This design comes from an exercise in tuning for small area, a short achievable clock period and few clock cycles on the open sky130 flow, not from production work. RTL that was checked went through simulation tests only; none was proved equivalent to the original. The series may have gaps, and a smaller design here may also do less where the tests do not look. For runs 5 and 6, only the layout was checked, not whether the RTL still works. Power and IR drop assume default switching activity.

## flow/design.v

```verilog
`timescale 1ns / 1ps
module RISC_V_Base_data_path(
    input  logic        cpu_clk,
    input  logic        reset,
    output logic [31:0] imem_addr,
    input  logic [31:0] imem_rdata,
    output logic [31:0] dmem_addr,
    output logic [31:0] dmem_wdata,
    output logic [3:0]  dmem_wmask,
    input  logic [31:0] dmem_rdata
);
    logic [31:2] pc;                        
    logic [31:2] pc_n;                      
    logic [31:0] ir;                        
    logic        d_valid;
    logic [31:0] ex_a, ex_b, ex_c;          
    logic [2:0]  ex_f3;                     
    logic [2:0]  ex_op;                     
    logic        ex_alt;                    
    logic        ex_cmp;                    
    logic        ex_link;                   
    logic        ex_pred;                   
    logic [4:0]  ex_rd;
    logic        ex_we, ex_ld, ex_st, ex_br, ex_jalr;    
    logic [31:0] mw_x;                      
    logic [31:0] mw_wdata;
    logic [3:0]  mw_wmask;
    logic [4:0]  mw_rd;
    logic        mw_we, mw_ld;
    logic [2:0]  mw_f3;
    logic [31:0] w_data;                    
    logic [1:0]  w_lo;
    logic [4:0]  w_rd;
    logic        w_we, w_ld;
    logic [2:0]  w_f3;
    logic [31:0] rf [1:31];
    assign imem_addr = {~pc_n, 2'b00};
    logic [4:0] opc, rs1, rs2, rd;
    logic [2:0] f3;
    assign opc = ir[6:2];
    assign rs1 = ir[19:15];
    assign rs2 = ir[24:20];
    assign rd  = ir[11:7];
    assign f3  = ir[14:12];
    logic d_load, d_opimm, d_auipc, d_store, d_op, d_lui, d_br, d_jalr, d_jal;
    assign d_br    =  opc[4] & ~opc[0];
    assign d_jalr  =  opc[4] &  opc[0] & ~opc[1];
    assign d_jal   =  opc[4] &  opc[1];
    assign d_load  = ~opc[4] & ~opc[3] & ~opc[2];
    assign d_store = ~opc[4] &  opc[3] & ~opc[2];
    assign d_opimm = ~opc[4] & ~opc[3] &  opc[2] & ~opc[0];
    assign d_auipc = ~opc[4] & ~opc[3] &  opc[2] &  opc[0];
    assign d_op    = ~opc[4] &  opc[3] &  opc[2] & ~opc[0];
    assign d_lui   = ~opc[4] &  opc[3] &  opc[2] &  opc[0];
    logic use1, use2, wr;
    assign use1 = ~(d_lui | d_auipc | d_jal);
    assign use2 = d_op | d_br | d_store;
    assign wr   = ~(d_br | d_store) & (rd != 5'd0);
    logic [31:0] imm_i, imm_s, imm_u4;
    logic [31:2] imm_bj, off_bj;
    assign imm_i  = {{20{ir[31]}}, ir[31:20]};
    assign imm_s  = {{20{ir[31]}}, ir[31:25], ir[11:7]};
    assign imm_u4 = {ir[31:12] - 20'd1, 12'hffc};
    assign imm_bj = d_jal ? {{12{ir[31]}}, ir[19:12], ir[20], ir[30:22]}
                          : {{20{ir[31]}}, ir[7], ir[30:25], ir[11:9]};
    assign off_bj = imm_bj - 30'd1;
    logic [31:2] pc4, target;
    assign pc4    = pc + 30'd1;
    assign target = pc + off_bj;
    logic pred;                             
    logic same;                             
    assign same = rs1 == rs2;
    assign pred = d_valid & (d_jal | (d_br & (same ? ~(f3[2] ^ f3[0]) : ir[31])));
    logic [31:0] wb;
    logic [31:0] r1, r2, v1, v2;
    always_comb begin
        r1 = 32'b0;
        r2 = 32'b0;
        for (int i = 1; i < 32; i++) begin
            r1 = r1 | (rf[i] & {32{rs1 == i[4:0]}});
            r2 = r2 | (rf[i] & {32{rs2 == i[4:0]}});
        end
    end
    assign v1 = (mw_we && rs1 == mw_rd) ? mw_x : (w_we && rs1 == w_rd) ? wb : r1;
    assign v2 = (mw_we && rs2 == mw_rd) ? mw_x : (w_we && rs2 == w_rd) ? wb : r2;
    logic fa, fb, fc;
    assign fa = use1 & ex_we & (rs1 == ex_rd);
    assign fb = (d_op | d_br) & ex_we & (rs2 == ex_rd);
    assign fc = d_store & ex_we & (rs2 == ex_rd);
    logic stall, redirect, bubble;
    logic [31:2] redirect_pc;
    assign stall  = d_valid && ((ex_ld && ((use1 && rs1 == ex_rd) || (use2 && rs2 == ex_rd))) ||
                                (mw_ld && ((use1 && rs1 == mw_rd) || (use2 && rs2 == mw_rd))));
    assign bubble = ~d_valid | stall | redirect;
    logic [31:2] pc_next;
    assign pc_next = redirect ? redirect_pc : stall ? pc : pred ? target : pc4;
    always_ff @(posedge cpu_clk or posedge reset) begin
        if (reset) begin
            pc      <= 30'h20000000;
            pc_n    <= ~30'h20000000;
            d_valid <= 1'b0;
        end else begin
            pc      <= pc_next;
            pc_n    <= ~pc_next;
            if (redirect)    d_valid <= 1'b0;
            else if (!stall) d_valid <= ~pred;
        end
    end
    always_ff @(posedge cpu_clk) begin
        if (!stall) ir <= imem_rdata;
    end
    always_ff @(posedge cpu_clk or posedge reset) begin
        if (reset) begin
            ex_we <= 1'b0; ex_ld <= 1'b0; ex_st <= 1'b0; ex_br <= 1'b0; ex_jalr <= 1'b0;
        end else begin
            ex_we   <= ~bubble & wr;
            ex_ld   <= ~bubble & d_load & wr;
            ex_st   <= ~bubble & d_store;
            ex_br   <= ~bubble & d_br;
            ex_jalr <= ~bubble & d_jalr;
        end
    end
    logic [31:0] res;                       
    always_ff @(posedge cpu_clk) begin
        ex_a    <= fa ? res : d_lui ? 32'b0 : d_auipc ? {pc, 2'b00} : v1;
        ex_b    <= fb ? res : (d_op | d_br) ? v2 : d_store ? imm_s : d_auipc ? imm_u4 : d_lui ? {ir[31:12], 12'b0} : imm_i;
        ex_c    <= fc ? res : d_store ? v2 : {((d_br & ~pred) ? target : pc), 2'b00};
        ex_f3   <= f3;
        ex_op   <= (d_op | d_opimm) ? f3 : 3'b000;
        ex_alt  <= ir[30] & (d_op | d_opimm) & (f3 == 3'b101);
        ex_cmp  <= d_br | ((d_op | d_opimm) & f3[2:1] == 2'b01) | (d_op & f3 == 3'b000 & ir[30]);
        ex_link <= d_jal | d_jalr;
        ex_pred <= pred;
        ex_rd   <= rd;
    end
    logic [31:0] a, b, c;
    assign a = ex_a;
    assign b = ex_b;
    assign c = ex_c;
    logic [32:0] sum;
    assign sum = {1'b0, a} + {1'b0, ex_cmp ? ~b : b} + {32'b0, ex_cmp};
    logic ltu, lt, eq;
    assign ltu = ~sum[32];
    assign lt  = (a[31] ^ b[31]) ? a[31] : sum[31];
    assign eq  = (a == b);
    logic        shl;
    logic [31:0] sh_in, sh_out, sh_rev;
    logic [32:0] sh_ext;
    assign shl = ~ex_op[2];
    always_comb begin
        for (int i = 0; i < 32; i++) sh_rev[i] = a[31 - i];
    end
    assign sh_in  = shl ? sh_rev : a;
    assign sh_ext = {ex_alt & a[31], sh_in};
    logic [31:0] sh_r;
    assign sh_r = 32'($signed(sh_ext) >>> b[4:0]);
    always_comb begin
        for (int i = 0; i < 32; i++) sh_out[i] = shl ? sh_r[31 - i] : sh_r[i];
    end
    logic [31:0] alu;
    always_comb begin
        case (ex_op)
            3'b000: alu = sum[31:0];
            3'b001: alu = sh_out;
            3'b010: alu = {31'b0, lt};
            3'b011: alu = {31'b0, ltu};
            3'b100: alu = a ^ b;
            3'b101: alu = sh_out;
            3'b110: alu = a | b;
            default: alu = a & b;
        endcase
    end
    assign res = ex_link ? c : alu;
    logic taken;
    always_comb begin
        case (ex_f3[2:1])
            2'b00:   taken = eq;
            2'b10:   taken = lt;
            default: taken = ltu;
        endcase
        taken = taken ^ ex_f3[0];
    end
    assign redirect    = ex_jalr | (ex_br & (taken ^ ex_pred));
    assign redirect_pc = ex_jalr ? sum[31:2] : c[31:2];
    always_ff @(posedge cpu_clk or posedge reset) begin
        if (reset) begin
            mw_we    <= 1'b0;
            mw_wmask <= 4'b0;
        end else begin
            mw_we    <= ex_we;
            mw_wmask <= ~ex_st ? 4'b0000 :
                        ex_f3[1] ? 4'b1111 :
                        ex_f3[0] ? (sum[1] ? 4'b1100 : 4'b0011) :
                        (4'b0001 << sum[1:0]);
        end
    end
    always_ff @(posedge cpu_clk) begin
        mw_x     <= res;
        mw_wdata <= ex_f3[1] ? c : ex_f3[0] ? {2{c[15:0]}} : {4{c[7:0]}};
        mw_rd    <= ex_rd;
        mw_ld    <= ex_ld;
        mw_f3    <= ex_f3;
    end
    assign dmem_addr  = mw_x;
    assign dmem_wdata = mw_wdata;
    assign dmem_wmask = mw_wmask;
    always_ff @(posedge cpu_clk or posedge reset) begin
        if (reset) w_we <= 1'b0;
        else       w_we <= mw_we;
    end
    always_ff @(posedge cpu_clk) begin
        w_data <= mw_ld ? dmem_rdata : mw_x;
        w_lo   <= mw_x[1:0];
        w_rd   <= mw_rd;
        w_ld   <= mw_ld;
        w_f3   <= mw_f3;
    end
    logic [7:0]  lbyte;
    logic [15:0] lhalf;
    logic [31:0] ldv;
    always_comb begin
        case (w_lo)
            2'b00:   lbyte = w_data[7:0];
            2'b01:   lbyte = w_data[15:8];
            2'b10:   lbyte = w_data[23:16];
            default: lbyte = w_data[31:24];
        endcase
        lhalf = w_lo[1] ? w_data[31:16] : w_data[15:0];
        case (w_f3[1:0])
            2'b00:   ldv = {{24{lbyte[7] & ~w_f3[2]}}, lbyte};
            2'b01:   ldv = {{16{lhalf[15] & ~w_f3[2]}}, lhalf};
            default: ldv = w_data;
        endcase
    end
    assign wb = w_ld ? ldv : w_data;
    always_ff @(posedge cpu_clk) begin
        if (w_we) rf[w_rd] <= wb;
    end
endmodule
```

## flow/flow/run.sh

```bash
#!/bin/bash
# The standard layout, with timing repair aiming for setup slack well
# above zero (the constraints are unchanged), so that the achieved period
# shrinks. The full output of the flow goes to standard.log.
export SETUP_SLACK_MARGIN=11.5
bash standard.sh > standard.log 2>&1
```

## flow/standard.sh

```bash
#!/bin/bash
# synth_recipe.tcl (not shown) runs the flow's synth.tcl, then flattens the netlist and writes it again
# the make line also repeats each setting of config.mk as NAME=value (left out here)
make -C /OpenROAD-flow-scripts/flow DESIGN_CONFIG=/design/flow/config.mk WORK_HOME=/design/flow/orfs CLKGATE_MAP_FILE= SYNTH_SCRIPT=/design/flow/synth_recipe.tcl "${@:-finish}"
```

## flow/config.mk

```make
export PLATFORM = sky130hd
export DESIGN_NAME = RISC_V_Base_data_path
export DESIGN_NICKNAME = RISC_V_Base_data_path
export VERILOG_FILES = /design/flow/design.v
export SDC_FILE = /design/flow/constraint.sdc
export NUM_CORES = 4
export LEC_CHECK = 0
export CAP_MARGIN = 20
export CORE_MARGIN = 2
export CORE_UTILIZATION = 40
export SLEW_MARGIN = 20
```

## flow/constraint.sdc

```tcl
create_clock -name core_clock -period 16.0 [get_ports {cpu_clk}]
set_input_delay 3.2000 -clock core_clock [delete_from_list [all_inputs] [get_ports {cpu_clk}]]
set_output_delay 3.2000 -clock core_clock [all_outputs]
set_load 0.01 [all_outputs]
```

==> run_1/wires.png <==
The bar under the picture is 100 um long. Two of the layers only.
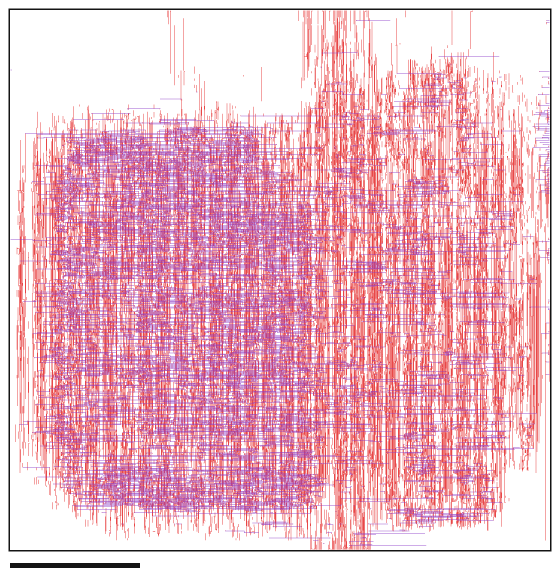
| colour | layer | wire length |
|---|---|---|
| purple | metal 3 | 57.5 mm |
| red | metal 2 | 150 mm |
final wirelength: 369,000 um
routed via count: 63,000
All-Layer GR Usage: 0.411
drt wl/cell: 43.2 um

==> run_1/congestion.png <==
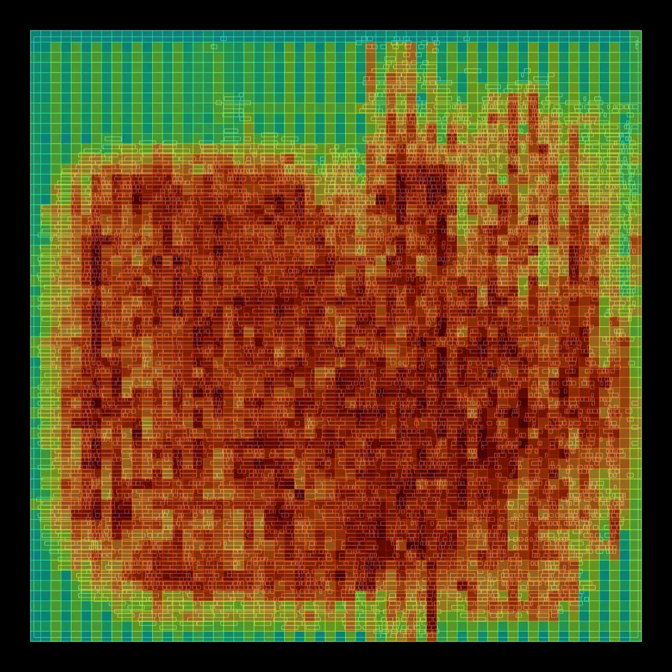
Final Util: 0.473
GR Util met1: 0.481
Top Usage Layer GRT: met2
Global Route met3 Usage: 0.180

==> run_1/metal_density.png <==
21 x 21 tiles, from black (low) to pale yellow (high), scaled to the fullest tile. Values are wire area over tile area, all layers added.
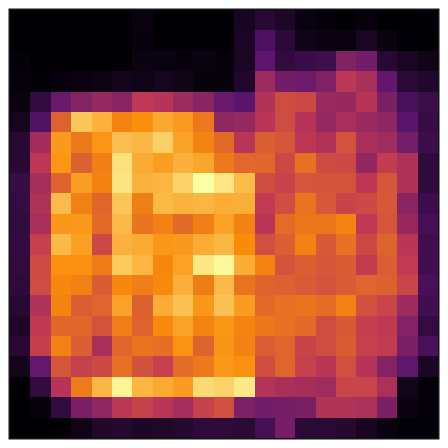
tiles over half the peak: 51%
fullest tile: 0.91
densest ninth of the die: centre
nearly empty tiles: 11%
mean over tiles: 0.41

==> qor.csv, run 1 <==
stage,metric,value,unit
run_status,outcome,"complete, no violations",
layout,nNetsFinal,6377,
synth,synthTopCellsByArea,"edfxtp_1 45%, a22oi_1 8.9%, dfxtp_1 6.7%",
synth,synth_top_flop_cell,edfxtp_1,
timing,fmax,205,MHz
synth,syn_inst,6011,
synth,yosysSeqAreaShare,0.549,
placed_design,place_congestion,1.05,
synth,synth-compound-area-share,0.195,
grt,antenna_found_initial,31,
timing,setup_tns,0,ns
route,firstDrtPassIters,12,
synth,synthMostInstantiatedCell,edfxtp_1,
critical_path,crit_top_cell,buf_4,
pwr,peakVddDrop,108,uV
min_path,hold_class,reg2reg,
layout,drive_gt1_frac,0.191,
timing,setup_violations,0,
job,maxCapViolCount,0,
floorplanning,coreArea,167000,sq um
synth,synth_edf_count,1022,
synth,ys_types,106,
route,ant_nets,0,
synth,synth_xor_area_frac,0.0180,
timing,worst_pin_slew,1.26,ns
pwr,p_per_area,158,nW/um^2
clocking,clk_latency,0.85,ns
floorplanning,initial_core_util,0.403,
synth,avgSynthCellArea,11.2,sq um
clocking,cts_root_buf,clkbuf_16,
synth,synth_top_family_by_area,compound AO/OA/AOI/OAI gates,
route,route.detailed.drc,0,
clocking,postCtsHoldBufs,0,
critical_path,critPathBufInv,4,
timing,timing.hold.ws,0.342,ns
floorplanning,chipHeight,415,um
clocking,clk_path_buf_depth,3,
grt,grt_max_degree,73,
critical_path,worstPathRequired,16.63,ns
critical_path,max_stage_delay,0.72,ns
clocking,cts_tree,yes,
clocking,cts_buffers,143,
clocking,cts-htree-levels,4,
synth,yosys.area_share.simple,0.119,
timing,skew,0.0592,ns
synth,synthAdderAreaFrac,0.0245,
timing,slew_headroom,0.158,
synth,ys_ff_latch,1321,
synth,synthTopCellsByCount,"1,022 x edfxtp_1, 800 x a22oi_1, 517 x nand2_1, 347 x clkbuf_1, 346 x nor2_1",
critical_path,cpMaxStageDelayCell,o221ai_2,
grt,grt_remaining_overflow,0,
critical_path,startpoint_type,register,
critical_path,criticalPathCategory,reg2reg,
timing,drv_slew,0,
route,drt-initial-drc-count,13400,
critical_path,endpoint_kind,register,
layout,syn_to_final_growth,17.1,%
grt,grt_pass1_wl,489000,um
floorplanning,die_w,415,um
synth,async_flop_share,0.0545,
floorplanning,die_area,172000,sq um
synth,muxShareOfSynthArea,0.0576,
floorplanning,ios,166,
layout,fillCellCount,15100,
synth,yosysWarnings,1,
timing,layout_min_cycle_time,4.87,ns
critical_path,worstPathMaxFanout,22,
timing,rsz0062_at_grt,true,
synth,yosys.area.top_type_share,0.454,
timing,finalHoldViolCount,0,
critical_path,crit_family,buffers and inverters,
clocking,clk_pin_slew,0.06,ns
synth,syn_area,67500,sq um
timing,finalCritPeriodShare,0.305,
floorplanning,placementRows,150,
clocking,clkSinkCount,1321,
pwr,p_leak,0.0287,uW
route,viasPerCell,7.38,
grt,grt_pass1_vias,57700,
placed_design,dp_hpwl,223000,um
placed_design,io_buffers,161,
critical_path,path_cells,"buf_4, nor2_2, buf_4, and2_2, buf_4, buf_4, a22oi_1, nand2_1, nor3_1, a31oi_2, mux2i_1, o221ai_2",
critical_path,crit_arrival,5.50,ns
synth,synth_top_cell_by_area,edfxtp_1,
Testbench counts for the RTL of run 1, summed over its fixed seeds: cycles 361,065.
## run 1: path summary, 6_finish.rpt
kind,start,to,slack [ns],cells past startpoint
setup / recovery,ir[20],ex_b[5],11.13,12
hold / removal,mw_f3[0],w_f3[0],0.34,0
hold reg to reg,mw_f3[0],w_f3[0],0.34,0
min in group asynchronous,reset,pc[24],3.08,3
setup reg to reg,ir[20],ex_b[5],11.13,12
max in group asynchronous,reset,mw_wmask[2],12.31,3
## run 1: routing by layer
| metal | GRT usage | up-vias | wire length (um) |
|---|---|---|---|
| li1 | - | 24000 | - |
| met1 | 0.481 | 30300 | 121000 |
| met2 | 0.583 | 6650 | 150000 |
| met3 | 0.180 | 2067 | 57500 |
| met4 | 0.333 | 34 | 38900 |
| met5 | 0.00139 | - | 603 |
## run 1: cells in the final DEF (no fill, tap or decap), types with 69 or more instances in the layout
cell / synthesis / final
a21oi_1: 246 / 227
a22oi_1: 800 / 800
and3_1: 142 / 139
buf_4: 9 / 294
buf_6: 5 / 69
clkbuf_16: 0 / 149
dfxtp_1: 227 / 184
edfxtp_1: 1022 / 1022
ha_1: 129 / 122
inv_1: 148 / 116
mux2_2: 116 / 116
mux2i_1: 122 / 118
nand2_1: 517 / 508
nand3_1: 222 / 217
nand4_1: 91 / 91
nor2_1: 346 / 270
nor2_4: 0 / 69
nor3_1: 82 / 69
o21ai_0: 167 / 147
xor2_1: 86 / 82
## run 1: flip-flops by register name, indices dropped and copies added, names as in the netlist, 30 cells and up
| name | count |
|---|---|
| ex_a | 32 |
| ex_b | 32 |
| ex_c | 32 |
| ir | 30 |
| mw_wdata | 32 |
| mw_x | 32 |
| pc | 30 |
| pc_n | 30 |
| rf | 992 |
| w_data | 32 |
## run 1: cell families (layout without fill, tap and decap cells)
| kind of cell | after synthesis | after routing |
|---|---|---|
| multiplexers | 300 | 300 |
| AO/OA/AOI/OAI | 1836 | 1837 |
| other | 1 | 35 |
| AND/OR/NAND/NOR | 1670 | 1670 |
| flip-flops | 1321 | 1321 |
| adder cells (fa/ha/maj) | 131 | 131 |
| XOR/XNOR | 139 | 139 |
| buffers and inverters | 613 | 892 |
## run 1: final cells by class
class,instances,area [sq um],area share
clock buffer,180,3810,0.0482
tap,2204,2760,0.0349
inverter,157,606,0.00765
sequential,1321,37200,0.470
antenna,33,82.6,0.00104
multi-input combinational,4079,29600,0.374
timing repair buffer,476,4080,0.0516
clock inverter,77,972,0.0123
timing repair inverter,2,10.0,0.000127
## run 1: metrics by stage
| step | cell area, sq um | power, uW | setup WS (ns) | instances |
|---|---|---|---|---|
| 4_1_cts | 77900 | 12100 | 11.29 | 8448 |
| 6_report | 79100 | 12500 | 11.13 | 8529 |
| 3_3_place_gp | 72400 | 8530 | 10.44 | 8135 |
| 3_5_place_dp | 72400 | 8540 | 10.36 | 8135 |
| 5_1_grt | 79000 | 12700 | 11.28 | 8498 |
| 2_1_floorplan | 67600 | 6690 | 11.55 | 6012 |
## run 1: worst register-to-register path, stage by stage (launching register included)
cell and delay [ns]:
edfxtp_1 0.36, buf_4 0.26, nor2_2 0.35, buf_4 0.44, and2_2 0.23, buf_4 0.42, buf_4 0.55, a22oi_1 0.19
nand2_1 0.17, nor3_1 0.07, a31oi_2 0.57, mux2i_1 0.36, o221ai_2 0.72
## run 1: where the power goes
part	switching, uW	total, uW	leakage [uW]	internal, uW
sequential	609	5070	0.0120	4460
clock	1500	3440	0.00230	1940
combinational	2650	4000	0.0144	1350
total	4760	12500	0.0287	7740
## run 1: what timing repair did
item | 4_1_cts | 5_1_grt
buffers inserted | 52 | 42
setup endpoints to repair | 212 | 166
pin swaps | 21 | 37
cloned | 4 | 4
resized for setup | 608 | 142
## Run 2: what changed since run 1
--- a/flow/design.v
+++ b/flow/design.v
@@ -10,7 +10,6 @@
     input  logic [31:0] dmem_rdata
 );
     logic [31:2] pc;                        
-    logic [31:2] pc_n;                      
     logic [31:0] ir;                        
     logic        d_valid;
     logic [31:0] ex_a, ex_b, ex_c;          
@@ -28,13 +27,8 @@
     logic [4:0]  mw_rd;
     logic        mw_we, mw_ld;
     logic [2:0]  mw_f3;
-    logic [31:0] w_data;                    
-    logic [1:0]  w_lo;
-    logic [4:0]  w_rd;
-    logic        w_we, w_ld;
-    logic [2:0]  w_f3;
     logic [31:0] rf [1:31];
-    assign imem_addr = {~pc_n, 2'b00};
+    assign imem_addr = {pc, 2'b00};
     logic [4:0] opc, rs1, rs2, rd;
     logic [2:0] f3;
     assign opc = ir[6:2];
@@ -81,27 +75,24 @@
             r2 = r2 | (rf[i] & {32{rs2 == i[4:0]}});
         end
     end
-    assign v1 = (mw_we && rs1 == mw_rd) ? mw_x : (w_we && rs1 == w_rd) ? wb : r1;
-    assign v2 = (mw_we && rs2 == mw_rd) ? mw_x : (w_we && rs2 == w_rd) ? wb : r2;
+    assign v1 = (mw_we && rs1 == mw_rd) ? wb : r1;
+    assign v2 = (mw_we && rs2 == mw_rd) ? wb : r2;
     logic fa, fb, fc;
     assign fa = use1 & ex_we & (rs1 == ex_rd);
     assign fb = (d_op | d_br) & ex_we & (rs2 == ex_rd);
     assign fc = d_store & ex_we & (rs2 == ex_rd);
     logic stall, redirect, bubble;
     logic [31:2] redirect_pc;
-    assign stall  = d_valid && ((ex_ld && ((use1 && rs1 == ex_rd) || (use2 && rs2 == ex_rd))) ||
-                                (mw_ld && ((use1 && rs1 == mw_rd) || (use2 && rs2 == mw_rd))));
+    assign stall  = d_valid && ex_ld && ((use1 && rs1 == ex_rd) || (use2 && rs2 == ex_rd));
     assign bubble = ~d_valid | stall | redirect;
     logic [31:2] pc_next;
     assign pc_next = redirect ? redirect_pc : stall ? pc : pred ? target : pc4;
     always_ff @(posedge cpu_clk or posedge reset) begin
         if (reset) begin
             pc      <= 30'h20000000;
-            pc_n    <= ~30'h20000000;
             d_valid <= 1'b0;
         end else begin
             pc      <= pc_next;
-            pc_n    <= ~pc_next;
             if (redirect)    d_valid <= 1'b0;
             else if (!stall) d_valid <= ~pred;
         end
@@ -204,36 +195,25 @@
     assign dmem_addr  = mw_x;
     assign dmem_wdata = mw_wdata;
     assign dmem_wmask = mw_wmask;
-    always_ff @(posedge cpu_clk or posedge reset) begin
-        if (reset) w_we <= 1'b0;
-        else       w_we <= mw_we;
-    end
-    always_ff @(posedge cpu_clk) begin
-        w_data <= mw_ld ? dmem_rdata : mw_x;
-        w_lo   <= mw_x[1:0];
-        w_rd   <= mw_rd;
-        w_ld   <= mw_ld;
-        w_f3   <= mw_f3;
-    end
     logic [7:0]  lbyte;
     logic [15:0] lhalf;
     logic [31:0] ldv;
     always_comb begin
-        case (w_lo)
-            2'b00:   lbyte = w_data[7:0];
-            2'b01:   lbyte = w_data[15:8];
-            2'b10:   lbyte = w_data[23:16];
-            default: lbyte = w_data[31:24];
-        endcase
-        lhalf = w_lo[1] ? w_data[31:16] : w_data[15:0];
-        case (w_f3[1:0])
-            2'b00:   ldv = {{24{lbyte[7] & ~w_f3[2]}}, lbyte};
-            2'b01:   ldv = {{16{lhalf[15] & ~w_f3[2]}}, lhalf};
-            default: ldv = w_data;
-        endcase
-    end
-    assign wb = w_ld ? ldv : w_data;
-    always_ff @(posedge cpu_clk) begin
-        if (w_we) rf[w_rd] <= wb;
+        case (mw_x[1:0])
+            2'b00:   lbyte = dmem_rdata[7:0];
+            2'b01:   lbyte = dmem_rdata[15:8];
+            2'b10:   lbyte = dmem_rdata[23:16];
+            default: lbyte = dmem_rdata[31:24];
+        endcase
+        lhalf = mw_x[1] ? dmem_rdata[31:16] : dmem_rdata[15:0];
+        case (mw_f3[1:0])
+            2'b00:   ldv = {{24{lbyte[7] & ~mw_f3[2]}}, lbyte};
+            2'b01:   ldv = {{16{lhalf[15] & ~mw_f3[2]}}, lhalf};
+            default: ldv = dmem_rdata;
+        endcase
+    end
+    assign wb = mw_ld ? ldv : mw_x;
+    always_ff @(posedge cpu_clk) begin
+        if (mw_we) rf[mw_rd] <= wb;
     end
 endmodule
--- a/flow/config.mk
+++ b/flow/config.mk
@@ -5,7 +5,10 @@
 export SDC_FILE = /design/flow/constraint.sdc
 export NUM_CORES = 4
 export LEC_CHECK = 0
+export ABC_AREA = 1
 export CAP_MARGIN = 20
 export CORE_MARGIN = 2
 export CORE_UTILIZATION = 40
+export CTS_CLUSTER_DIAMETER = 100
+export CTS_CLUSTER_SIZE = 25
 export SLEW_MARGIN = 20
==> run 2 against run 1 <==
Sequential power shrank 12%. Hold slack improved by 0.061 ns. Clock power decreased by 44%. Register-to-register slack better by 0.23 ns. Critical endpoint is now ex_a[22]. Cell area is 4.8% lower. Clock-buffer cell count decreased by 109. Worst setup slack improved by 0.19 ns. Total power shrank 18%. Wire length rose by 2.7%.
==> qor.csv, run 2 <==
stage,metric,value,unit,change
clocking,clk_path_buf_depth,3,,unchanged
critical_path,crit_family,compound AO/OA/AOI/OAI gates,,
layout,multi_input_area,27100,sq um,-8.4%
synth,yosys.area.top_type_share,0.471,,+0.0170
critical_path,critPathBufInv,2,,-2
synth,synthTopCellsByCount,"1,710 x nand2_1, 1,022 x edfxtp_1, 783 x inv_1, 505 x o21ai_0, 440 x nor2_1",,
timing,fmax,214,MHz,+4.1%
critical_path,worst-path-stages,13,,+1
critical_path,criticalPathCategory,in2reg,,
synth,ys_types,66,,-38%
layout,nNetsFinal,7648,,+20%
timing,finalCritPeriodShare,0.293,,-0.0120
timing,rsz0062_at_grt,true,,
run_status,outcome,"complete, no violations",,
timing,worst_pin_slew,1.39,ns,+0.123 ns
synth,ys_ff_latch,1247,,-5.6%
timing,layout_min_cycle_time,4.68,ns,-0.192 ns
timing,timing.hold.ws,0.403,ns,+0.0611 ns
route,route.detailed.drc,0,,unchanged
timing,finalHoldViolCount,0,,unchanged
critical_path,endpoint_kind,register,,
pwr,peakVddDrop,106,uV,-1.7%
synth,synthTopCellsByArea,"edfxtp_1 47%, nand2_1 9.9%, dfxtp_1 5.7%",,
layout,layout_commonest_cell,nand2_1,,
placed_design,io_buffers,161,,unchanged
critical_path,startpoint_type,input port,,
grt,grt_max_degree,100,,+37%
clocking,cts_root_buf,clkbuf_16,,
placed_design,placed_cell_area,70200,sq um,-3.1%
layout,layout_common_cells,"1,676 x nand2_1, 1,022 x edfxtp_1, 750 x inv_1, 428 x o21ai_0, 386 x nor2_1",,
critical_path,r2r_start,ir[16],,
critical_path,cpMaxStageDelayCell,o22ai_4,,
timing,setup_tns,0,ns,unchanged
placed_design,place_congestion,1.06,,+0.92%
layout,largest_reg_flops,992,,unchanged
synth,synth_top_cell_by_area,edfxtp_1,,
layout,final_cells,9696,,+14%
critical_path,worstPathRequired,16.65,ns,+0.02 ns
route,drt-total-wl,378000,um,+2.7%
timing,slew_headroom,0.0620,,-0.0964
synth,yosysWarnings,1,,unchanged
layout,drive_gt1_frac,0.137,,-0.0540
critical_path,setup.worst_path.start,dmem_rdata[31],,
grt,grt_remaining_overflow,0,,unchanged
clocking,clk_pin_slew,0.10,ns,+0.04 ns
clocking,clkSinkCount,1247,,-5.6%
clocking,postCtsHoldBufs,0,,unchanged
floorplanning,coreArea,162000,sq um,-3.1%
layout,syn_to_final_growth,15.6,%,
route,viasPerCell,6.72,,-8.9%
min_path,hold_class,reg2reg,,
critical_path,r2r_cells,15,,+3
layout,design_area,75300,sq um,-4.8%
clocking,cts-htree-levels,2,,-2
route,wl_per_cell,39.0,um,-9.7%
layout,seqCellArea,35600,sq um,-4.4%
synth,synth_top_flop_cell,edfxtp_1,,
clocking,cts_tree,yes,,
job,maxCapViolCount,0,,unchanged
pwr,p_per_area,136,nW/um^2,-14%
layout,fillCellCount,15700,,+3.7%
grt,grt_usage,0.436,,+0.0252
grt,grt_pass1_wl,496000,um,+1.5%
floorplanning,placementRows,148,,-1.3%
route,drt-initial-drc-count,12500,,-7.0%
grt,antenna_found_initial,41,,+32%
critical_path,crit_arrival,5.33,ns,-0.17 ns
critical_path,cp-endpoint,ex_a[22],,
timing,setup_violations,0,,unchanged
critical_path,timing.rr.end,ex_a[26],,
floorplanning,die_w,407,um,-1.8%
synth,async_flop_share,0.0329,,-0.0216
synth,synthMostInstantiatedCell,nand2_1,,
Testbench counts for the RTL of run 2, summed over its fixed seeds: cycles 359,519.
## run 2: cell count changes after synthesis, moves of 173 or more
| cell | delta |
|---|---|
| inv_1 | +635 |
| o22ai_1 | +173 |
| nand3_1 | +185 |
| a22oi_1 | -749 |
| nand2_1 | +1193 |
| o21ai_0 | +338 |
## run 2: kinds of logic (layout without fill, tap and decap cells)
family                   after synthesis  after routing  synth area share
flip-flops                          1247           1247             0.544
multiplexers                          13             13           0.00200
buffers and inverters               1173           1466            0.0704
AND/OR/NAND/NOR                     2888           2901             0.187
other                                  1             47         0.0000576
adder cells (fa/ha/maj)              131            131            0.0254
XOR/XNOR                             122            122            0.0164
AO/OA/AOI/OAI                       1582           1594             0.155
## run 2: timing repair
action                                   CTS  global route
pin swaps                                 42            69
setup buffers                            121            58
endpoints found under the setup margin  1135           417
endpoints found under the hold margin      0             0
cloned                                    29             2
gates resized for setup                  667           203
## run 2: area by class of cell
class / count / area share
Antenna cell: 45 / 0.00150
Inverter: 828 / 0.0421
Multi-Input combinational cell: 4763 / 0.360
Tap cell: 2175 / 0.0361
Clock buffer: 71 / 0.0208
Clock inverter: 17 / 0.00400
Timing Repair Buffer: 546 / 0.0628
Timing Repair inverter: 4 / 0.000366
Sequential cell: 1247 / 0.472
## run 2: power breakdown
group | internal (uW) | switching [uW] | leakage (uW)
clock network | 742 | 1180 | 0.000895
registers | 4120 | 314 | 0.0114
logic | 1090 | 2760 | 0.0171
## run 2: how the worst min path moves through the flow
stage,endpoint,cells after the start,from
3_5_place_dp,mw_we,0,ex_we
4_1_cts,mw_rd[1],0,ex_rd[1]
6_report,mw_rd[1],0,ex_rd[1]
2_1_floorplan,mw_wdata[1],0,ex_c[1]
5_1_grt,mw_we,0,ex_we
3_3_place_gp,mw_we,0,ex_we
## run 2: metal layers
layer,track usage,share of wire,vias to the layer above
met5,0.0411,0.0026,-
met1,0.493,0.33,31000
met4,0.371,0.11,42
met2,0.614,0.40,6363
li1,-,-,25900
met3,0.208,0.16,1976
## run 2: stage by stage
| stage | worst slack (ns) | util | power, uW |
|---|---|---|---|
| final | 11.32 | 0.464 | 10200 |
| after global routing | 11.33 | 0.464 | 10400 |
| after CTS | 11.35 | 0.455 | 9790 |
| after detailed placement | 9.27 | 0.433 | 7570 |
| after global placement | 9.31 | 0.433 | 7550 |
| after floorplan | 11.15 | - | 5930 |
==> run_2/clk_routes.png <==
The bar under the picture is 100 um long.
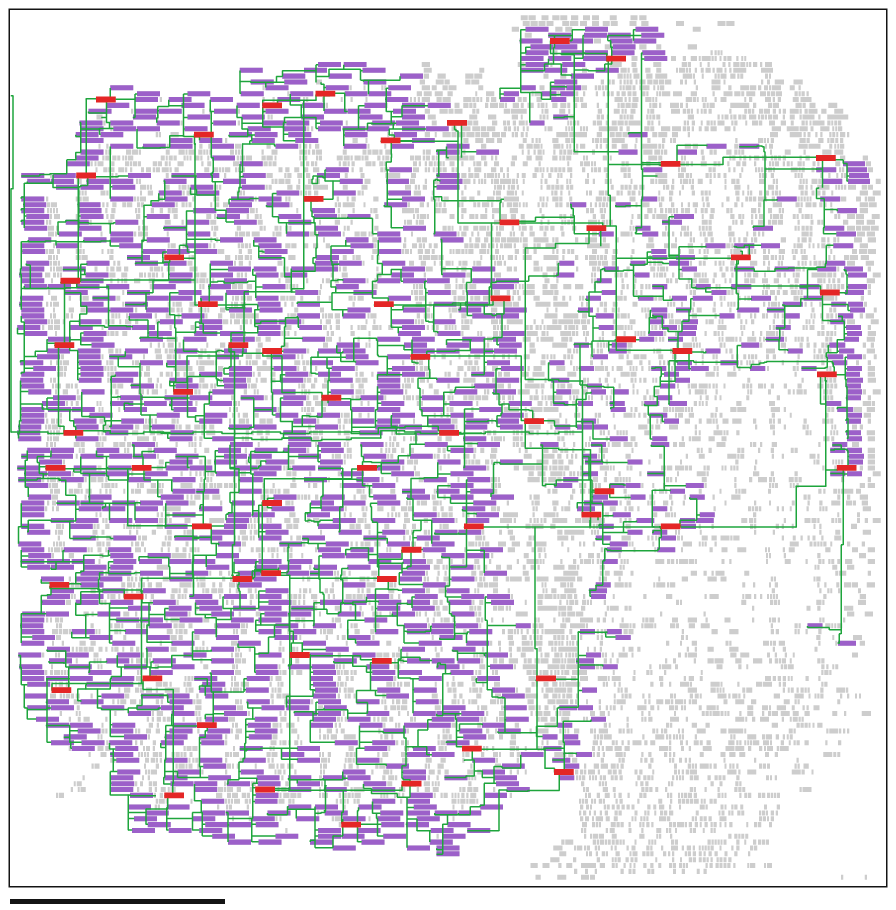
[purple] flip-flops | count: 1,247
[red] clock drivers | count: 61
[green] clock wires | length: 14,700 um
flops lie: spread over the die
routed clock nets: 62
Clock Skew: 0.103 ns
later-pin clock latency in the skew report: 0.84 ns
power in the clock group: 1920 uW
Clk network pwr share: 0.188

==> run_2/metal_density.png <==
20 x 20 tiles, from black (low) to pale yellow (high), scaled to the fullest tile. Values are wire area over tile area, all layers added.
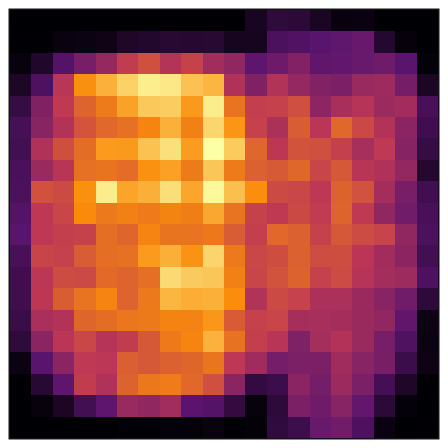
mean over tiles: 0.44
nearly empty tiles: 9.2%
fullest tile: 1.0
tiles over half the peak: 45%
densest ninth of the die: centre

## Run 3: what changed since run 2
--- a/flow/design.v
+++ b/flow/design.v
@@ -75,27 +75,26 @@
             r2 = r2 | (rf[i] & {32{rs2 == i[4:0]}});
         end
     end
-    assign v1 = (mw_we && rs1 == mw_rd) ? wb : r1;
-    assign v2 = (mw_we && rs2 == mw_rd) ? wb : r2;
+    assign v1 = (mw_we && rs1 == mw_rd) ? mw_x : r1;
+    assign v2 = (mw_we && rs2 == mw_rd) ? mw_x : r2;
     logic fa, fb, fc;
     assign fa = use1 & ex_we & (rs1 == ex_rd);
     assign fb = (d_op | d_br) & ex_we & (rs2 == ex_rd);
     assign fc = d_store & ex_we & (rs2 == ex_rd);
     logic stall, redirect, bubble;
     logic [31:2] redirect_pc;
-    assign stall  = d_valid && ex_ld && ((use1 && rs1 == ex_rd) || (use2 && rs2 == ex_rd));
+    assign stall  = d_valid && ((ex_ld && ((use1 && rs1 == ex_rd) || (use2 && rs2 == ex_rd))) ||
+                                (mw_ld && ((use1 && rs1 == mw_rd) || (use2 && rs2 == mw_rd))));
     assign bubble = ~d_valid | stall | redirect;
     logic [31:2] pc_next;
     assign pc_next = redirect ? redirect_pc : stall ? pc : pred ? target : pc4;
+    always_ff @(posedge cpu_clk) begin
+        pc <= reset ? 30'h20000000 : pc_next;
+    end
     always_ff @(posedge cpu_clk or posedge reset) begin
-        if (reset) begin
-            pc      <= 30'h20000000;
-            d_valid <= 1'b0;
-        end else begin
-            pc      <= pc_next;
-            if (redirect)    d_valid <= 1'b0;
-            else if (!stall) d_valid <= ~pred;
-        end
+        if (reset)           d_valid <= 1'b0;
+        else if (redirect)   d_valid <= 1'b0;
+        else if (!stall)     d_valid <= ~pred;
     end
     always_ff @(posedge cpu_clk) begin
         if (!stall) ir <= imem_rdata;
@@ -174,16 +173,14 @@
     assign redirect    = ex_jalr | (ex_br & (taken ^ ex_pred));
     assign redirect_pc = ex_jalr ? sum[31:2] : c[31:2];
     always_ff @(posedge cpu_clk or posedge reset) begin
-        if (reset) begin
-            mw_we    <= 1'b0;
-            mw_wmask <= 4'b0;
-        end else begin
-            mw_we    <= ex_we;
-            mw_wmask <= ~ex_st ? 4'b0000 :
-                        ex_f3[1] ? 4'b1111 :
-                        ex_f3[0] ? (sum[1] ? 4'b1100 : 4'b0011) :
-                        (4'b0001 << sum[1:0]);
-        end
+        if (reset) mw_we <= 1'b0;
+        else       mw_we <= ex_we;
+    end
+    always_ff @(posedge cpu_clk) begin
+        mw_wmask <= (reset | ~ex_st) ? 4'b0000 :
+                    ex_f3[1] ? 4'b1111 :
+                    ex_f3[0] ? (sum[1] ? 4'b1100 : 4'b0011) :
+                    (4'b0001 << sum[1:0]);
     end
     always_ff @(posedge cpu_clk) begin
         mw_x     <= res;
==> flow/flow/run.sh (replaced) <==
#!/bin/bash
# The standard layout, with timing repair aiming for setup slack well
# above zero (the constraints are unchanged), so that the achieved period
# shrinks. The full output of the flow goes to standard.log.
export SETUP_SLACK_MARGIN=11.6
bash standard.sh > standard.log 2>&1
==> run 3 against run 2 <==
Wire length decreased by 1.7%. Cell area is 0.32% lower. Cell count is 0.11% higher. Non-clock buffer count fell by 5. Critical path type is now reg2reg. Highest routed layer unchanged.
==> qor.csv, run 3 <==
stage,metric,value,unit,change
floorplanning,ios,166,,
timing,worst_pin_slew,1.31,ns,-0.0785 ns
clocking,cts_buffers,61,,
pwr,combPwrFrac,0.338,,-0.039
floorplanning,initial_core_util,0.404,,
synth,synth_top_cell_by_area,edfxtp_1,,
grt,antenna_found_initial,42,,+2.4%
min_path,hold_class,reg2reg,,
pwr,p_seq_frac,0.457,,+0.023
pwr,p_leak,0.0289,uW,
layout,layout_commonest_cell,nand2_1,,
pwr,p_per_area,125,nW/um^2,-7.7%
synth,yosysWarnings,1,,unchanged
placed_design,place_congestion,1.05,,-0.87%
critical_path,cpMaxStageDelayCell,edfxtp_1,,
pwr,switching_share,0.389,,-0.0281
critical_path,path_cells,"inv_1, nand2_1, nor2_2, nand2_2, buf_4, clkinv_2, nand2_1, o21ai_0, a221oi_1, o2111ai_1, nor2_1, nand3_1, o21ai_0, o22ai_1, inv_1, nand2_1",,
critical_path,r2r_start,ir[21],,
critical_path,crit_top_cell,nand2_1,,
critical_path,startpoint_type,register,,
timing,setup_violations,0,,unchanged
critical_path,crit_family,simple AND/OR/NAND/NOR gates,,
clocking,cts_root_buf,clkbuf_16,,
critical_path,timing.rr.end,ex_b[3],,
synth,yosys.area.top_type_share,0.472,,+0.000925
clocking,clkSinkCount,1247,,unchanged
synth,synth-compound-area-share,0.154,,-0.000908
pwr,finalPower,9400,uW,-7.9%
layout,syn_to_final_growth,15.5,%,
route,wl_per_cell,38.3,um,-1.8%
grt,grt_usage,0.437,,+0.000955
floorplanning,die_area,166000,sq um,
synth,async_flop_share,0.00561,,-0.0273
synth,synthTopCellsByCount,"1,716 x nand2_1, 1,022 x edfxtp_1, 797 x inv_1, 517 x o21ai_0, 510 x nor2_1",,
clocking,postCtsHoldBufs,0,,unchanged
critical_path,crit_arrival,5.37,ns,+0.04 ns
route,route.detailed.drc,0,,unchanged
synth,synth_top_family_by_area,simple AND/OR/NAND/NOR gates,,
placed_design,placed_cell_area,70200,sq um,about the same
layout,design_area,75100,sq um,-0.32%
synth,yosys.area_share.simple,0.188,,+0.00114
critical_path,regToRegSetupSlack,11.28,ns,
placed_design,place_ws,9.39,ns,+0.119 ns
synth,syn_area,65000,sq um,
run_status,outcome,"complete, no violations",,
synth,synthTopCellsByArea,"edfxtp_1 47%, nand2_1 9.9%, dfxtp_1 6.7%",,
clocking,cts_tree,yes,,
route,firstDrtPassIters,9,,
pwr,peakVddDrop,105,uV,-0.74%
route,drt-total-wl,372000,um,-1.7%
layout,layout_common_cells,"1,690 x nand2_1, 1,022 x edfxtp_1, 772 x inv_1, 482 x o21ai_0, 463 x nor2_1",,
clocking,clk_pin_slew,0.10,ns,about the same
layout,largest_reg_flops,992,,unchanged
critical_path,critPathBufInv,4,,+2
job,maxCapViolCount,0,,unchanged
timing,rsz0062_at_grt,true,,
critical_path,worstPathRequired,16.65,ns,about the same
pwr,power.switching,3650,uW,-14%
timing,layout_min_cycle_time,4.72,ns,+0.0352 ns
synth,synth_top_flop_cell,edfxtp_1,,
floorplanning,coreArea,161000,sq um,-0.79%
clocking,clk_path_buf_depth,3,,unchanged
layout,nNetsFinal,7665,,+0.22%
synth,synthMostInstantiatedCell,nand2_1,,
synth,ys_ff_latch,1247,,unchanged
grt,grt_pass1_wl,490000,um,-1.2%
layout,fillCellCount,15400,,-1.6%
layout,drive_gt1_frac,0.128,,-0.00888
timing,slew_headroom,0.126,,+0.0637
synth,synth_xor_area_frac,0.0179,,+0.00151
floorplanning,chipHeight,407,um,
timing,fmax,212,MHz,-0.75%
route,viasPerCell,6.77,,+0.73%
synth,synth_edf_count,1022,,
timing,finalHoldViolCount,0,,unchanged
pwr,p_int,5750,uW,-3.5%
min_path,holdPathStages,0,,unchanged
grt,grt_max_degree,85,,-15%
clocking,cts-htree-levels,2,,unchanged
synth,synthAdderAreaFrac,0.0255,,+0.0000499
critical_path,r2r_cells,16,,+1
floorplanning,placementRows,147,,-0.68%
synth,ys_types,69,,+4.5%
critical_path,criticalPathCategory,reg2reg,,
synth,muxShareOfSynthArea,0.00216,,+0.000158
min_path,worstHoldStart,ex_c[6],,
min_path,hold_end,mw_wdata[6],,
timing,setup_tns,0,ns,unchanged
placed_design,io_buffers,161,,unchanged
grt,grt_remaining_overflow,0,,unchanged
critical_path,endpoint_kind,register,,
floorplanning,die_w,407,um,about the same
timing,finalWorstSetupSlack,11.28,ns,-0.0352 ns
timing,finalCritPeriodShare,0.295,,+0.00220
route,drt-initial-drc-count,13600,,+8.8%
Testbench counts for the RTL of run 3, summed over its fixed seeds: cycles 361,065.
run 3: cell types whose count changed in the layout (fill, tap and decap cells not counted), sizes merged, moves of 34 or more:
cell | before | now
nand4 | 132 | 179
a211oi | 74 | 39
a21oi | 257 | 291
dfxtp | 184 | 218
nand3 | 415 | 319
nor2 | 453 | 519
run 3: per-layer routing:
metal | GRT usage | share of wire
met5 | 0.00862 | 0.00070
met4 | 0.377 | 0.11
met3 | 0.221 | 0.17
met2 | 0.594 | 0.39
met1 | 0.505 | 0.32
run 3: how the worst max path moves through the flow:
stage | from | to | cells past startpoint
floorplan | dmem_rdata[7] | rf[10][22] | 7
global placement | dmem_rdata[31] | rf[26][18] | 7
detailed placement | dmem_rdata[31] | rf[1][18] | 7
CTS | mw_x[30] | dmem_addr[30] | 1
global route | mw_x[14] | dmem_addr[14] | 1
finish | ir[21] | ex_b[3] | 16
run 3: area by class of cell:
| cell class | count | area, sq um | area share |
|---|---|---|---|
| antenna | 60 | 150 | 0.00200 |
| timing repair buffer | 541 | 4980 | 0.0664 |
| multi-input combinational | 4785 | 26700 | 0.355 |
| sequential | 1247 | 35500 | 0.473 |
| tap | 2160 | 2700 | 0.0360 |
| clock buffer | 68 | 1570 | 0.0210 |
| inverter | 832 | 3190 | 0.0425 |
| clock inverter | 14 | 278 | 0.00370 |
run 3: cell families after synthesis:
kind of cell / Yosys count
muxes: 14
DFF: 1247
AOI/OAI and AO/OA: 1580
buffers and inverters: 1174
and+or+nand+nor: 2908
adders and majority gates: 131
xor gates and xnor gates: 133
other: 1
run 3: power groups by stage:
stage,combinational [uW],clock [uW],sequential [uW]
final,3180,1920,4300
after global routing,3260,1980,4290
after CTS,2920,1890,4280
after detailed placement,2480,0,4400
after global placement,2460,0,4410
after floorplan,1320,0,4230
run 3: metrics by stage:
step,utilization,hold WS (ns),instances
2_1_floorplan,-,0.329,7189
3_3_place_gp,0.436,0.372,9399
3_5_place_dp,0.436,0.360,9400
4_1_cts,0.461,0.378,9619
5_1_grt,0.466,0.387,9659
6_report,0.466,0.377,9707
run 3: timing repair:
action | 4_1_cts | 5_1_grt
setup buffers | 119 | 26
endpoints found under the hold margin | 0 | 0
pin swaps | 30 | 20
gates cloned | 18 | 1
gates resized for setup | 753 | 130
endpoints found under the setup margin | 1060 | 940
==> run_3/metal_density.png <==
20 x 20 tiles, from black (low) to pale yellow (high), scaled to the fullest tile. Values are wire area over tile area, all layers added.
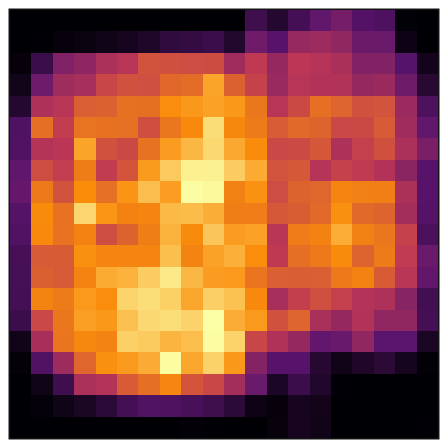
nearly empty tiles: 13%
emptiest ninth of the die: lower right
fullest tile: 0.92
mean over tiles: 0.43
tiles over half the peak: 52%
densest ninth of the die: centre

==> run_3/clk_routes.png <==
The bar under the picture is 100 um long.
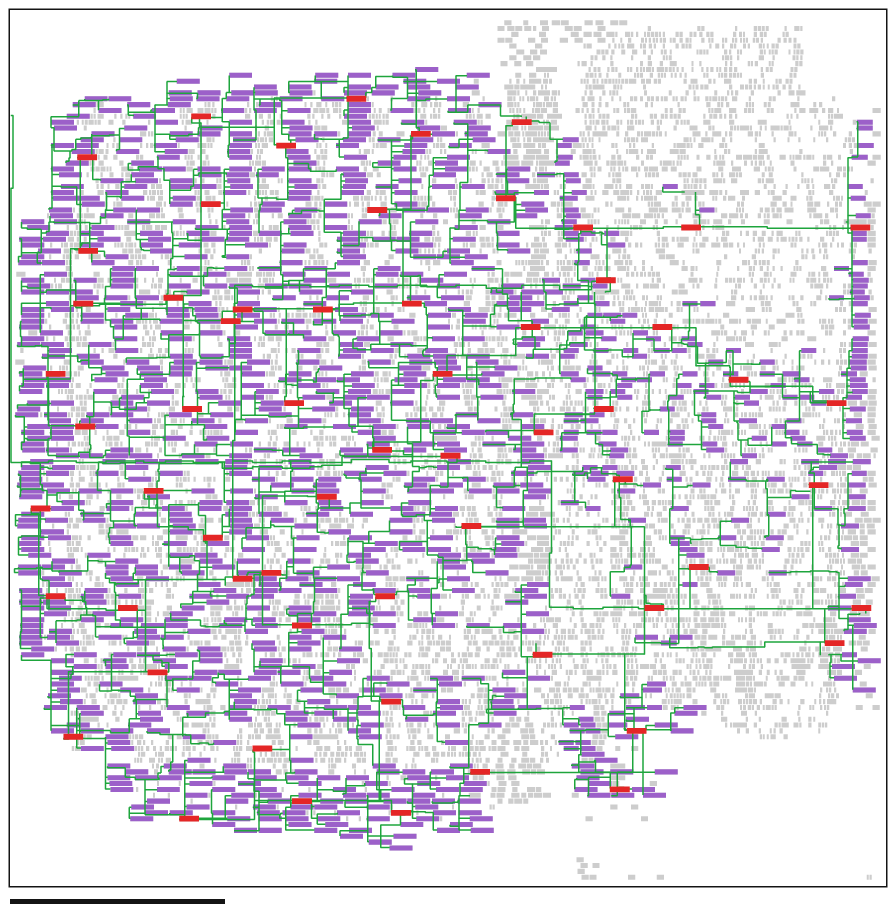
[purple] flip-flops | count: 1,247
[red] clock drivers | count: 61
[green] clock wires | length: 14,600 um
routed clock nets: 62
Clk network pwr share: 0.204
later-pin clock latency in the skew report: 0.83 ns
Clock Skew: 0.0846 ns

## Run 4: what changed since run 3
--- a/flow/design.v
+++ b/flow/design.v
@@ -11,7 +11,14 @@
 );
     logic [31:2] pc;                        
     logic [31:0] ir;                        
+    logic [31:2] pc_d;                      
     logic        d_valid;
+    logic        d_hit;                     
+    logic [1:0]  d_hidx;                    
+    logic [3:0]  btb_v;
+    logic [7:2]  btb_tag [0:3];
+    logic [11:2] btb_tgt [0:3];
+    logic [1:0]  btb_rr;                    
     logic [31:0] ex_a, ex_b, ex_c;          
     logic [2:0]  ex_f3;                     
     logic [2:0]  ex_op;                     
@@ -29,6 +36,19 @@
     logic [2:0]  mw_f3;
     logic [31:0] rf [1:31];
     assign imem_addr = {pc, 2'b00};
+    logic [3:0]  hit_k;
+    logic        hit;
+    logic [1:0]  hidx;
+    logic [11:2] f_tgt;
+    logic [31:2] f_next;
+    always_comb begin
+        for (int k = 0; k < 4; k++) hit_k[k] = btb_v[k] & (btb_tag[k] == pc[7:2]);
+        hit   = |hit_k;
+        hidx  = {hit_k[3] | hit_k[2], hit_k[3] | hit_k[1]};
+        f_tgt = ({10{hit_k[0]}} & btb_tgt[0]) | ({10{hit_k[1]}} & btb_tgt[1]) |
+                ({10{hit_k[2]}} & btb_tgt[2]) | ({10{hit_k[3]}} & btb_tgt[3]);
+    end
+    assign f_next = hit ? {pc[31:12], f_tgt} : pc + 30'd1;
     logic [4:0] opc, rs1, rs2, rd;
     logic [2:0] f3;
     assign opc = ir[6:2];
@@ -50,17 +70,16 @@
     assign use1 = ~(d_lui | d_auipc | d_jal);
     assign use2 = d_op | d_br | d_store;
     assign wr   = ~(d_br | d_store) & (rd != 5'd0);
-    logic [31:0] imm_i, imm_s, imm_u4;
-    logic [31:2] imm_bj, off_bj;
+    logic [31:0] imm_i, imm_s, imm_u;
+    logic [31:2] imm_bj;
     assign imm_i  = {{20{ir[31]}}, ir[31:20]};
     assign imm_s  = {{20{ir[31]}}, ir[31:25], ir[11:7]};
-    assign imm_u4 = {ir[31:12] - 20'd1, 12'hffc};
+    assign imm_u  = {ir[31:12], 12'b0};
     assign imm_bj = d_jal ? {{12{ir[31]}}, ir[19:12], ir[20], ir[30:22]}
                           : {{20{ir[31]}}, ir[7], ir[30:25], ir[11:9]};
-    assign off_bj = imm_bj - 30'd1;
     logic [31:2] pc4, target;
-    assign pc4    = pc + 30'd1;
-    assign target = pc + off_bj;
+    assign pc4    = pc_d + 30'd1;
+    assign target = pc_d + imm_bj;
     logic pred;                             
     logic same;                             
     assign same = rs1 == rs2;
@@ -86,18 +105,47 @@
     assign stall  = d_valid && ((ex_ld && ((use1 && rs1 == ex_rd) || (use2 && rs2 == ex_rd))) ||
                                 (mw_ld && ((use1 && rs1 == mw_rd) || (use2 && rs2 == mw_rd))));
     assign bubble = ~d_valid | stall | redirect;
-    logic [31:2] pc_next;
-    assign pc_next = redirect ? redirect_pc : stall ? pc : pred ? target : pc4;
+    logic [31:2] exp_next, pc_next;
+    logic        d_redir;
+    assign exp_next = pred ? target : pc4;
+    assign d_redir  = d_valid & ~stall & (pc != exp_next);
+    assign pc_next  = redirect ? redirect_pc : stall ? pc : d_redir ? exp_next : f_next;
     always_ff @(posedge cpu_clk) begin
         pc <= reset ? 30'h20000000 : pc_next;
     end
     always_ff @(posedge cpu_clk or posedge reset) begin
-        if (reset)           d_valid <= 1'b0;
-        else if (redirect)   d_valid <= 1'b0;
-        else if (!stall)     d_valid <= ~pred;
-    end
-    always_ff @(posedge cpu_clk) begin
-        if (!stall) ir <= imem_rdata;
+        if (reset)                   d_valid <= 1'b0;
+        else if (redirect | d_redir) d_valid <= 1'b0;
+        else if (!stall)             d_valid <= 1'b1;
+    end
+    always_ff @(posedge cpu_clk) begin
+        if (!stall) begin
+            ir     <= imem_rdata;
+            pc_d   <= pc;
+            d_hit  <= hit;
+            d_hidx <= hidx;
+        end
+    end
+    logic [1:0] wslot;
+    assign wslot = d_hit ? d_hidx : btb_rr;
+    always_ff @(posedge cpu_clk or posedge reset) begin
+        if (reset) begin
+            btb_v  <= 4'b0;
+            btb_rr <= 2'b0;
+        end else if (d_redir && !redirect) begin
+            if (pred) begin
+                btb_v[wslot] <= 1'b1;
+                if (!d_hit) btb_rr <= btb_rr + 2'd1;
+            end else if (d_hit) begin
+                btb_v[d_hidx] <= 1'b0;
+            end
+        end
+    end
+    always_ff @(posedge cpu_clk) begin
+        if (d_redir && !redirect && pred) begin
+            btb_tag[wslot] <= pc_d[7:2];
+            btb_tgt[wslot] <= target[11:2];
+        end
     end
     always_ff @(posedge cpu_clk or posedge reset) begin
         if (reset) begin
@@ -112,9 +160,9 @@
     end
     logic [31:0] res;                       
     always_ff @(posedge cpu_clk) begin
-        ex_a    <= fa ? res : d_lui ? 32'b0 : d_auipc ? {pc, 2'b00} : v1;
-        ex_b    <= fb ? res : (d_op | d_br) ? v2 : d_store ? imm_s : d_auipc ? imm_u4 : d_lui ? {ir[31:12], 12'b0} : imm_i;
-        ex_c    <= fc ? res : d_store ? v2 : {((d_br & ~pred) ? target : pc), 2'b00};
+        ex_a    <= fa ? res : d_lui ? 32'b0 : d_auipc ? {pc_d, 2'b00} : v1;
+        ex_b    <= fb ? res : (d_op | d_br) ? v2 : d_store ? imm_s : (d_lui | d_auipc) ? imm_u : imm_i;
+        ex_c    <= fc ? res : d_store ? v2 : {((d_br & ~pred) ? target : pc4), 2'b00};
         ex_f3   <= f3;
         ex_op   <= (d_op | d_opimm) ? f3 : 3'b000;
         ex_alt  <= ir[30] & (d_op | d_opimm) & (f3 == 3'b101);
==> run 4 against run 3 <==
Synthesized area rose by 7.3%. Largest power group unchanged. Flip-flop and latch count rose by 103. Highest routed layer unchanged. Maximum frequency fell by 1.7%. Still clean. Synthesized cell count rose by 6.5%.
==> qor.csv, run 4 <==
stage,metric,value,unit,change
synth,synthTopCellsByArea,"edfxtp_1 48%, nand2_1 11%, dfxtp_1 6.3%",,
route,drt-initial-drc-count,12800,,-5.6%
placed_design,dp_cells,10000,,+6.8%
timing,finalHoldViolCount,0,,unchanged
timing,setup_tns,0,ns,unchanged
synth,synth_top_cell_by_area,edfxtp_1,,
layout,drive_gt1_frac,0.133,,+0.00540
grt,grt_max_degree,93,,+9.4%
layout,nNetsFinal,8200,,+7.0%
layout,fillCellCount,16600,,+7.6%
clocking,clk_pin_slew,0.10,ns,about the same
layout,design_area,81400,sq um,+8.4%
timing,slew_headroom,0.130,,+0.00439
clocking,clk_path_buf_depth,3,,unchanged
critical_path,max_stage_delay,0.77,ns,
min_path,hold_class,reg2reg,,
critical_path,worstPathRequired,16.71,ns,+0.06 ns
clocking,cts-htree-levels,3,,+1
pwr,p_leak,0.0319,uW,+10%
clocking,cts_tree,yes,,
synth,ys_types,65,,-5.8%
timing,finalCritPeriodShare,0.300,,+0.00497
route,firstDrtPassIters,9,,unchanged
timing,setup_violations,0,,unchanged
floorplanning,ios,166,,unchanged
floorplanning,placementRows,153,,+4.1%
critical_path,endpoint_kind,register,,
synth,synth_top_flop_cell,edfxtp_1,,
critical_path,path_cells,"buf_4, nor2_1, nand3_1, inv_2, buf_4, nand2_1, o2111ai_1, nor4_1, a21oi_1, o221ai_1, nand2_1",,
grt,grt_usage,0.409,,-0.0283
route,drt-total-wl,380000,um,+2.0%
layout,syn_to_final_growth,16.7,%,
timing,worst_pin_slew,1.30,ns,-0.00656 ns
job,maxCapViolCount,0,,unchanged
placed_design,io_buffers,161,,unchanged
grt,grt_remaining_overflow,0,,unchanged
layout,multi_input_area,28500,sq um,+6.8%
critical_path,startpoint_type,register,,
synth,ys_ff_latch,1350,,+8.3%
layout,layout_common_cells,"1,898 x nand2_1, 1,119 x edfxtp_1, 868 x inv_1, 472 x o21ai_0, 379 x buf_4",,
synth,synthMostInstantiatedCell,nand2_1,,
route,viasPerCell,6.59,,-2.7%
route,route.detailed.drc,0,,unchanged
grt,antenna_found_initial,44,,+4.8%
synth,synth_edf_count,1119,,+9.5%
synth,async_flop_share,0.00963,,+0.00402
floorplanning,die_area,178000,sq um,+7.2%
timing,rsz0062_at_grt,true,,
floorplanning,chipHeight,422,um,+3.6%
layout,layout_commonest_cell,nand2_1,,
timing,skew,0.0760,ns,-0.00853 ns
grt,grt_pass1_wl,504000,um,+2.8%
synth,syn_area,69700,sq um,+7.3%
clocking,clkSinkCount,1350,,+8.3%
timing,layout_min_cycle_time,4.80,ns,+0.0795 ns
clocking,postCtsHoldBufs,0,,unchanged
placed_design,place_congestion,1.04,,-1.1%
floorplanning,initial_core_util,0.402,,-0.00219
clocking,clk_latency,0.81,ns,-0.02 ns
synth,synthTopCellsByCount,"1,962 x nand2_1, 1,119 x edfxtp_1, 891 x inv_1, 496 x o21ai_0, 443 x nor2_1",,
floorplanning,coreArea,174000,sq um,+7.9%
layout,final_cells,10400,,+7.0%
layout,seqCellArea,38500,sq um,+8.6%
clocking,cts_buffers,68,,+11%
placed_design,placed_cell_area,75300,sq um,+7.2%
run_status,outcome,"complete, no violations",,
pwr,finalPower,10900,uW,+16%
clocking,cts_root_buf,clkbuf_16,,
floorplanning,die_w,422,um,+3.6%
Testbench counts for the RTL of run 4, summed over its fixed seeds: cycles 333,548.
## run 4: changes by cell type after synthesis, sizes merged, moves of 37 or more
| cell | change |
|---|---|
| buf | -46 |
| o22ai | -37 |
| nand2 | +231 |
| nand3 | +53 |
| a221oi | +51 |
| nor2 | -62 |
| edfxtp | +97 |
| inv | +95 |
| clkbuf | +53 |
## run 4: kinds of logic (layout without fill, tap and decap cells)
family | Yosys count | count (layout) | share of synthesized area
buf+inv | 1278 | 1634 | 0.0702
other cells | 1 | 28 | 0.0000538
simple gates | 3101 | 3109 | 0.185
xor+xnor | 108 | 108 | 0.0136
mux | 26 | 26 | 0.00373
fa+ha+maj | 128 | 128 | 0.0232
compound gates | 1664 | 1675 | 0.155
flops | 1350 | 1350 | 0.549
## run 4: where the power goes
group / switching (uW) / internal (uW)
clock: 1260 / 843
sequential: 406 / 4480
combinational: 2700 / 1180
total: 4370 / 6500
## run 4: metrics by stage
| stage | hold WS [ns] | worst slack, ns |
|---|---|---|
| after global routing | 0.400 | 11.34 |
| after CTS | 0.397 | 11.43 |
| final | 0.396 | 11.20 |
| after detailed placement | 0.376 | 8.95 |
| after global placement | 0.382 | 8.97 |
| after floorplan | 0.329 | 11.18 |
## run 4: worst paths after layout
kind	from	end	slack, ns	depth (start not counted)
setup / recovery	ir[16]	ex_a[16]	11.20	11
hold / removal	ex_c[3]	mw_wdata[3]	0.40	0
setup reg to reg	ir[16]	ex_a[16]	11.20	11
hold reg to reg	ex_c[3]	mw_wdata[3]	0.40	0
max in group asynchronous	reset	mw_we	12.65	3
min in group asynchronous	reset	d_valid	2.91	3
## run 4: area by class of cell
| type | instances | share of cell area |
|---|---|---|
| tap | 2325 | 0.0358 |
| multi-input combinational | 5048 | 0.350 |
| clock buffer | 77 | 0.0213 |
| sequential | 1350 | 0.474 |
| clock inverter | 19 | 0.00394 |
| timing repair buffer | 609 | 0.0704 |
| inverter | 929 | 0.0437 |
| antenna | 26 | 0.000800 |
## run 4: what timing repair did
item,CTS,global route
resized for setup,753,200
cloned,22,7
endpoints found under the setup margin,973,934
buffers inserted,133,63
pin swaps,30,52
## run 4: layer usage
layer,part of all wire,global-route usage,routed length (um)
met1,0.33,0.481,127000
met2,0.41,0.584,155000
met3,0.15,0.156,56500
met4,0.11,0.355,40700
met5,0.0011,0,431
## run 4: worst max-delay path, delay by kind of cell (launching register included)
kind / cells / cell delay (ns)
AND/OR/NAND/NOR: 5 / 1.31
buffers and inverters: 3 / 1.54
flip-flops: 1 / 0.54
AO/OA/AOI/OAI: 3 / 1.26
==> run_4/congestion.png <==
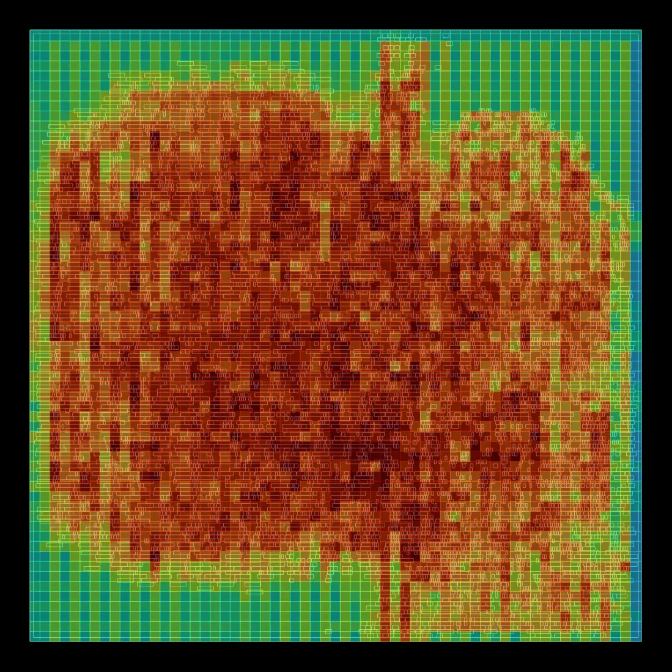
Final Util: 0.469
drt wl/cell: 36.6 um
GR Util met1: 0.481

==> run_4/wires.png <==
The bar under the picture is 100 um long. Two of the layers only.
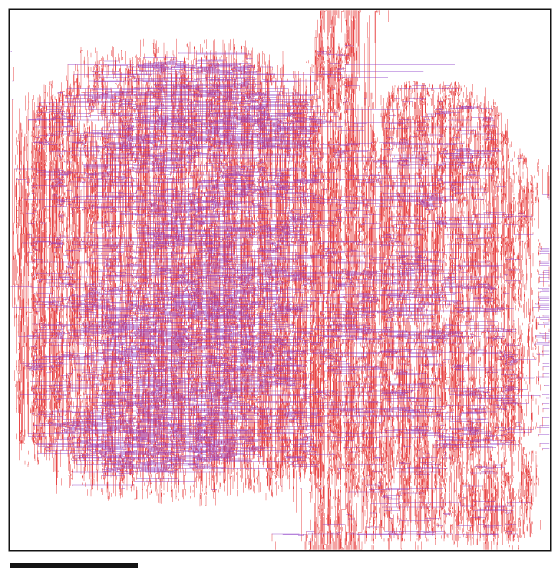
| colour | layer | wire length |
|---|---|---|
| purple | metal 3 | 56.5 mm |
| red | metal 2 | 155 mm |

==> run 5: a larger rewrite; changed files in full <==
removed: flow/flow/run.sh
removed: flow/standard.sh
==> flow/design.v <==
`timescale 1ns / 1ps
module RISC_V_Base_data_path(
    input  logic        cpu_clk,
    input  logic        reset,
    output logic [31:0] imem_addr,
    input  logic [31:0] imem_rdata,
    output logic [31:0] dmem_addr,
    output logic [31:0] dmem_wdata,
    output logic [3:0]  dmem_wmask,
    input  logic [31:0] dmem_rdata
);
    logic [31:2] pc;                        
    logic [31:0] ex_a, ex_b, ex_c;          
    logic        ex_fa, ex_fb, ex_fc;       
    logic [2:0]  ex_f3;                     
    logic [2:0]  ex_op;                     
    logic        ex_alt;                    
    logic        ex_cmp;                    
    logic        ex_link;                   
    logic        ex_pred;                   
    logic [4:0]  ex_rd;
    logic        ex_we, ex_ld, ex_st, ex_br, ex_jalr;    
    logic [31:0] mw_x;                      
    logic [31:0] mw_wdata;
    logic [3:0]  mw_wmask;
    logic [4:0]  mw_rd;
    logic        mw_we, mw_ld;
    logic [2:0]  mw_f3;
    logic [31:0] rf [1:31];
    logic [31:0] ins;
    assign ins       = imem_rdata;
    assign imem_addr = {pc, 2'b00};
    logic [4:0] opc, rs1, rs2, rd;
    logic [2:0] f3;
    assign opc = ins[6:2];
    assign rs1 = ins[19:15];
    assign rs2 = ins[24:20];
    assign rd  = ins[11:7];
    assign f3  = ins[14:12];
    logic d_load, d_opimm, d_auipc, d_store, d_op, d_lui, d_br, d_jalr, d_jal;
    assign d_br    =  opc[4] & ~opc[0];
    assign d_jalr  =  opc[4] &  opc[0] & ~opc[1];
    assign d_jal   =  opc[4] &  opc[1];
    assign d_load  = ~opc[4] & ~opc[3] & ~opc[2];
    assign d_store = ~opc[4] &  opc[3] & ~opc[2];
    assign d_opimm = ~opc[4] & ~opc[3] &  opc[2] & ~opc[0];
    assign d_auipc = ~opc[4] & ~opc[3] &  opc[2] &  opc[0];
    assign d_op    = ~opc[4] &  opc[3] &  opc[2] & ~opc[0];
    assign d_lui   = ~opc[4] &  opc[3] &  opc[2] &  opc[0];
    logic use1, use2, wr;
    assign use1 = ~(d_lui | d_auipc | d_jal);
    assign use2 = d_op | d_br | d_store;
    assign wr   = ~(d_br | d_store) & (rd != 5'd0);
    logic [31:0] imm_i, imm_s, imm_u;
    logic [31:2] imm_bj;
    assign imm_i  = {{20{ins[31]}}, ins[31:20]};
    assign imm_s  = {{20{ins[31]}}, ins[31:25], ins[11:7]};
    assign imm_u  = {ins[31:12], 12'b0};
    assign imm_bj = d_jal ? {{12{ins[31]}}, ins[19:12], ins[20], ins[30:22]}
                          : {{20{ins[31]}}, ins[7], ins[30:25], ins[11:9]};
    logic [31:2] pc4, target;
    assign pc4    = pc + 30'd1;
    assign target = pc + imm_bj;
    logic pred;                             
    assign pred = d_jal | (d_br & ins[31]);
    logic [31:0] wb;
    logic [31:0] r1, r2, v1, v2;
    assign r1 = (rs1 == 5'd0) ? 32'b0 : rf[rs1];
    assign r2 = (rs2 == 5'd0) ? 32'b0 : rf[rs2];
    assign v1 = (mw_we && rs1 == mw_rd) ? wb : r1;
    assign v2 = (mw_we && rs2 == mw_rd) ? wb : r2;
    logic stall, redirect, bubble;
    logic [31:2] redirect_pc;
    assign stall  = ex_ld && ((use1 && rs1 == ex_rd) || (use2 && rs2 == ex_rd));
    assign bubble = stall | redirect;
    always_ff @(posedge cpu_clk or posedge reset) begin
        if (reset)
            pc <= 30'h20000000;
        else if (redirect)
            pc <= redirect_pc;
        else if (!stall)
            pc <= pred ? target : pc4;
    end
    always_ff @(posedge cpu_clk or posedge reset) begin
        if (reset) begin
            ex_we <= 1'b0; ex_ld <= 1'b0; ex_st <= 1'b0; ex_br <= 1'b0; ex_jalr <= 1'b0;
        end else begin
            ex_we   <= ~bubble & wr;
            ex_ld   <= ~bubble & d_load & wr;
            ex_st   <= ~bubble & d_store;
            ex_br   <= ~bubble & d_br;
            ex_jalr <= ~bubble & d_jalr;
        end
    end
    always_ff @(posedge cpu_clk) begin
        ex_a    <= d_lui ? 32'b0 : d_auipc ? {pc, 2'b00} : v1;
        ex_b    <= (d_op | d_br) ? v2 : d_store ? imm_s : (d_lui | d_auipc) ? imm_u : imm_i;
        ex_c    <= d_store ? v2 : {((d_br & ~pred) ? target : pc4), 2'b00};
        ex_fa   <= use1 & ex_we & (rs1 == ex_rd);
        ex_fb   <= (d_op | d_br) & ex_we & (rs2 == ex_rd);
        ex_fc   <= d_store & ex_we & (rs2 == ex_rd);
        ex_f3   <= f3;
        ex_op   <= (d_op | d_opimm) ? f3 : 3'b000;
        ex_alt  <= ins[30] & (d_op | (d_opimm & f3 == 3'b101));
        ex_cmp  <= d_br | ((d_op | d_opimm) & f3[2:1] == 2'b01) | (d_op & f3 == 3'b000 & ins[30]);
        ex_link <= d_jal | d_jalr;
        ex_pred <= pred;
        ex_rd   <= rd;
    end
    logic [31:0] a, b, c;
    assign a = ex_fa ? mw_x : ex_a;
    assign b = ex_fb ? mw_x : ex_b;
    assign c = ex_fc ? mw_x : ex_c;
    logic [32:0] sum;
    assign sum = {1'b0, a} + {1'b0, ex_cmp ? ~b : b} + {32'b0, ex_cmp};
    logic ltu, lt, eq;
    assign ltu = ~sum[32];
    assign lt  = (a[31] ^ b[31]) ? a[31] : sum[31];
    assign eq  = (a == b);
    logic        shl;
    logic [31:0] sh_in, sh_out, sh_rev;
    logic [32:0] sh_ext;
    assign shl = ~ex_op[2];
    always_comb begin
        for (int i = 0; i < 32; i++) sh_rev[i] = a[31 - i];
    end
    assign sh_in  = shl ? sh_rev : a;
    assign sh_ext = {ex_alt & a[31], sh_in};
    logic [31:0] sh_r;
    assign sh_r = 32'($signed(sh_ext) >>> b[4:0]);
    always_comb begin
        for (int i = 0; i < 32; i++) sh_out[i] = shl ? sh_r[31 - i] : sh_r[i];
    end
    logic [31:0] alu;
    always_comb begin
        case (ex_op)
            3'b000: alu = sum[31:0];
            3'b001: alu = sh_out;
            3'b010: alu = {31'b0, lt};
            3'b011: alu = {31'b0, ltu};
            3'b100: alu = a ^ b;
            3'b101: alu = sh_out;
            3'b110: alu = a | b;
            default: alu = a & b;
        endcase
    end
    logic taken;
    always_comb begin
        case (ex_f3[2:1])
            2'b00:   taken = eq;
            2'b10:   taken = lt;
            default: taken = ltu;
        endcase
        taken = taken ^ ex_f3[0];
    end
    assign redirect    = ex_jalr | (ex_br & (taken ^ ex_pred));
    assign redirect_pc = ex_jalr ? sum[31:2] : c[31:2];
    always_ff @(posedge cpu_clk or posedge reset) begin
        if (reset) begin
            mw_we    <= 1'b0;
            mw_wmask <= 4'b0;
        end else begin
            mw_we    <= ex_we;
            mw_wmask <= ~ex_st ? 4'b0000 :
                        ex_f3[1] ? 4'b1111 :
                        ex_f3[0] ? (sum[1] ? 4'b1100 : 4'b0011) :
                        (4'b0001 << sum[1:0]);
        end
    end
    always_ff @(posedge cpu_clk) begin
        mw_x     <= ex_link ? c : alu;
        mw_wdata <= ex_f3[1] ? c : ex_f3[0] ? {2{c[15:0]}} : {4{c[7:0]}};
        mw_rd    <= ex_rd;
        mw_ld    <= ex_ld;
        mw_f3    <= ex_f3;
    end
    assign dmem_addr  = mw_x;
    assign dmem_wdata = mw_wdata;
    assign dmem_wmask = mw_wmask;
    logic [7:0]  lbyte;
    logic [15:0] lhalf;
    logic [31:0] ldv;
    always_comb begin
        case (mw_x[1:0])
            2'b00:   lbyte = dmem_rdata[7:0];
            2'b01:   lbyte = dmem_rdata[15:8];
            2'b10:   lbyte = dmem_rdata[23:16];
            default: lbyte = dmem_rdata[31:24];
        endcase
        lhalf = mw_x[1] ? dmem_rdata[31:16] : dmem_rdata[15:0];
        case (mw_f3[1:0])
            2'b00:   ldv = {{24{lbyte[7] & ~mw_f3[2]}}, lbyte};
            2'b01:   ldv = {{16{lhalf[15] & ~mw_f3[2]}}, lhalf};
            default: ldv = dmem_rdata;
        endcase
    end
    assign wb = mw_ld ? ldv : mw_x;
    always_ff @(posedge cpu_clk) begin
        if (mw_we) rf[mw_rd] <= wb;
    end
endmodule
==> flow/run.sh <==
#!/bin/bash
# synth_recipe.tcl (not shown) runs the flow's synth.tcl, then flattens the netlist and writes it again
# the make line also repeats each setting of config.mk as NAME=value (left out here)
make -C /OpenROAD-flow-scripts/flow DESIGN_CONFIG=/design/flow/config.mk WORK_HOME=/design/flow/orfs CLKGATE_MAP_FILE= SYNTH_SCRIPT=/design/flow/synth_recipe.tcl finish
==> flow/config.mk <==
export PLATFORM = sky130hd
export DESIGN_NAME = RISC_V_Base_data_path
export DESIGN_NICKNAME = RISC_V_Base_data_path
export VERILOG_FILES = /design/flow/design.v
export SDC_FILE = /design/flow/constraint.sdc
export NUM_CORES = 4
export LEC_CHECK = 0
export CAP_MARGIN = 20
export CORE_MARGIN = 2
export CORE_UTILIZATION = 40
export SLEW_MARGIN = 20
==> run 5 against run 4 <==
Still clean on timing, DRC and antenna. Maximum frequency is 36% lower. Core utilization is 1.4 points lower. Synthesized area is 5.2% lower. Flip-flop and latch count is 131 lower. Critical endpoint is now ex_c[31].
==> qor.csv, run 5 <==
stage,metric,value,unit,change
synth,yosysWarnings,1,,
timing,fmax,134,MHz,
critical_path,timing.rr.end,pc[30],,
placed_design,io_buffers,161,,unchanged
clocking,clk_path_buf_depth,3,,unchanged
layout,layout_common_cells,"992 x edfxtp_1, 585 x mux4_2, 308 x a21oi_1, 307 x mux2i_1, 286 x nor2_1",,
floorplanning,ios,166,,unchanged
timing,layout_min_cycle_time,7.48,ns,+2.68 ns
clocking,cts_tree,yes,,
layout,layout_commonest_cell,edfxtp_1,,
route,wl_per_cell,35.0,um,-4.4%
clocking,cts_buffers,137,,+100%
grt,grt_max_degree,130,,+40%
critical_path,r2r_start,ex_fb,,
route,firstDrtPassIters,6,,-3
synth,ys_types,89,,+37%
clocking,post_cts_buffers,0,,-100%
placed_design,place_congestion,1.02,,-1.7%
synth,avgSynthCellArea,13.9,sq um,
floorplanning,chipHeight,410,um,-2.6%
grt,antenna_found_initial,13,,-70%
synth,synth_top_cell_by_area,edfxtp_1,,
synth,synth_top_flop_cell,edfxtp_1,,
pwr,p_per_area,146,nW/um^2,
clocking,clkSinkCount,1219,,-9.7%
floorplanning,coreArea,164000,sq um,-5.3%
timing,finalCritPeriodShare,0.467,,+0.167
clocking,clk_latency,0.80,ns,about the same
route,drt-total-wl,249000,um,-34%
synth,synthTopCellsByArea,"edfxtp_1 45%, mux4_2 20%, dfxtp_1 5.7%",,
min_path,hold_end,mw_rd[4],,
synth,ys_ff_latch,1219,,-9.7%
clocking,clk_pin_slew,0.06,ns,-0.04 ns
clocking,postCtsHoldBufs,0,,unchanged
critical_path,startpoint_type,input port,,
timing,skew,0.0451,ns,-0.0309 ns
timing,rsz0062_at_grt,false,,
floorplanning,die_w,410,um,-2.6%
critical_path,worstPathRequired,16.65,ns,-0.06 ns
synth,synthTopCellsByCount,"992 x edfxtp_1, 585 x mux4_2, 319 x nor2_1, 315 x a21oi_1, 310 x mux2i_1",,
clocking,post_cts_resized,0,,-100%
layout,largest_reg_flops,992,,
clocking,cts_root_buf,clkbuf_16,,
layout,fillCellCount,14600,,-12%
route,drt-initial-drc-count,5848,,-54%
timing,drv_slew,0,,
synth,synthMostInstantiatedCell,edfxtp_1,,
clocking,cts-htree-levels,4,,+1
placed_design,dp_hpwl,168000,um,
timing,setup_violations,0,,unchanged
synth,synth_edf_count,992,,-11%
pwr,p_leak,0.0253,uW,-21%
job,maxCapViolCount,0,,unchanged
critical_path,crit_arrival,8.13,ns,
synth,async_flop_share,0.0328,,+0.0232
min_path,worstHoldStart,ex_rd[4],,
pwr,peakVddDrop,98.4,uV,
floorplanning,placementRows,149,,-2.6%
synth,syn_area,66100,sq um,-5.2%
min_path,hold_class,reg2reg,,
route,viasPerCell,6.41,,-2.7%
critical_path,r2r_cells,17,,+6
floorplanning,initial_core_util,0.402,,about the same
route,ant_nets,0,,
layout,syn_to_final_growth,13.2,%,
grt,grt_pass1_wl,346000,um,-31%
min_path,holdPathStages,0,,unchanged
synth,syn_inst,4759,,
synth,yosys.area.top_type_share,0.451,,
floorplanning,die_area,168000,sq um,-5.2%
critical_path,criticalPathCategory,in2reg,,
run_status,outcome,"complete, no violations",,
layout,nNetsFinal,5023,,-39%
critical_path,regToRegSetupSlack,8.94,ns,-2.26 ns
route,route.detailed.drc,0,,unchanged
synth,yosysSeqAreaShare,0.523,,
timing,setup_tns,0,ns,unchanged
timing,worst_pin_slew,1.28,ns,-0.0184 ns
layout,drive_gt1_frac,0.213,,+0.0802
critical_path,endpoint_kind,register,,
grt,grt_remaining_overflow,0,,unchanged
route,via_count,45700,,
critical_path,worstPathMaxFanout,14,,
grt,grt_pass1_vias,44500,,
timing,timing.hold.ws,0.402,ns,+0.00548 ns
timing,slew_headroom,0.121,,-0.00900
timing,finalHoldViolCount,0,,unchanged
-- run 5: cell types whose count changed after synthesis, moves of 70 or more --
| cell | previous run | this run |
|---|---|---|
| nand4_1 | 150 | 14 |
| nand3_1 | 371 | 40 |
| edfxtp_1 | 1119 | 992 |
| mux2i_1 | 26 | 310 |
| inv_1 | 891 | 141 |
| a221oi_1 | 218 | 17 |
| nand2_1 | 1962 | 286 |
| o211ai_1 | 95 | 25 |
| o22ai_1 | 173 | 52 |
| nor2_1 | 443 | 319 |
| o2111ai_1 | 76 | 2 |
| o21ai_0 | 496 | 196 |
| mux4_2 | 0 | 585 |
-- run 5: cell families (layout without fill, tap and decap cells) --
logic type      after synthesis  in the layout  share of synthesized area
compound gates              968            968                     0.0927
xor+xnor                    134            134                     0.0178
fa+ha+maj                   128            128                     0.0245
buf+inv                     509            687                     0.0300
flops                      1219           1219                      0.523
mux                         938            938                      0.254
other cells                   1              8                  0.0000568
simple gates                862            862                     0.0584
-- run 5: per-layer routing --
| layer | share of wire | global-route usage |
|---|---|---|
| met1 | 0.39 | 0.385 |
| met2 | 0.45 | 0.449 |
| met3 | 0.093 | 0.0625 |
| met4 | 0.067 | 0.170 |
| met5 | 0.00024 | 0 |
-- run 5: power breakdown --
part / total, uW / switching (uW) / internal, uW / leakage [uW]
Combinational: 3370 / 2240 / 1130 / 0.0122
Clock: 3100 / 1360 / 1730 / 0.00213
Sequential: 4410 / 404 / 4010 / 0.0110
Total: 10900 / 4010 / 6870 / 0.0253
-- run 5: worst max-delay path, stage by stage --
cell and delay [ns]:
clkdlybuf4s50_1 0.95, nand2_1 0.36, and2_1 0.36, a21o_1 0.19, ha_1 0.37, nand3_1 0.15, nor3b_1 0.20, nand3_1 0.16
a2111o_1 0.48, a21oi_1 0.27, nor2_1 0.10, o21ai_0 0.35, xnor2_1 0.14, o21ai_0 0.66, a21oi_1 0.14
-- run 5: worst max path at each step --
stage                   startpoint  endpoint  slack (ns)  depth (start not counted)
floorplan           imem_rdata[18]    pc[30]        8.94                         16
detailed placement   imem_rdata[6]  ex_c[31]        7.86                         15
global route         imem_rdata[6]  ex_c[31]        8.33                         15
CTS                  imem_rdata[6]  ex_c[31]        8.69                         15
finish               imem_rdata[6]  ex_c[31]        8.52                         15
global placement     imem_rdata[6]  ex_c[31]        7.84                         15
-- run 5: per-stage QoR --
| stage | power (uW) | instance area (sq um) | instances | worst slack, ns |
|---|---|---|---|---|
| global placement | 7710 | 70400 | 6879 | 7.84 |
| global route | 11200 | 74800 | 7127 | 8.33 |
| detailed placement | 7720 | 70400 | 6879 | 7.86 |
| CTS | 10800 | 74800 | 7127 | 8.69 |
| finish | 10900 | 74800 | 7133 | 8.52 |
| floorplan | 6050 | 66100 | 4760 | 8.94 |
-- run 5: area by class of cell --
cell class                      instances  area, sq um  share of cell area
Tap cell                             2189         2740              0.0366
Clock inverter                         72          728             0.00974
Inverter                              147          552             0.00738
Sequential cell                      1219        34600               0.462
Clock buffer                          176         3650              0.0488
Antenna cell                            6         15.0            0.000201
Timing Repair Buffer                  292         2630              0.0352
Multi-Input combinational cell       3032        29900               0.400
==> run_5/congestion.png <==
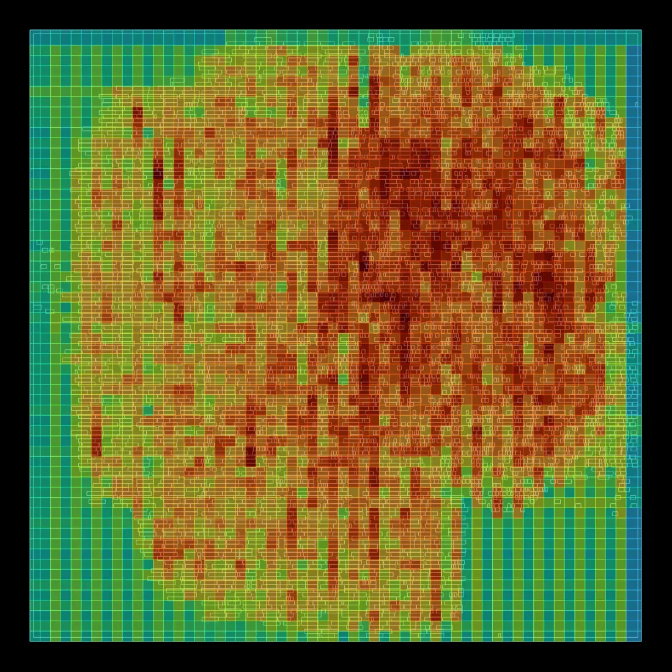
All-Layer GR Usage: 0.293
Final Util: 0.455
GR Util met1: 0.385
GRT met2 Usage: 0.449
Global Route met3 Usage: 0.0625

==> run_5/clk_routes.png <==
The bar under the picture is 100 um long.
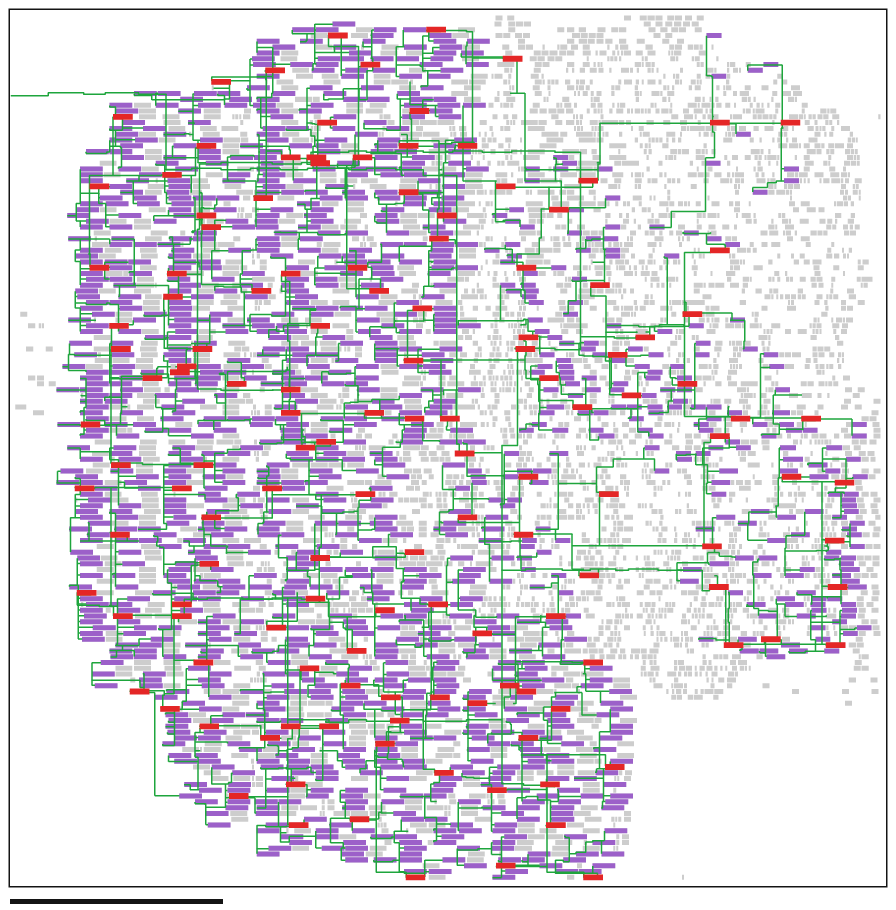
[green] clock wires | length: 15,700 um
[purple] flip-flops | count: 1,219
[red] clock drivers | count: 137
flops lie: spread over the die

==> run 6: a larger rewrite; changed files in full <==
==> flow/design.v <==
`timescale 1ns / 1ps
module PC #(parameter width=32)(
    input logic reset,
    input logic cpu_clk,
    input logic PCSel,          
    input logic [31:0] alu_out,  
    output logic [width-1:0] count     
);
always @(posedge cpu_clk or posedge reset) begin
    if (reset)
        count <= 32'h80000000;
    else if (PCSel)
        count <= {alu_out[31:1], 1'b0};   
    else
        count <= count + 4;   
end
endmodule
`timescale 1ns / 1ps
module imm_gen(
    input logic [4:0] rs1,
    input logic [4:0] rs2,
    input logic [4:0] rd,
    input logic [6:0] func_7,
    input logic [2:0] func_3,
    input logic [2:0] ImmSel,          
    output logic [31:0] immGen_out     
);
always_comb
    case(ImmSel)
        3'b000: begin  
            immGen_out = {{20{func_7[6]}}, func_7, rs2}; 
        end
        3'b001: begin   
            immGen_out = {{12{func_7[6]}}, func_7, rs2, rs1, func_3}; 
        end
        3'b010: begin  
            immGen_out = {{20{func_7[6]}}, func_7, rd}; 
        end
        3'b011: begin  
            immGen_out = {{19{func_7[6]}}, func_7[6], rd[0], func_7[5:0], rd[4:1], 1'b0};
        end
        3'b100: begin  
            immGen_out = {{11{func_7[6]}}, func_7[6], rs1, func_3, rs2[0], func_7[5:0], rs2[4:1], 1'b0}; 
        end
        default: immGen_out = 32'b0;
    endcase
endmodule
`timescale 1ns / 1ps
module reg_file(
    input logic cpu_clk,
    input logic RegWEn,
    input logic [4:0] rs1,
    input logic [4:0] rs2,
    input logic [4:0] rd,
    input logic [31:0]mux_out,
    output logic [31:0] data_R1,
    output logic [31:0] data_R2
);
logic [31:0] reg_file[31:0];
assign data_R1 = (rs1 == 5'd0) ? 32'b0 : reg_file[rs1];
assign data_R2 = (rs2 == 5'd0) ? 32'b0 : reg_file[rs2];
always @(posedge cpu_clk) begin
    if (RegWEn&&rd!=0) begin
        reg_file[rd] = mux_out;
    end
end
endmodule
`timescale 1ns / 1ps
module mux_A(
    input logic ASel,
    input logic [31:0]count,
    input logic [31:0]data_R1,
    output logic [31:0]data_mux_a_out
);
    assign data_mux_a_out = (ASel) ? (count) : (data_R1);
endmodule
`timescale 1ns / 1ps
module mux_B(
    input logic BSel,
    input logic [31:0] ImmGen_out,
    input logic [31:0] data_R2,
    output logic [31:0] data_mux_b_alu
);
    assign data_mux_b_alu = (BSel) ? (ImmGen_out) : (data_R2);
endmodule
`timescale 1ns / 1ps
module ALU (
    input logic [31:0]data_mux_a_out,
    input logic [31:0]data_mux_b_alu,
    input logic [3:0] ALUSel,   
    output logic [31:0] ALU_OUT
);
always_comb begin
    case (ALUSel)
        4'b0000: ALU_OUT = data_mux_a_out +data_mux_b_alu;   
        4'b0001: ALU_OUT = data_mux_a_out -data_mux_b_alu;   
        4'b0010: ALU_OUT = data_mux_a_out &data_mux_b_alu;   
        4'b0011: ALU_OUT = data_mux_a_out |data_mux_b_alu;   
        4'b0100: ALU_OUT = data_mux_a_out ^data_mux_b_alu;   
        4'b0101: ALU_OUT = data_mux_a_out <<data_mux_b_alu[4:0];   
        4'b0110: ALU_OUT = data_mux_a_out >>data_mux_b_alu[4:0];   
        4'b0111: ALU_OUT = $signed(data_mux_a_out) >>> data_mux_b_alu[4:0];   
        4'b1000: ALU_OUT = ($signed(data_mux_a_out) < $signed(data_mux_b_alu)) ? 32'b1 : 32'b0;   
        4'b1001: ALU_OUT = (data_mux_a_out < data_mux_b_alu) ? 32'b1 : 32'b0;   
        4'b1010: ALU_OUT = {data_mux_b_alu<<12}+data_mux_a_out; 
        4'b1011: ALU_OUT = {data_mux_b_alu<<12}; 
        default: ALU_OUT = 32'b0;   
    endcase
end
endmodule
`timescale 1ns / 1ps
module data_mem (
    input  logic [31:0] adr,        
    input  logic [31:0] dataW,      
    input  logic MEMRW,             
    input  logic [2:0] func3,       
    output logic [31:0] dataR,      
    output logic [31:0] mem_adr,
    output logic [31:0] mem_wdata,
    output logic [3:0]  mem_wmask,
    input  logic [31:0] mem_rdata
);
    logic [7:0]  rbyte;
    logic [15:0] rhalf;
    assign mem_adr = adr;
    always_comb begin
        case (adr[1:0])
            2'b00: rbyte = mem_rdata[7:0];
            2'b01: rbyte = mem_rdata[15:8];
            2'b10: rbyte = mem_rdata[23:16];
            default: rbyte = mem_rdata[31:24];
        endcase
        rhalf = adr[1] ? mem_rdata[31:16] : mem_rdata[15:0];
        case (func3[1:0])
            2'b00: dataR = {{24{rbyte[7] & ~func3[2]}}, rbyte};    
            2'b01: dataR = {{16{rhalf[15] & ~func3[2]}}, rhalf};   
            2'b10: dataR = mem_rdata;                              
            default: dataR = 32'b0;
        endcase
    end
    always_comb begin
        mem_wdata = 32'b0;
        mem_wmask = 4'b0;
        if (MEMRW == 1'b1) begin
            case (func3[1:0])
                2'b00: begin  
                    mem_wdata = {4{dataW[7:0]}};
                    mem_wmask = 4'b0001 << adr[1:0];
                end
                2'b01: begin  
                    mem_wdata = {2{dataW[15:0]}};
                    mem_wmask = adr[1] ? 4'b1100 : 4'b0011;
                end
                2'b10: begin  
                    mem_wdata = dataW;
                    mem_wmask = 4'b1111;
                end
                default: ;
            endcase
        end
    end
endmodule
`timescale 1ns / 1ps
module mux_WB #(parameter width=32)(
    input logic [31:0]alu_out,
    input logic [31:0]dataR,
    input logic [width-1:0]count,
    input logic [1:0]WBSel,               
    output logic [31:0]mux_out
);
   always_comb
   begin
    case(WBSel)
   2'b00: begin mux_out=dataR; end
   2'b01: begin mux_out=alu_out; end
   2'b10: begin   mux_out=count + 32'd4; end
    default: begin  mux_out=32'b0; end
    endcase
   end
endmodule
module control_unit(
    input logic [2:0] func_3,   
    input logic [4:0] opcode,   
    input logic func_7,         
    input logic BrEq,           
    input logic BrLt,           
    output logic PCSel,         
    output logic [2:0] ImmSel,  
    output logic BrUn,          
    output logic ASel,          
    output logic BSel,          
    output logic [3:0] ALUSel,  
    output logic MemRW,         
    output logic RegWEn,        
    output logic [1:0]WBSel    
);
assign BrUn = (opcode == 5'b11000) && func_3[1];
always_comb begin
    case(opcode)
        5'b00000: begin   
            case(func_3)
                3'b000: begin   
                  PCSel = 0; ImmSel =0; ASel = 0; BSel = 1; ALUSel =0; MemRW = 0; RegWEn = 1; WBSel = 0;
                end
                3'b001: begin   
                      PCSel = 0; ImmSel =0; ASel = 0; BSel = 1; ALUSel =0; MemRW = 0; RegWEn = 1; WBSel = 0;
                end
                3'b010: begin   
                     PCSel = 0; ImmSel =0; ASel = 0; BSel = 1; ALUSel =0; MemRW = 0; RegWEn = 1; WBSel = 0;
                end
                3'b100: begin   
                     PCSel = 0; ImmSel =0; ASel = 0; BSel = 1; ALUSel =0; MemRW = 0; RegWEn = 1; WBSel = 0;
                end
                3'b101: begin   
                    PCSel = 0; ImmSel =0; ASel = 0; BSel = 1; ALUSel =0; MemRW = 0; RegWEn = 1; WBSel = 0;
                end
                default: begin  PCSel = 0; ImmSel =0; ASel = 0; BSel = 0; ALUSel =0; MemRW = 0; RegWEn = 0; WBSel = 0;
                end
            endcase
        end
        5'b00100: begin   
            case(func_3)
                3'b000: begin   
                    PCSel = 0; ImmSel = 0; ASel = 0; BSel =1; ALUSel =0; MemRW = 0; RegWEn = 1; WBSel = 1;
                end
                3'b001: begin   
                     PCSel = 0; ImmSel = 0; ASel = 0; BSel =1; ALUSel =5; MemRW = 0; RegWEn = 1; WBSel = 1;
                end
                3'b010: begin   
                    PCSel = 0; ImmSel = 0; ASel = 0; BSel =1; ALUSel =8; MemRW = 0; RegWEn = 1; WBSel = 1;
                end
                3'b011: begin   
                     PCSel = 0; ImmSel = 0; ASel = 0; BSel =1; ALUSel =9; MemRW = 0; RegWEn = 1; WBSel = 1;
                end
                3'b100: begin   
                     PCSel = 0; ImmSel = 0; ASel = 0; BSel =1; ALUSel =4; MemRW = 0; RegWEn = 1; WBSel = 1;
                end
                3'b101: begin   
                    if(func_7) begin   
                         PCSel = 0; ImmSel = 0; ASel = 0; BSel =1; ALUSel =7; MemRW = 0; RegWEn = 1; WBSel = 1;
                    end else begin   
                         PCSel = 0; ImmSel = 0; ASel = 0; BSel =1; ALUSel =6; MemRW = 0; RegWEn = 1; WBSel = 1;
                    end
                end
                3'b110: begin   
                    PCSel = 0; ImmSel = 0; ASel = 0; BSel =1; ALUSel =3; MemRW = 0; RegWEn = 1; WBSel = 1;
                end
                3'b111: begin   
                    PCSel = 0; ImmSel = 0; ASel = 0; BSel =1; ALUSel =2; MemRW = 0; RegWEn = 1; WBSel = 1;
                end
                  default: begin  PCSel = 0; ImmSel =0; ASel = 0; BSel = 0; ALUSel =0; MemRW = 0; RegWEn = 0; WBSel = 0;  end
            endcase
        end
        5'b00101: begin   
                  PCSel = 0; ImmSel = 1; ASel = 1; BSel = 1; ALUSel =10; MemRW = 0; RegWEn = 1; WBSel = 1;
        end
        5'b01101: begin   
        PCSel = 0; ImmSel = 1; ASel = 0; BSel = 1; ALUSel = 11; MemRW = 0; RegWEn = 1; WBSel = 1;
        end
        5'b01000: begin   
            case(func_3)
                3'b000: begin   
                    PCSel = 0; ImmSel =2; ASel = 0; BSel = 1; ALUSel = 0; MemRW = 1; RegWEn = 0; WBSel = 0;
                end
                3'b001: begin   
                      PCSel = 0; ImmSel =2; ASel = 0; BSel = 1; ALUSel = 0; MemRW = 1; RegWEn = 0; WBSel = 0;
                end
                3'b010: begin   
                     PCSel = 0; ImmSel =2; ASel = 0; BSel = 1; ALUSel = 0; MemRW = 1; RegWEn = 0; WBSel = 0;
                end
                default: begin  PCSel = 0; ImmSel =0; ASel = 0; BSel = 0; ALUSel =0; MemRW = 0; RegWEn = 0; WBSel = 0; end
            endcase
        end
        5'b01100: begin   
            case(func_3)
                3'b000: begin   
                    if(func_7) begin   
                        PCSel = 0; ImmSel = 0; ASel = 0; BSel = 0; ALUSel =1; MemRW = 0; RegWEn = 1; WBSel = 1;
                    end else begin   
                        PCSel = 0; ImmSel = 0; ASel = 0; BSel = 0; ALUSel =0; MemRW = 0; RegWEn = 1; WBSel = 1;
                    end
                end
                3'b001: begin   
                    PCSel = 0; ImmSel = 0; ASel = 0; BSel = 0; ALUSel =5; MemRW = 0; RegWEn = 1; WBSel = 1;
                end
                3'b010: begin   
                    PCSel = 0; ImmSel = 0; ASel = 0; BSel = 0; ALUSel =8; MemRW = 0; RegWEn = 1; WBSel = 1;
                end
                3'b011: begin   
                        PCSel = 0; ImmSel = 0; ASel = 0; BSel = 0; ALUSel =9; MemRW = 0; RegWEn = 1; WBSel = 1;
                    end                
                3'b100: begin   
                   PCSel = 0; ImmSel = 0; ASel =0; BSel = 0; ALUSel =4; MemRW = 0; RegWEn = 1; WBSel = 1;
                end
                3'b101: begin   
                   if(func_7) begin     
                        PCSel = 0; ImmSel = 0; ASel = 0; BSel = 0; ALUSel =7; MemRW = 0; RegWEn = 1; WBSel = 1;
                    end else begin     
                        PCSel = 0; ImmSel = 0; ASel = 0; BSel = 0; ALUSel =6; MemRW = 0; RegWEn = 1; WBSel = 1;
                    end
                end
                3'b110: begin   
                    PCSel = 0; ImmSel = 0; ASel = 0; BSel = 0; ALUSel =3; MemRW = 0; RegWEn = 1; WBSel = 1;
                end
                3'b111: begin   
                   PCSel = 0; ImmSel = 0; ASel = 0; BSel = 0; ALUSel =2; MemRW = 0; RegWEn = 1; WBSel = 1;
                end
                 default: begin  PCSel = 0; ImmSel =0; ASel = 0; BSel = 0; ALUSel =0; MemRW = 0; RegWEn = 0; WBSel = 0; end
            endcase
        end
        5'b11000: begin   
            case(func_3)
                3'b000: begin   
                if(BrEq)  begin  PCSel =1; ImmSel =3; ASel = 1; BSel = 1; ALUSel = 0; MemRW = 0; RegWEn = 0; WBSel =1;   end          else begin  PCSel =0; ImmSel =0; ASel = 0; BSel = 0; ALUSel = 0; MemRW = 0; RegWEn = 0; WBSel =0;   end       
                end
                3'b001: begin   
               if(!BrEq)  begin  PCSel =1; ImmSel =3; ASel = 1; BSel = 1; ALUSel = 0; MemRW = 0; RegWEn = 0; WBSel =1;   end   else  begin  PCSel =0; ImmSel =0; ASel = 0; BSel = 0; ALUSel = 0; MemRW = 0; RegWEn = 0; WBSel =0;   end
                end
                3'b100: begin   
                   if( BrLt)  begin  PCSel =1; ImmSel =3; ASel = 1; BSel = 1; ALUSel = 0; MemRW = 0; RegWEn = 0; WBSel =1;   end   else begin  PCSel =0; ImmSel =0; ASel = 0; BSel = 0; ALUSel = 0; MemRW = 0; RegWEn = 0; WBSel =0;   end
                end
                3'b101: begin   
               if(!BrLt||BrEq)  begin  PCSel =1; ImmSel =3; ASel = 1; BSel = 1; ALUSel = 0; MemRW = 0; RegWEn = 0; WBSel =1;   end   else begin  PCSel =0; ImmSel =0; ASel = 0; BSel = 0; ALUSel = 0; MemRW = 0; RegWEn = 0; WBSel =0;   end
                end
                3'b110: begin   
               if( BrLt)  begin  PCSel =1; ImmSel =3; ASel = 1; BSel = 1; ALUSel = 0; MemRW = 0; RegWEn = 0; WBSel =1;   end   else begin  PCSel =0; ImmSel =0; ASel = 0; BSel = 0; ALUSel = 0; MemRW = 0; RegWEn = 0; WBSel =0;   end
                end
                3'b111: begin   
                if(!BrLt||BrEq)  begin  PCSel =1; ImmSel =3; ASel = 1; BSel = 1; ALUSel = 0; MemRW = 0; RegWEn = 0; WBSel =1;   end   else begin  PCSel =0; ImmSel =0; ASel = 0; BSel = 0; ALUSel = 0; MemRW = 0; RegWEn = 0; WBSel =0;   end
                end
                default: begin  PCSel =0; ImmSel =0; ASel = 0; BSel = 0; ALUSel = 0; MemRW = 0; RegWEn = 0; WBSel =0;   end 
            endcase
        end
        5'b11001: begin   
            case(func_3)
                3'b000: begin
               PCSel = 1; ImmSel =0; ASel = 0; BSel = 1; ALUSel =0; MemRW = 0; RegWEn = 1; WBSel =2;
                end
                default: begin  PCSel = 0; ImmSel =0; ASel = 0; BSel = 0; ALUSel =0; MemRW = 0; RegWEn = 0; WBSel = 0; end
            endcase
        end
        5'b11011: begin   
            PCSel = 1; ImmSel =4; ASel = 1; BSel = 1; ALUSel = 0; MemRW = 0; RegWEn = 1; WBSel =2;
        end
        default: begin   
            PCSel = 0; ImmSel = 0; ASel = 0; BSel = 0; ALUSel = 0; MemRW = 0; RegWEn = 0; WBSel = 0;
        end
    endcase
end
endmodule
`timescale 1ns / 1ps
module Branch_comp(
    input logic [31:0] data_R1,
    input logic [31:0] data_R2,
    input logic BrUn,
    output logic BrLT,
    output logic BrEQ
);
    always_comb
    begin
        if (!BrUn) begin
            BrLT = ($signed(data_R1) < $signed(data_R2));
            BrEQ = ($signed(data_R1) == $signed(data_R2));
        end else begin
            BrLT = (data_R1 < data_R2);
            BrEQ = (data_R1 == data_R2);
        end
    end
endmodule
`timescale 1ns / 1ps
module RISC_V_Base_data_path(
    input  logic        cpu_clk,
    input  logic        reset,
    output logic [31:0] imem_addr,
    input  logic [31:0] imem_rdata,
    output logic [31:0] dmem_addr,
    output logic [31:0] dmem_wdata,
    output logic [3:0]  dmem_wmask,
    input  logic [31:0] dmem_rdata
);
      parameter [31:0]width=32;      
      parameter [31:0]depth=27000;       
     logic [31:0]data_mux_b_alu;
      logic BrEq;
      logic BrLt;
      logic [2:0]ImmSel;
      logic [width-1:0]PC_val;
      logic RegWEn;
    logic  [31:0]jump_addr, immGen_out, return_address;
    logic [4:0] rs1, rs2, rd;
    logic [6:0] opcode;
    logic func_7_sig;
    logic [6:0] func_7;
    logic [2:0] func_3;
    logic PCSel, BrUn, BSel, ASel, MEMRW;
    logic [3:0] ALUSel;
    logic [31:0] ALU_OUT, data_2_alu, data_R1, data_R2, mux_out_data, dataR, data_mux_a_out;
    logic [1:0] WBSel;
    logic [31:0]mux_out;
    PC #(width)pc_inst (
        .reset(reset),
        .cpu_clk(cpu_clk),
        .PCSel(PCSel),
        .alu_out(ALU_OUT),
        .count(PC_val)
    );
    logic [31:0] inst;
    assign imem_addr  = PC_val;
    assign inst       = imem_rdata;
    assign rs1        = inst[19:15];
    assign rs2        = inst[24:20];
    assign rd         = inst[11:7];
    assign opcode     = inst[6:0];
    assign func_7_sig = inst[30];
    assign func_7     = inst[31:25];
    assign func_3     = inst[14:12];
    imm_gen immgen_inst(
        .rs1(rs1),
        .rs2(rs2),
        .rd(rd),
        .func_7(func_7),
        .func_3(func_3),
        .ImmSel(ImmSel),
        .immGen_out(immGen_out)
    );
    reg_file reg_file_inst (
        .cpu_clk(cpu_clk),
        .RegWEn(RegWEn),
        .rs1(rs1),
        .rs2(rs2),
        .rd(rd),
        .mux_out(mux_out),
        .data_R1(data_R1),
        .data_R2(data_R2)
    );
    mux_B mux_b_inst (
        .BSel(BSel),
        .ImmGen_out(immGen_out),
        .data_R2(data_R2),
        .data_mux_b_alu(data_mux_b_alu)
    );
    ALU alu_inst (
        .data_mux_a_out(data_mux_a_out),
        .data_mux_b_alu(data_mux_b_alu),
        .ALUSel(ALUSel),
        .ALU_OUT(ALU_OUT)
    );
    data_mem data_mem_inst (
        .adr(ALU_OUT),
        .dataW(data_R2),
        .MEMRW(MEMRW),
        .func3(func_3),
        .dataR(dataR),
        .mem_adr(dmem_addr),
        .mem_wdata(dmem_wdata),
        .mem_wmask(dmem_wmask),
        .mem_rdata(dmem_rdata)
    );
    mux_WB mux_wb_inst (
        .alu_out(ALU_OUT),
        .dataR(dataR),
        .count(PC_val),
        .WBSel(WBSel),
        .mux_out(mux_out)
    );
    control_unit control_unit_inst (
        .func_3(func_3),
        .opcode(opcode[6:2]),
        .func_7(func_7_sig),
        .BrEq(BrEq),
        .BrLt(BrLt),
        .PCSel(PCSel),
        .ImmSel(ImmSel),
        .BrUn(BrUn),
        .ASel(ASel),
        .BSel(BSel),
        .ALUSel(ALUSel),
        .MemRW(MEMRW),
        .RegWEn(RegWEn),
        .WBSel(WBSel)
    );
    Branch_comp branch_comp_inst (
        .data_R1(data_R1),
        .data_R2(data_R2),
        .BrUn(BrUn),
        .BrLT(BrLt),
        .BrEQ(BrEq)
    );
    mux_A mux_a_inst (
        .ASel(ASel),
        .count(PC_val),
        .data_R1(data_R1),
        .data_mux_a_out(data_mux_a_out)
    );
endmodule
==> run 6 against run 5 <==
Critical endpoint is now dmem_addr[24]. Sequential power decreased by 22%. Global-route usage increased by 0.63 points. Cell count fell by 0.81%. Core utilization is 2.6 points higher. Hold slack gained 0.34 ns. Clock skew up 0.0092 ns. Flip-flop and latch count decreased by 164. Total power decreased by 16%. Synthesized area down 4.8%. Highest routed layer unchanged. Cell area up 0.41%. Maximum frequency fell by 52%. Largest power group unchanged. Register-to-register slack got worse by 3.1 ns.
==> qor.csv, run 6 <==
stage,metric,value,unit,change
synth,yosysSeqAreaShare,0.501,,-0.0217
critical_path,setup.worst_path.start,imem_rdata[15],,
timing,finalWorstSetupSlack,0.288,ns,-8.24 ns
synth,ys_types,106,,+19%
synth,synthTopCellsByArea,"edfxtp_1 49%, mux4_2 23%, ha_1 3.0%",,
floorplanning,die_w,401,um,-2.4%
floorplanning,coreArea,156000,sq um,-5.0%
critical_path,timing.rr.end,reg_file_inst.reg_file[11][10],,
timing,slew_headroom,0.203,,+0.0824
critical_path,r2r_start,reg_file_inst.reg_file[31][6],,
clocking,cts_tree,yes,,
timing,timing.hold.ws,0.744,ns,+0.342 ns
job,maxCapViolCount,0,,unchanged
placed_design,place_ws,-0.382,ns,-8.24 ns
critical_path,r2r_cells,42,,+25
route,ant_nets,0,,unchanged
synth,synthTopCellsByCount,"1,024 x edfxtp_1, 640 x mux4_2, 325 x nor2_1, 248 x a21oi_1, 225 x nand2_1",,
timing,layout_min_cycle_time,15.71,ns,+8.24 ns
synth,syn_inst,4358,,-8.4%
route,viasPerCell,6.67,,+4.1%
critical_path,worstPathMaxFanout,23,,+9
clocking,cts_buffers,109,,-20%
critical_path,crit_top_cell,buf_4,,
layout,drive_gt1_frac,0.322,,+0.109
synth,yosysWarnings,8,,+7
synth,synth_edf_count,1024,,+3.2%
synth,avgSynthCellArea,14.4,sq um,+4.0%
layout,largest_reg_flops,1024,,+3.2%
clocking,cts-htree-levels,3,,-1
floorplanning,initial_core_util,0.403,,+0.00102
layout,syn_to_final_growth,19.4,%,
grt,grt_remaining_overflow,0,,unchanged
route,drt-initial-drc-count,6561,,+12%
layout,layout_commonest_cell,edfxtp_1,,
synth,ys_ff_latch,1055,,-13%
grt,grt_pass1_wl,344000,um,-0.59%
placed_design,dp_hpwl,173000,um,+3.0%
layout,final_cells,7075,,-0.81%
grt,grt_usage,0.299,,+0.00634
critical_path,criticalPathCategory,in2out,,
clocking,clk_pin_slew,0.06,ns,about the same
critical_path,cpMaxStageDelayCell,or4_1,,
critical_path,crit_arrival,12.51,ns,+4.38 ns
critical_path,max_stage_delay,0.59,ns,-0.36 ns
synth,synth_top_flop_cell,edfxtp_1,,
timing,fmax,63.6,MHz,-52%
placed_design,place_congestion,1.09,,+6.9%
floorplanning,die_area,161000,sq um,-4.7%
route,firstDrtPassIters,8,,+2
synth,async_flop_share,0.0294,,-0.00343
grt,grt_max_degree,61,,-53%
timing,drv_slew,0,,unchanged
run_status,outcome,"complete, no violations",,
pwr,p_leak,0.0261,uW,+3.1%
timing,rsz0062_at_grt,true,,
critical_path,regToRegSetupSlack,5.88,ns,-3.06 ns
pwr,p_per_area,122,nW/um^2,-16%
route,route.detailed.drc,0,,unchanged
timing,setup_violations,0,,unchanged
placed_design,io_buffers,162,,+0.62%
timing,worst_pin_slew,1.19,ns,-0.0960 ns
min_path,hold_class,reg2reg,,
placed_design,dp_cells,6875,,-0.058%
critical_path,endpoint_kind,primary output,,
critical_path,startpoint_type,input port,,
layout,layout_common_cells,"1,024 x edfxtp_1, 640 x mux4_2, 555 x buf_4, 288 x nor2_1, 233 x a21oi_1",,
synth,synthMostInstantiatedCell,edfxtp_1,,
clocking,postCtsHoldBufs,0,,unchanged
layout,nNetsFinal,5146,,+2.4%
grt,antenna_found_initial,7,,-6
floorplanning,placementRows,145,,-2.7%
clocking,clkSinkCount,1055,,-13%
critical_path,cp-endpoint,dmem_addr[24],,
timing,finalHoldViolCount,0,,unchanged
pwr,peakVddDrop,88.8,uV,-9.9%
grt,grt_pass1_vias,45900,,+3.3%
timing,setup_tns,0,ns,unchanged
clocking,clk_path_buf_depth,3,,unchanged
floorplanning,ios,166,,unchanged
clocking,cts_root_buf,clkbuf_16,,
timing,finalCritPeriodShare,0.982,,+0.515
floorplanning,chipHeight,401,um,-2.4%
synth,yosys.area.top_type_share,0.489,,+0.0378
synth,synth_top_cell_by_area,edfxtp_1,,
critical_path,worstPathRequired,12.80,ns,-3.85 ns
synth,syn_area,62900,sq um,-4.8%
==> run 6: changes by cell type in the layout (fill, tap and decap cells not counted), moves of 35 or more <==
cell     change
a21oi_1     -75
buf_12      +44
buf_4      +422
dfxtp_1    -179
mux2i_1    -200
mux4_2      +55
nand2_1     -60
nor3_1      +35
o21ai_0     -63
xnor2_1     -56
==> run 6: repair_timing <==
item,CTS,global route
setup endpoints to repair,7,16
setup buffers,0,0
pin swaps,1,4
gates resized for setup,7,35
==> run 6: logic make-up after synthesis <==
group	share of synthesized area
flops	0.501
compound gates	0.106
simple gates	0.0663
mux	0.255
buf+inv	0.0337
fa+ha+maj	0.0306
xor+xnor	0.00724
other cells	0.0000596
==> run 6: worst max-delay path, delay by kind of cell <==
family,cells,cell delay [ns]
buffers and inverters,12,2.71
AO/OA/AOI/OAI,9,2.14
adder cells (fa/ha/maj),2,0.56
AND/OR/NAND/NOR,12,2.72
multiplexers,3,1.17
==> run 6: how the worst min path moves through the flow <==
| stage | startpoint | to | slack (ns) | depth (start not counted) |
|---|---|---|---|---|
| 5_1_grt | pc_inst.count[31] | pc_inst.count[31] | 0.75 | 2 |
| 3_5_place_dp | pc_inst.count[31] | pc_inst.count[31] | 0.70 | 2 |
| 2_1_floorplan | pc_inst.count[1] | pc_inst.count[1] | 0.63 | 2 |
| 3_3_place_gp | pc_inst.count[31] | pc_inst.count[31] | 0.70 | 2 |
| 4_1_cts | pc_inst.count[31] | pc_inst.count[31] | 0.72 | 2 |
| 6_report | pc_inst.count[31] | pc_inst.count[31] | 0.74 | 2 |
==> run 6: layout make-up <==
class,instances,area [sq um]
inverter,128,480
multi-input combinational,2868,30000
tap,2058,2570
antenna,1,2.50
sequential,1055,31500
timing repair buffer,766,6780
clock inverter,76,1010
clock buffer,123,2780
fill,13300,81100
==> run 6: through the flow <==
stage / total power [uW] / instance area [sq um] / util
after floorplan: 4930 / 63100 / -
after global placement: 6350 / 71100 / 0.455
after detailed placement: 6360 / 71100 / 0.455
after CTS: 9060 / 74900 / 0.480
after global routing: 9420 / 75100 / 0.481
final: 9150 / 75100 / 0.481
==> run 6: power by group <==
part,switching [uW],total [uW],internal (uW)
Combinational,1830,3020,1190
Clock,1110,2710,1590
Sequential,166,3420,3250
==> run 6: routing by layer <==
layer,up-vias,GRT usage,share of wire
li1,19200,-,-
met1,24300,0.403,0.38
met2,3121,0.454,0.45
met3,601,0.0784,0.12
met4,6,0.138,0.054
met5,-,0,0.00017
==> run_6/clk_routes.png <==
The bar under the picture is 100 um long.
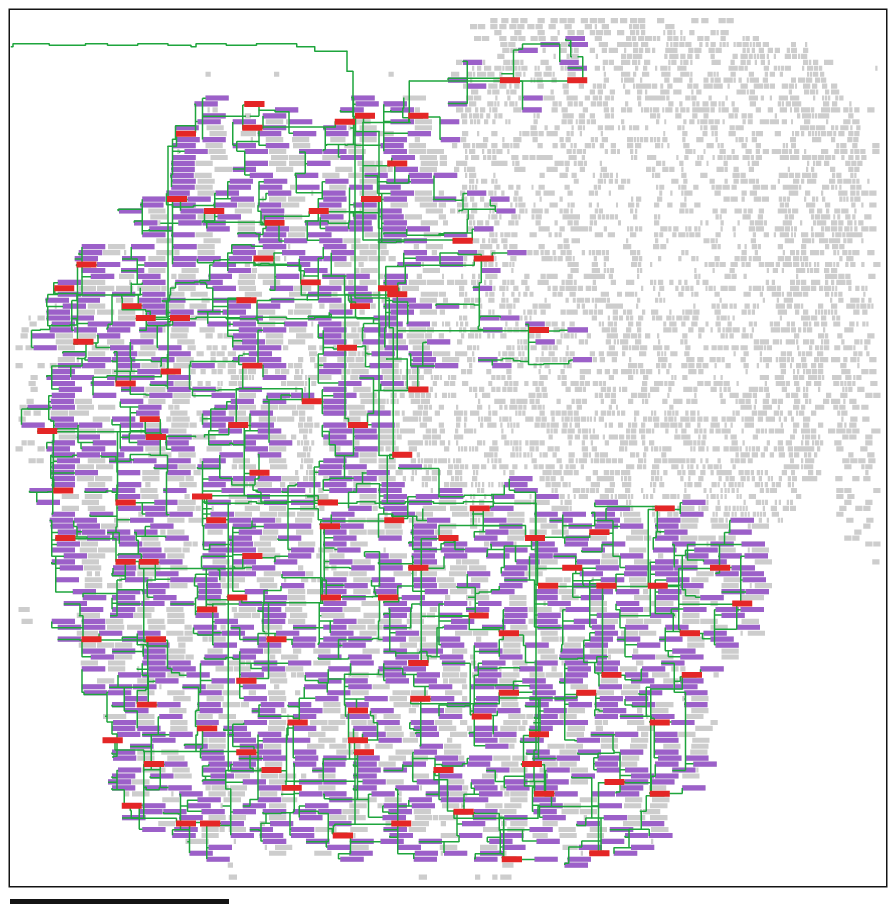
[red] clock drivers | count: 109
[green] clock wires | length: 12,800 um
[purple] flip-flops | count: 1,055
routed clock nets: 110
power in the clock group: 2710 uW
Clock Skew: 0.0543 ns
later-pin clock latency in the skew report: 0.77 ns
Clk network pwr share: 0.296

==> run_6/wires.png <==
The bar under the picture is 100 um long. Two of the layers only.
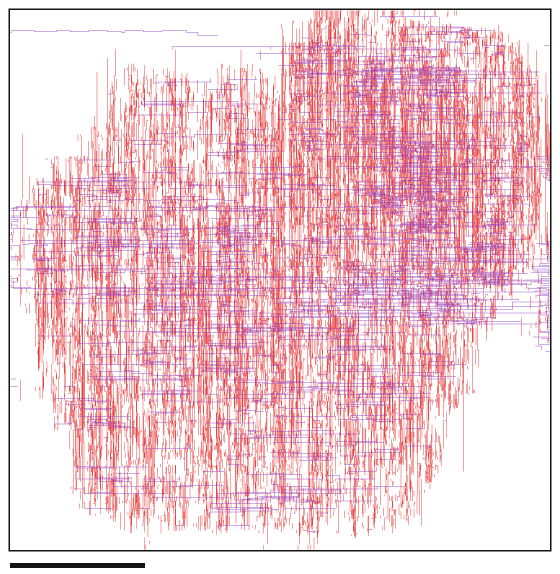
| colour | layer | wire length |
|---|---|---|
| purple | metal 3 | 28.9 mm |
| red | metal 2 | 109 mm |
drt wl/cell: 34.5 um
routed via count: 47,200
final wirelength: 244,000 um


==> layout pictures side by side <==
Wire density map.
picture 1
21 x 21 tiles, from black (low) to pale yellow (high), scaled to the fullest tile. Values are wire area over tile area, all layers added.
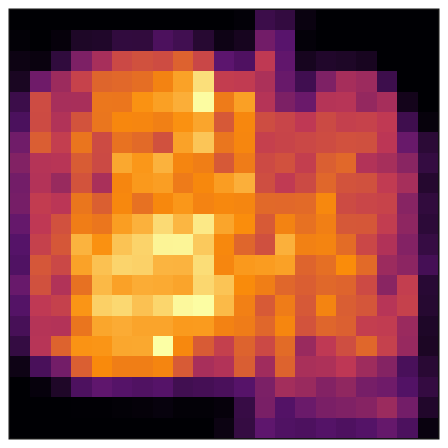
picture 2
21 x 21 tiles, from black (low) to pale yellow (high), scaled to the fullest tile. Values are wire area over tile area, all layers added.
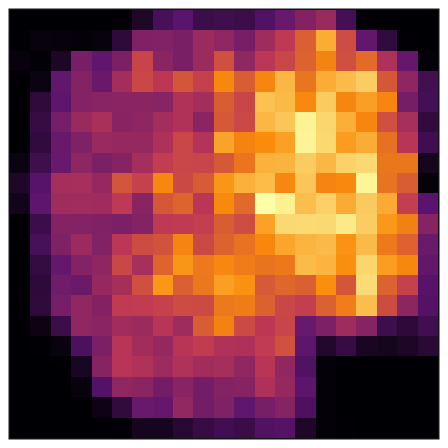
picture 3
20 x 20 tiles, from black (low) to pale yellow (high), scaled to the fullest tile. Values are wire area over tile area, all layers added.
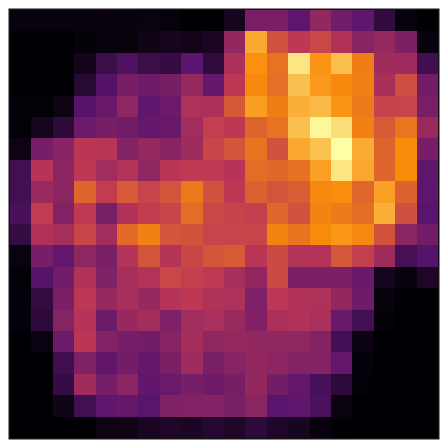
run 6: picture 3
run 4: picture 1
run 5: picture 2


## Gallery

Congestion heat map.
(a)
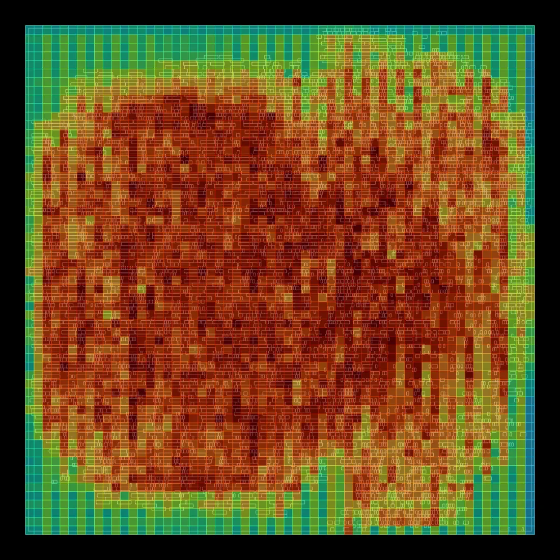
(b)
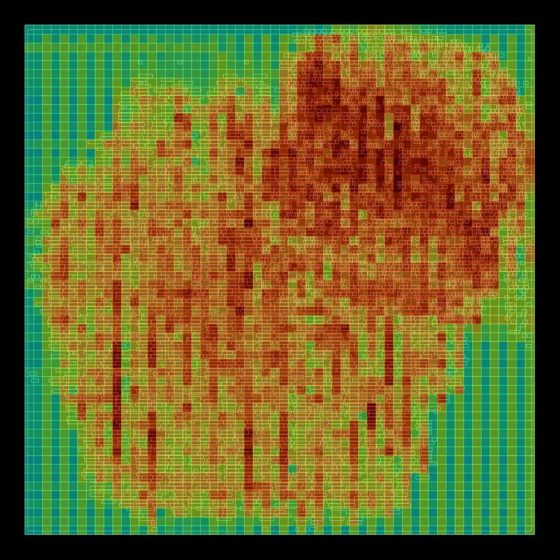
(c)
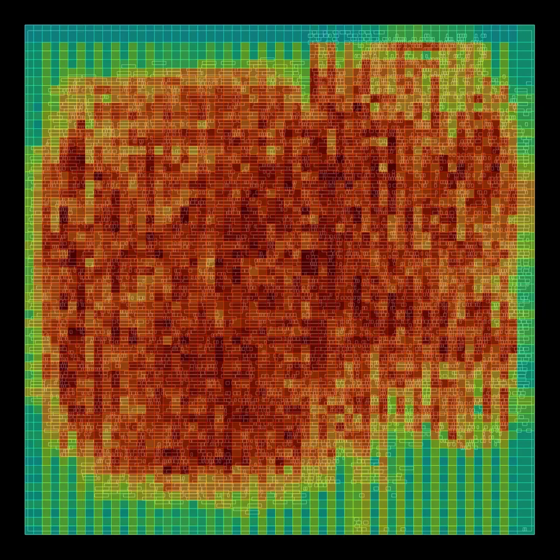
(b): run 6
(a): run 2
(c): run 3
The one with the lowest track usage is (b).

==> port drivers added, routing unchanged <==
How much do the figures lean on ideal ports? The routed layouts below were timed once more, with nothing changed but the port constraints. Step 1 assumes that a clkbuf_16 drives the clock port and a buf_2 every other input. Step 2 times the ports against the registers' clock, not the clock port: input delays grow and output delays shrink by t, the midpoint of the rising clock arrivals with the driver on. Three values: ideal, step 1, step 2; two values: the first two.
| run | t, ns | setup slack, ns | worst setup path after step 2 | worst register clock-pin slew, ns |
|---|---|---|---|---|
| run 1 | 0.907 | 11.127 / 11.127 / 11.127 | register to register | 0.07 / 0.07 |
| run 2 | 0.873 | 11.318 / 11.243 / 10.479 | input to register | 0.11 / 0.11 |
| run 3 | 0.867 | 11.283 / 11.283 / 10.684 | input to register | 0.12 / 0.12 |
| run 4 | 0.867 | 11.203 / 11.203 / 10.781 | input to register | 0.12 / 0.12 |
| run 5 | 0.866 | 8.524 / 8.585 / 7.719 | input to register | 0.07 / 0.07 |
| run 6 | 0.818 | 0.288 / 0.238 / 0.238 | input to output | 0.07 / 0.07 |
After both steps setup and hold are still met in every run listed. For run 2, which loses most, drivers alone change the setup slack by -0.075 ns; drivers and shift together by -0.839 ns.
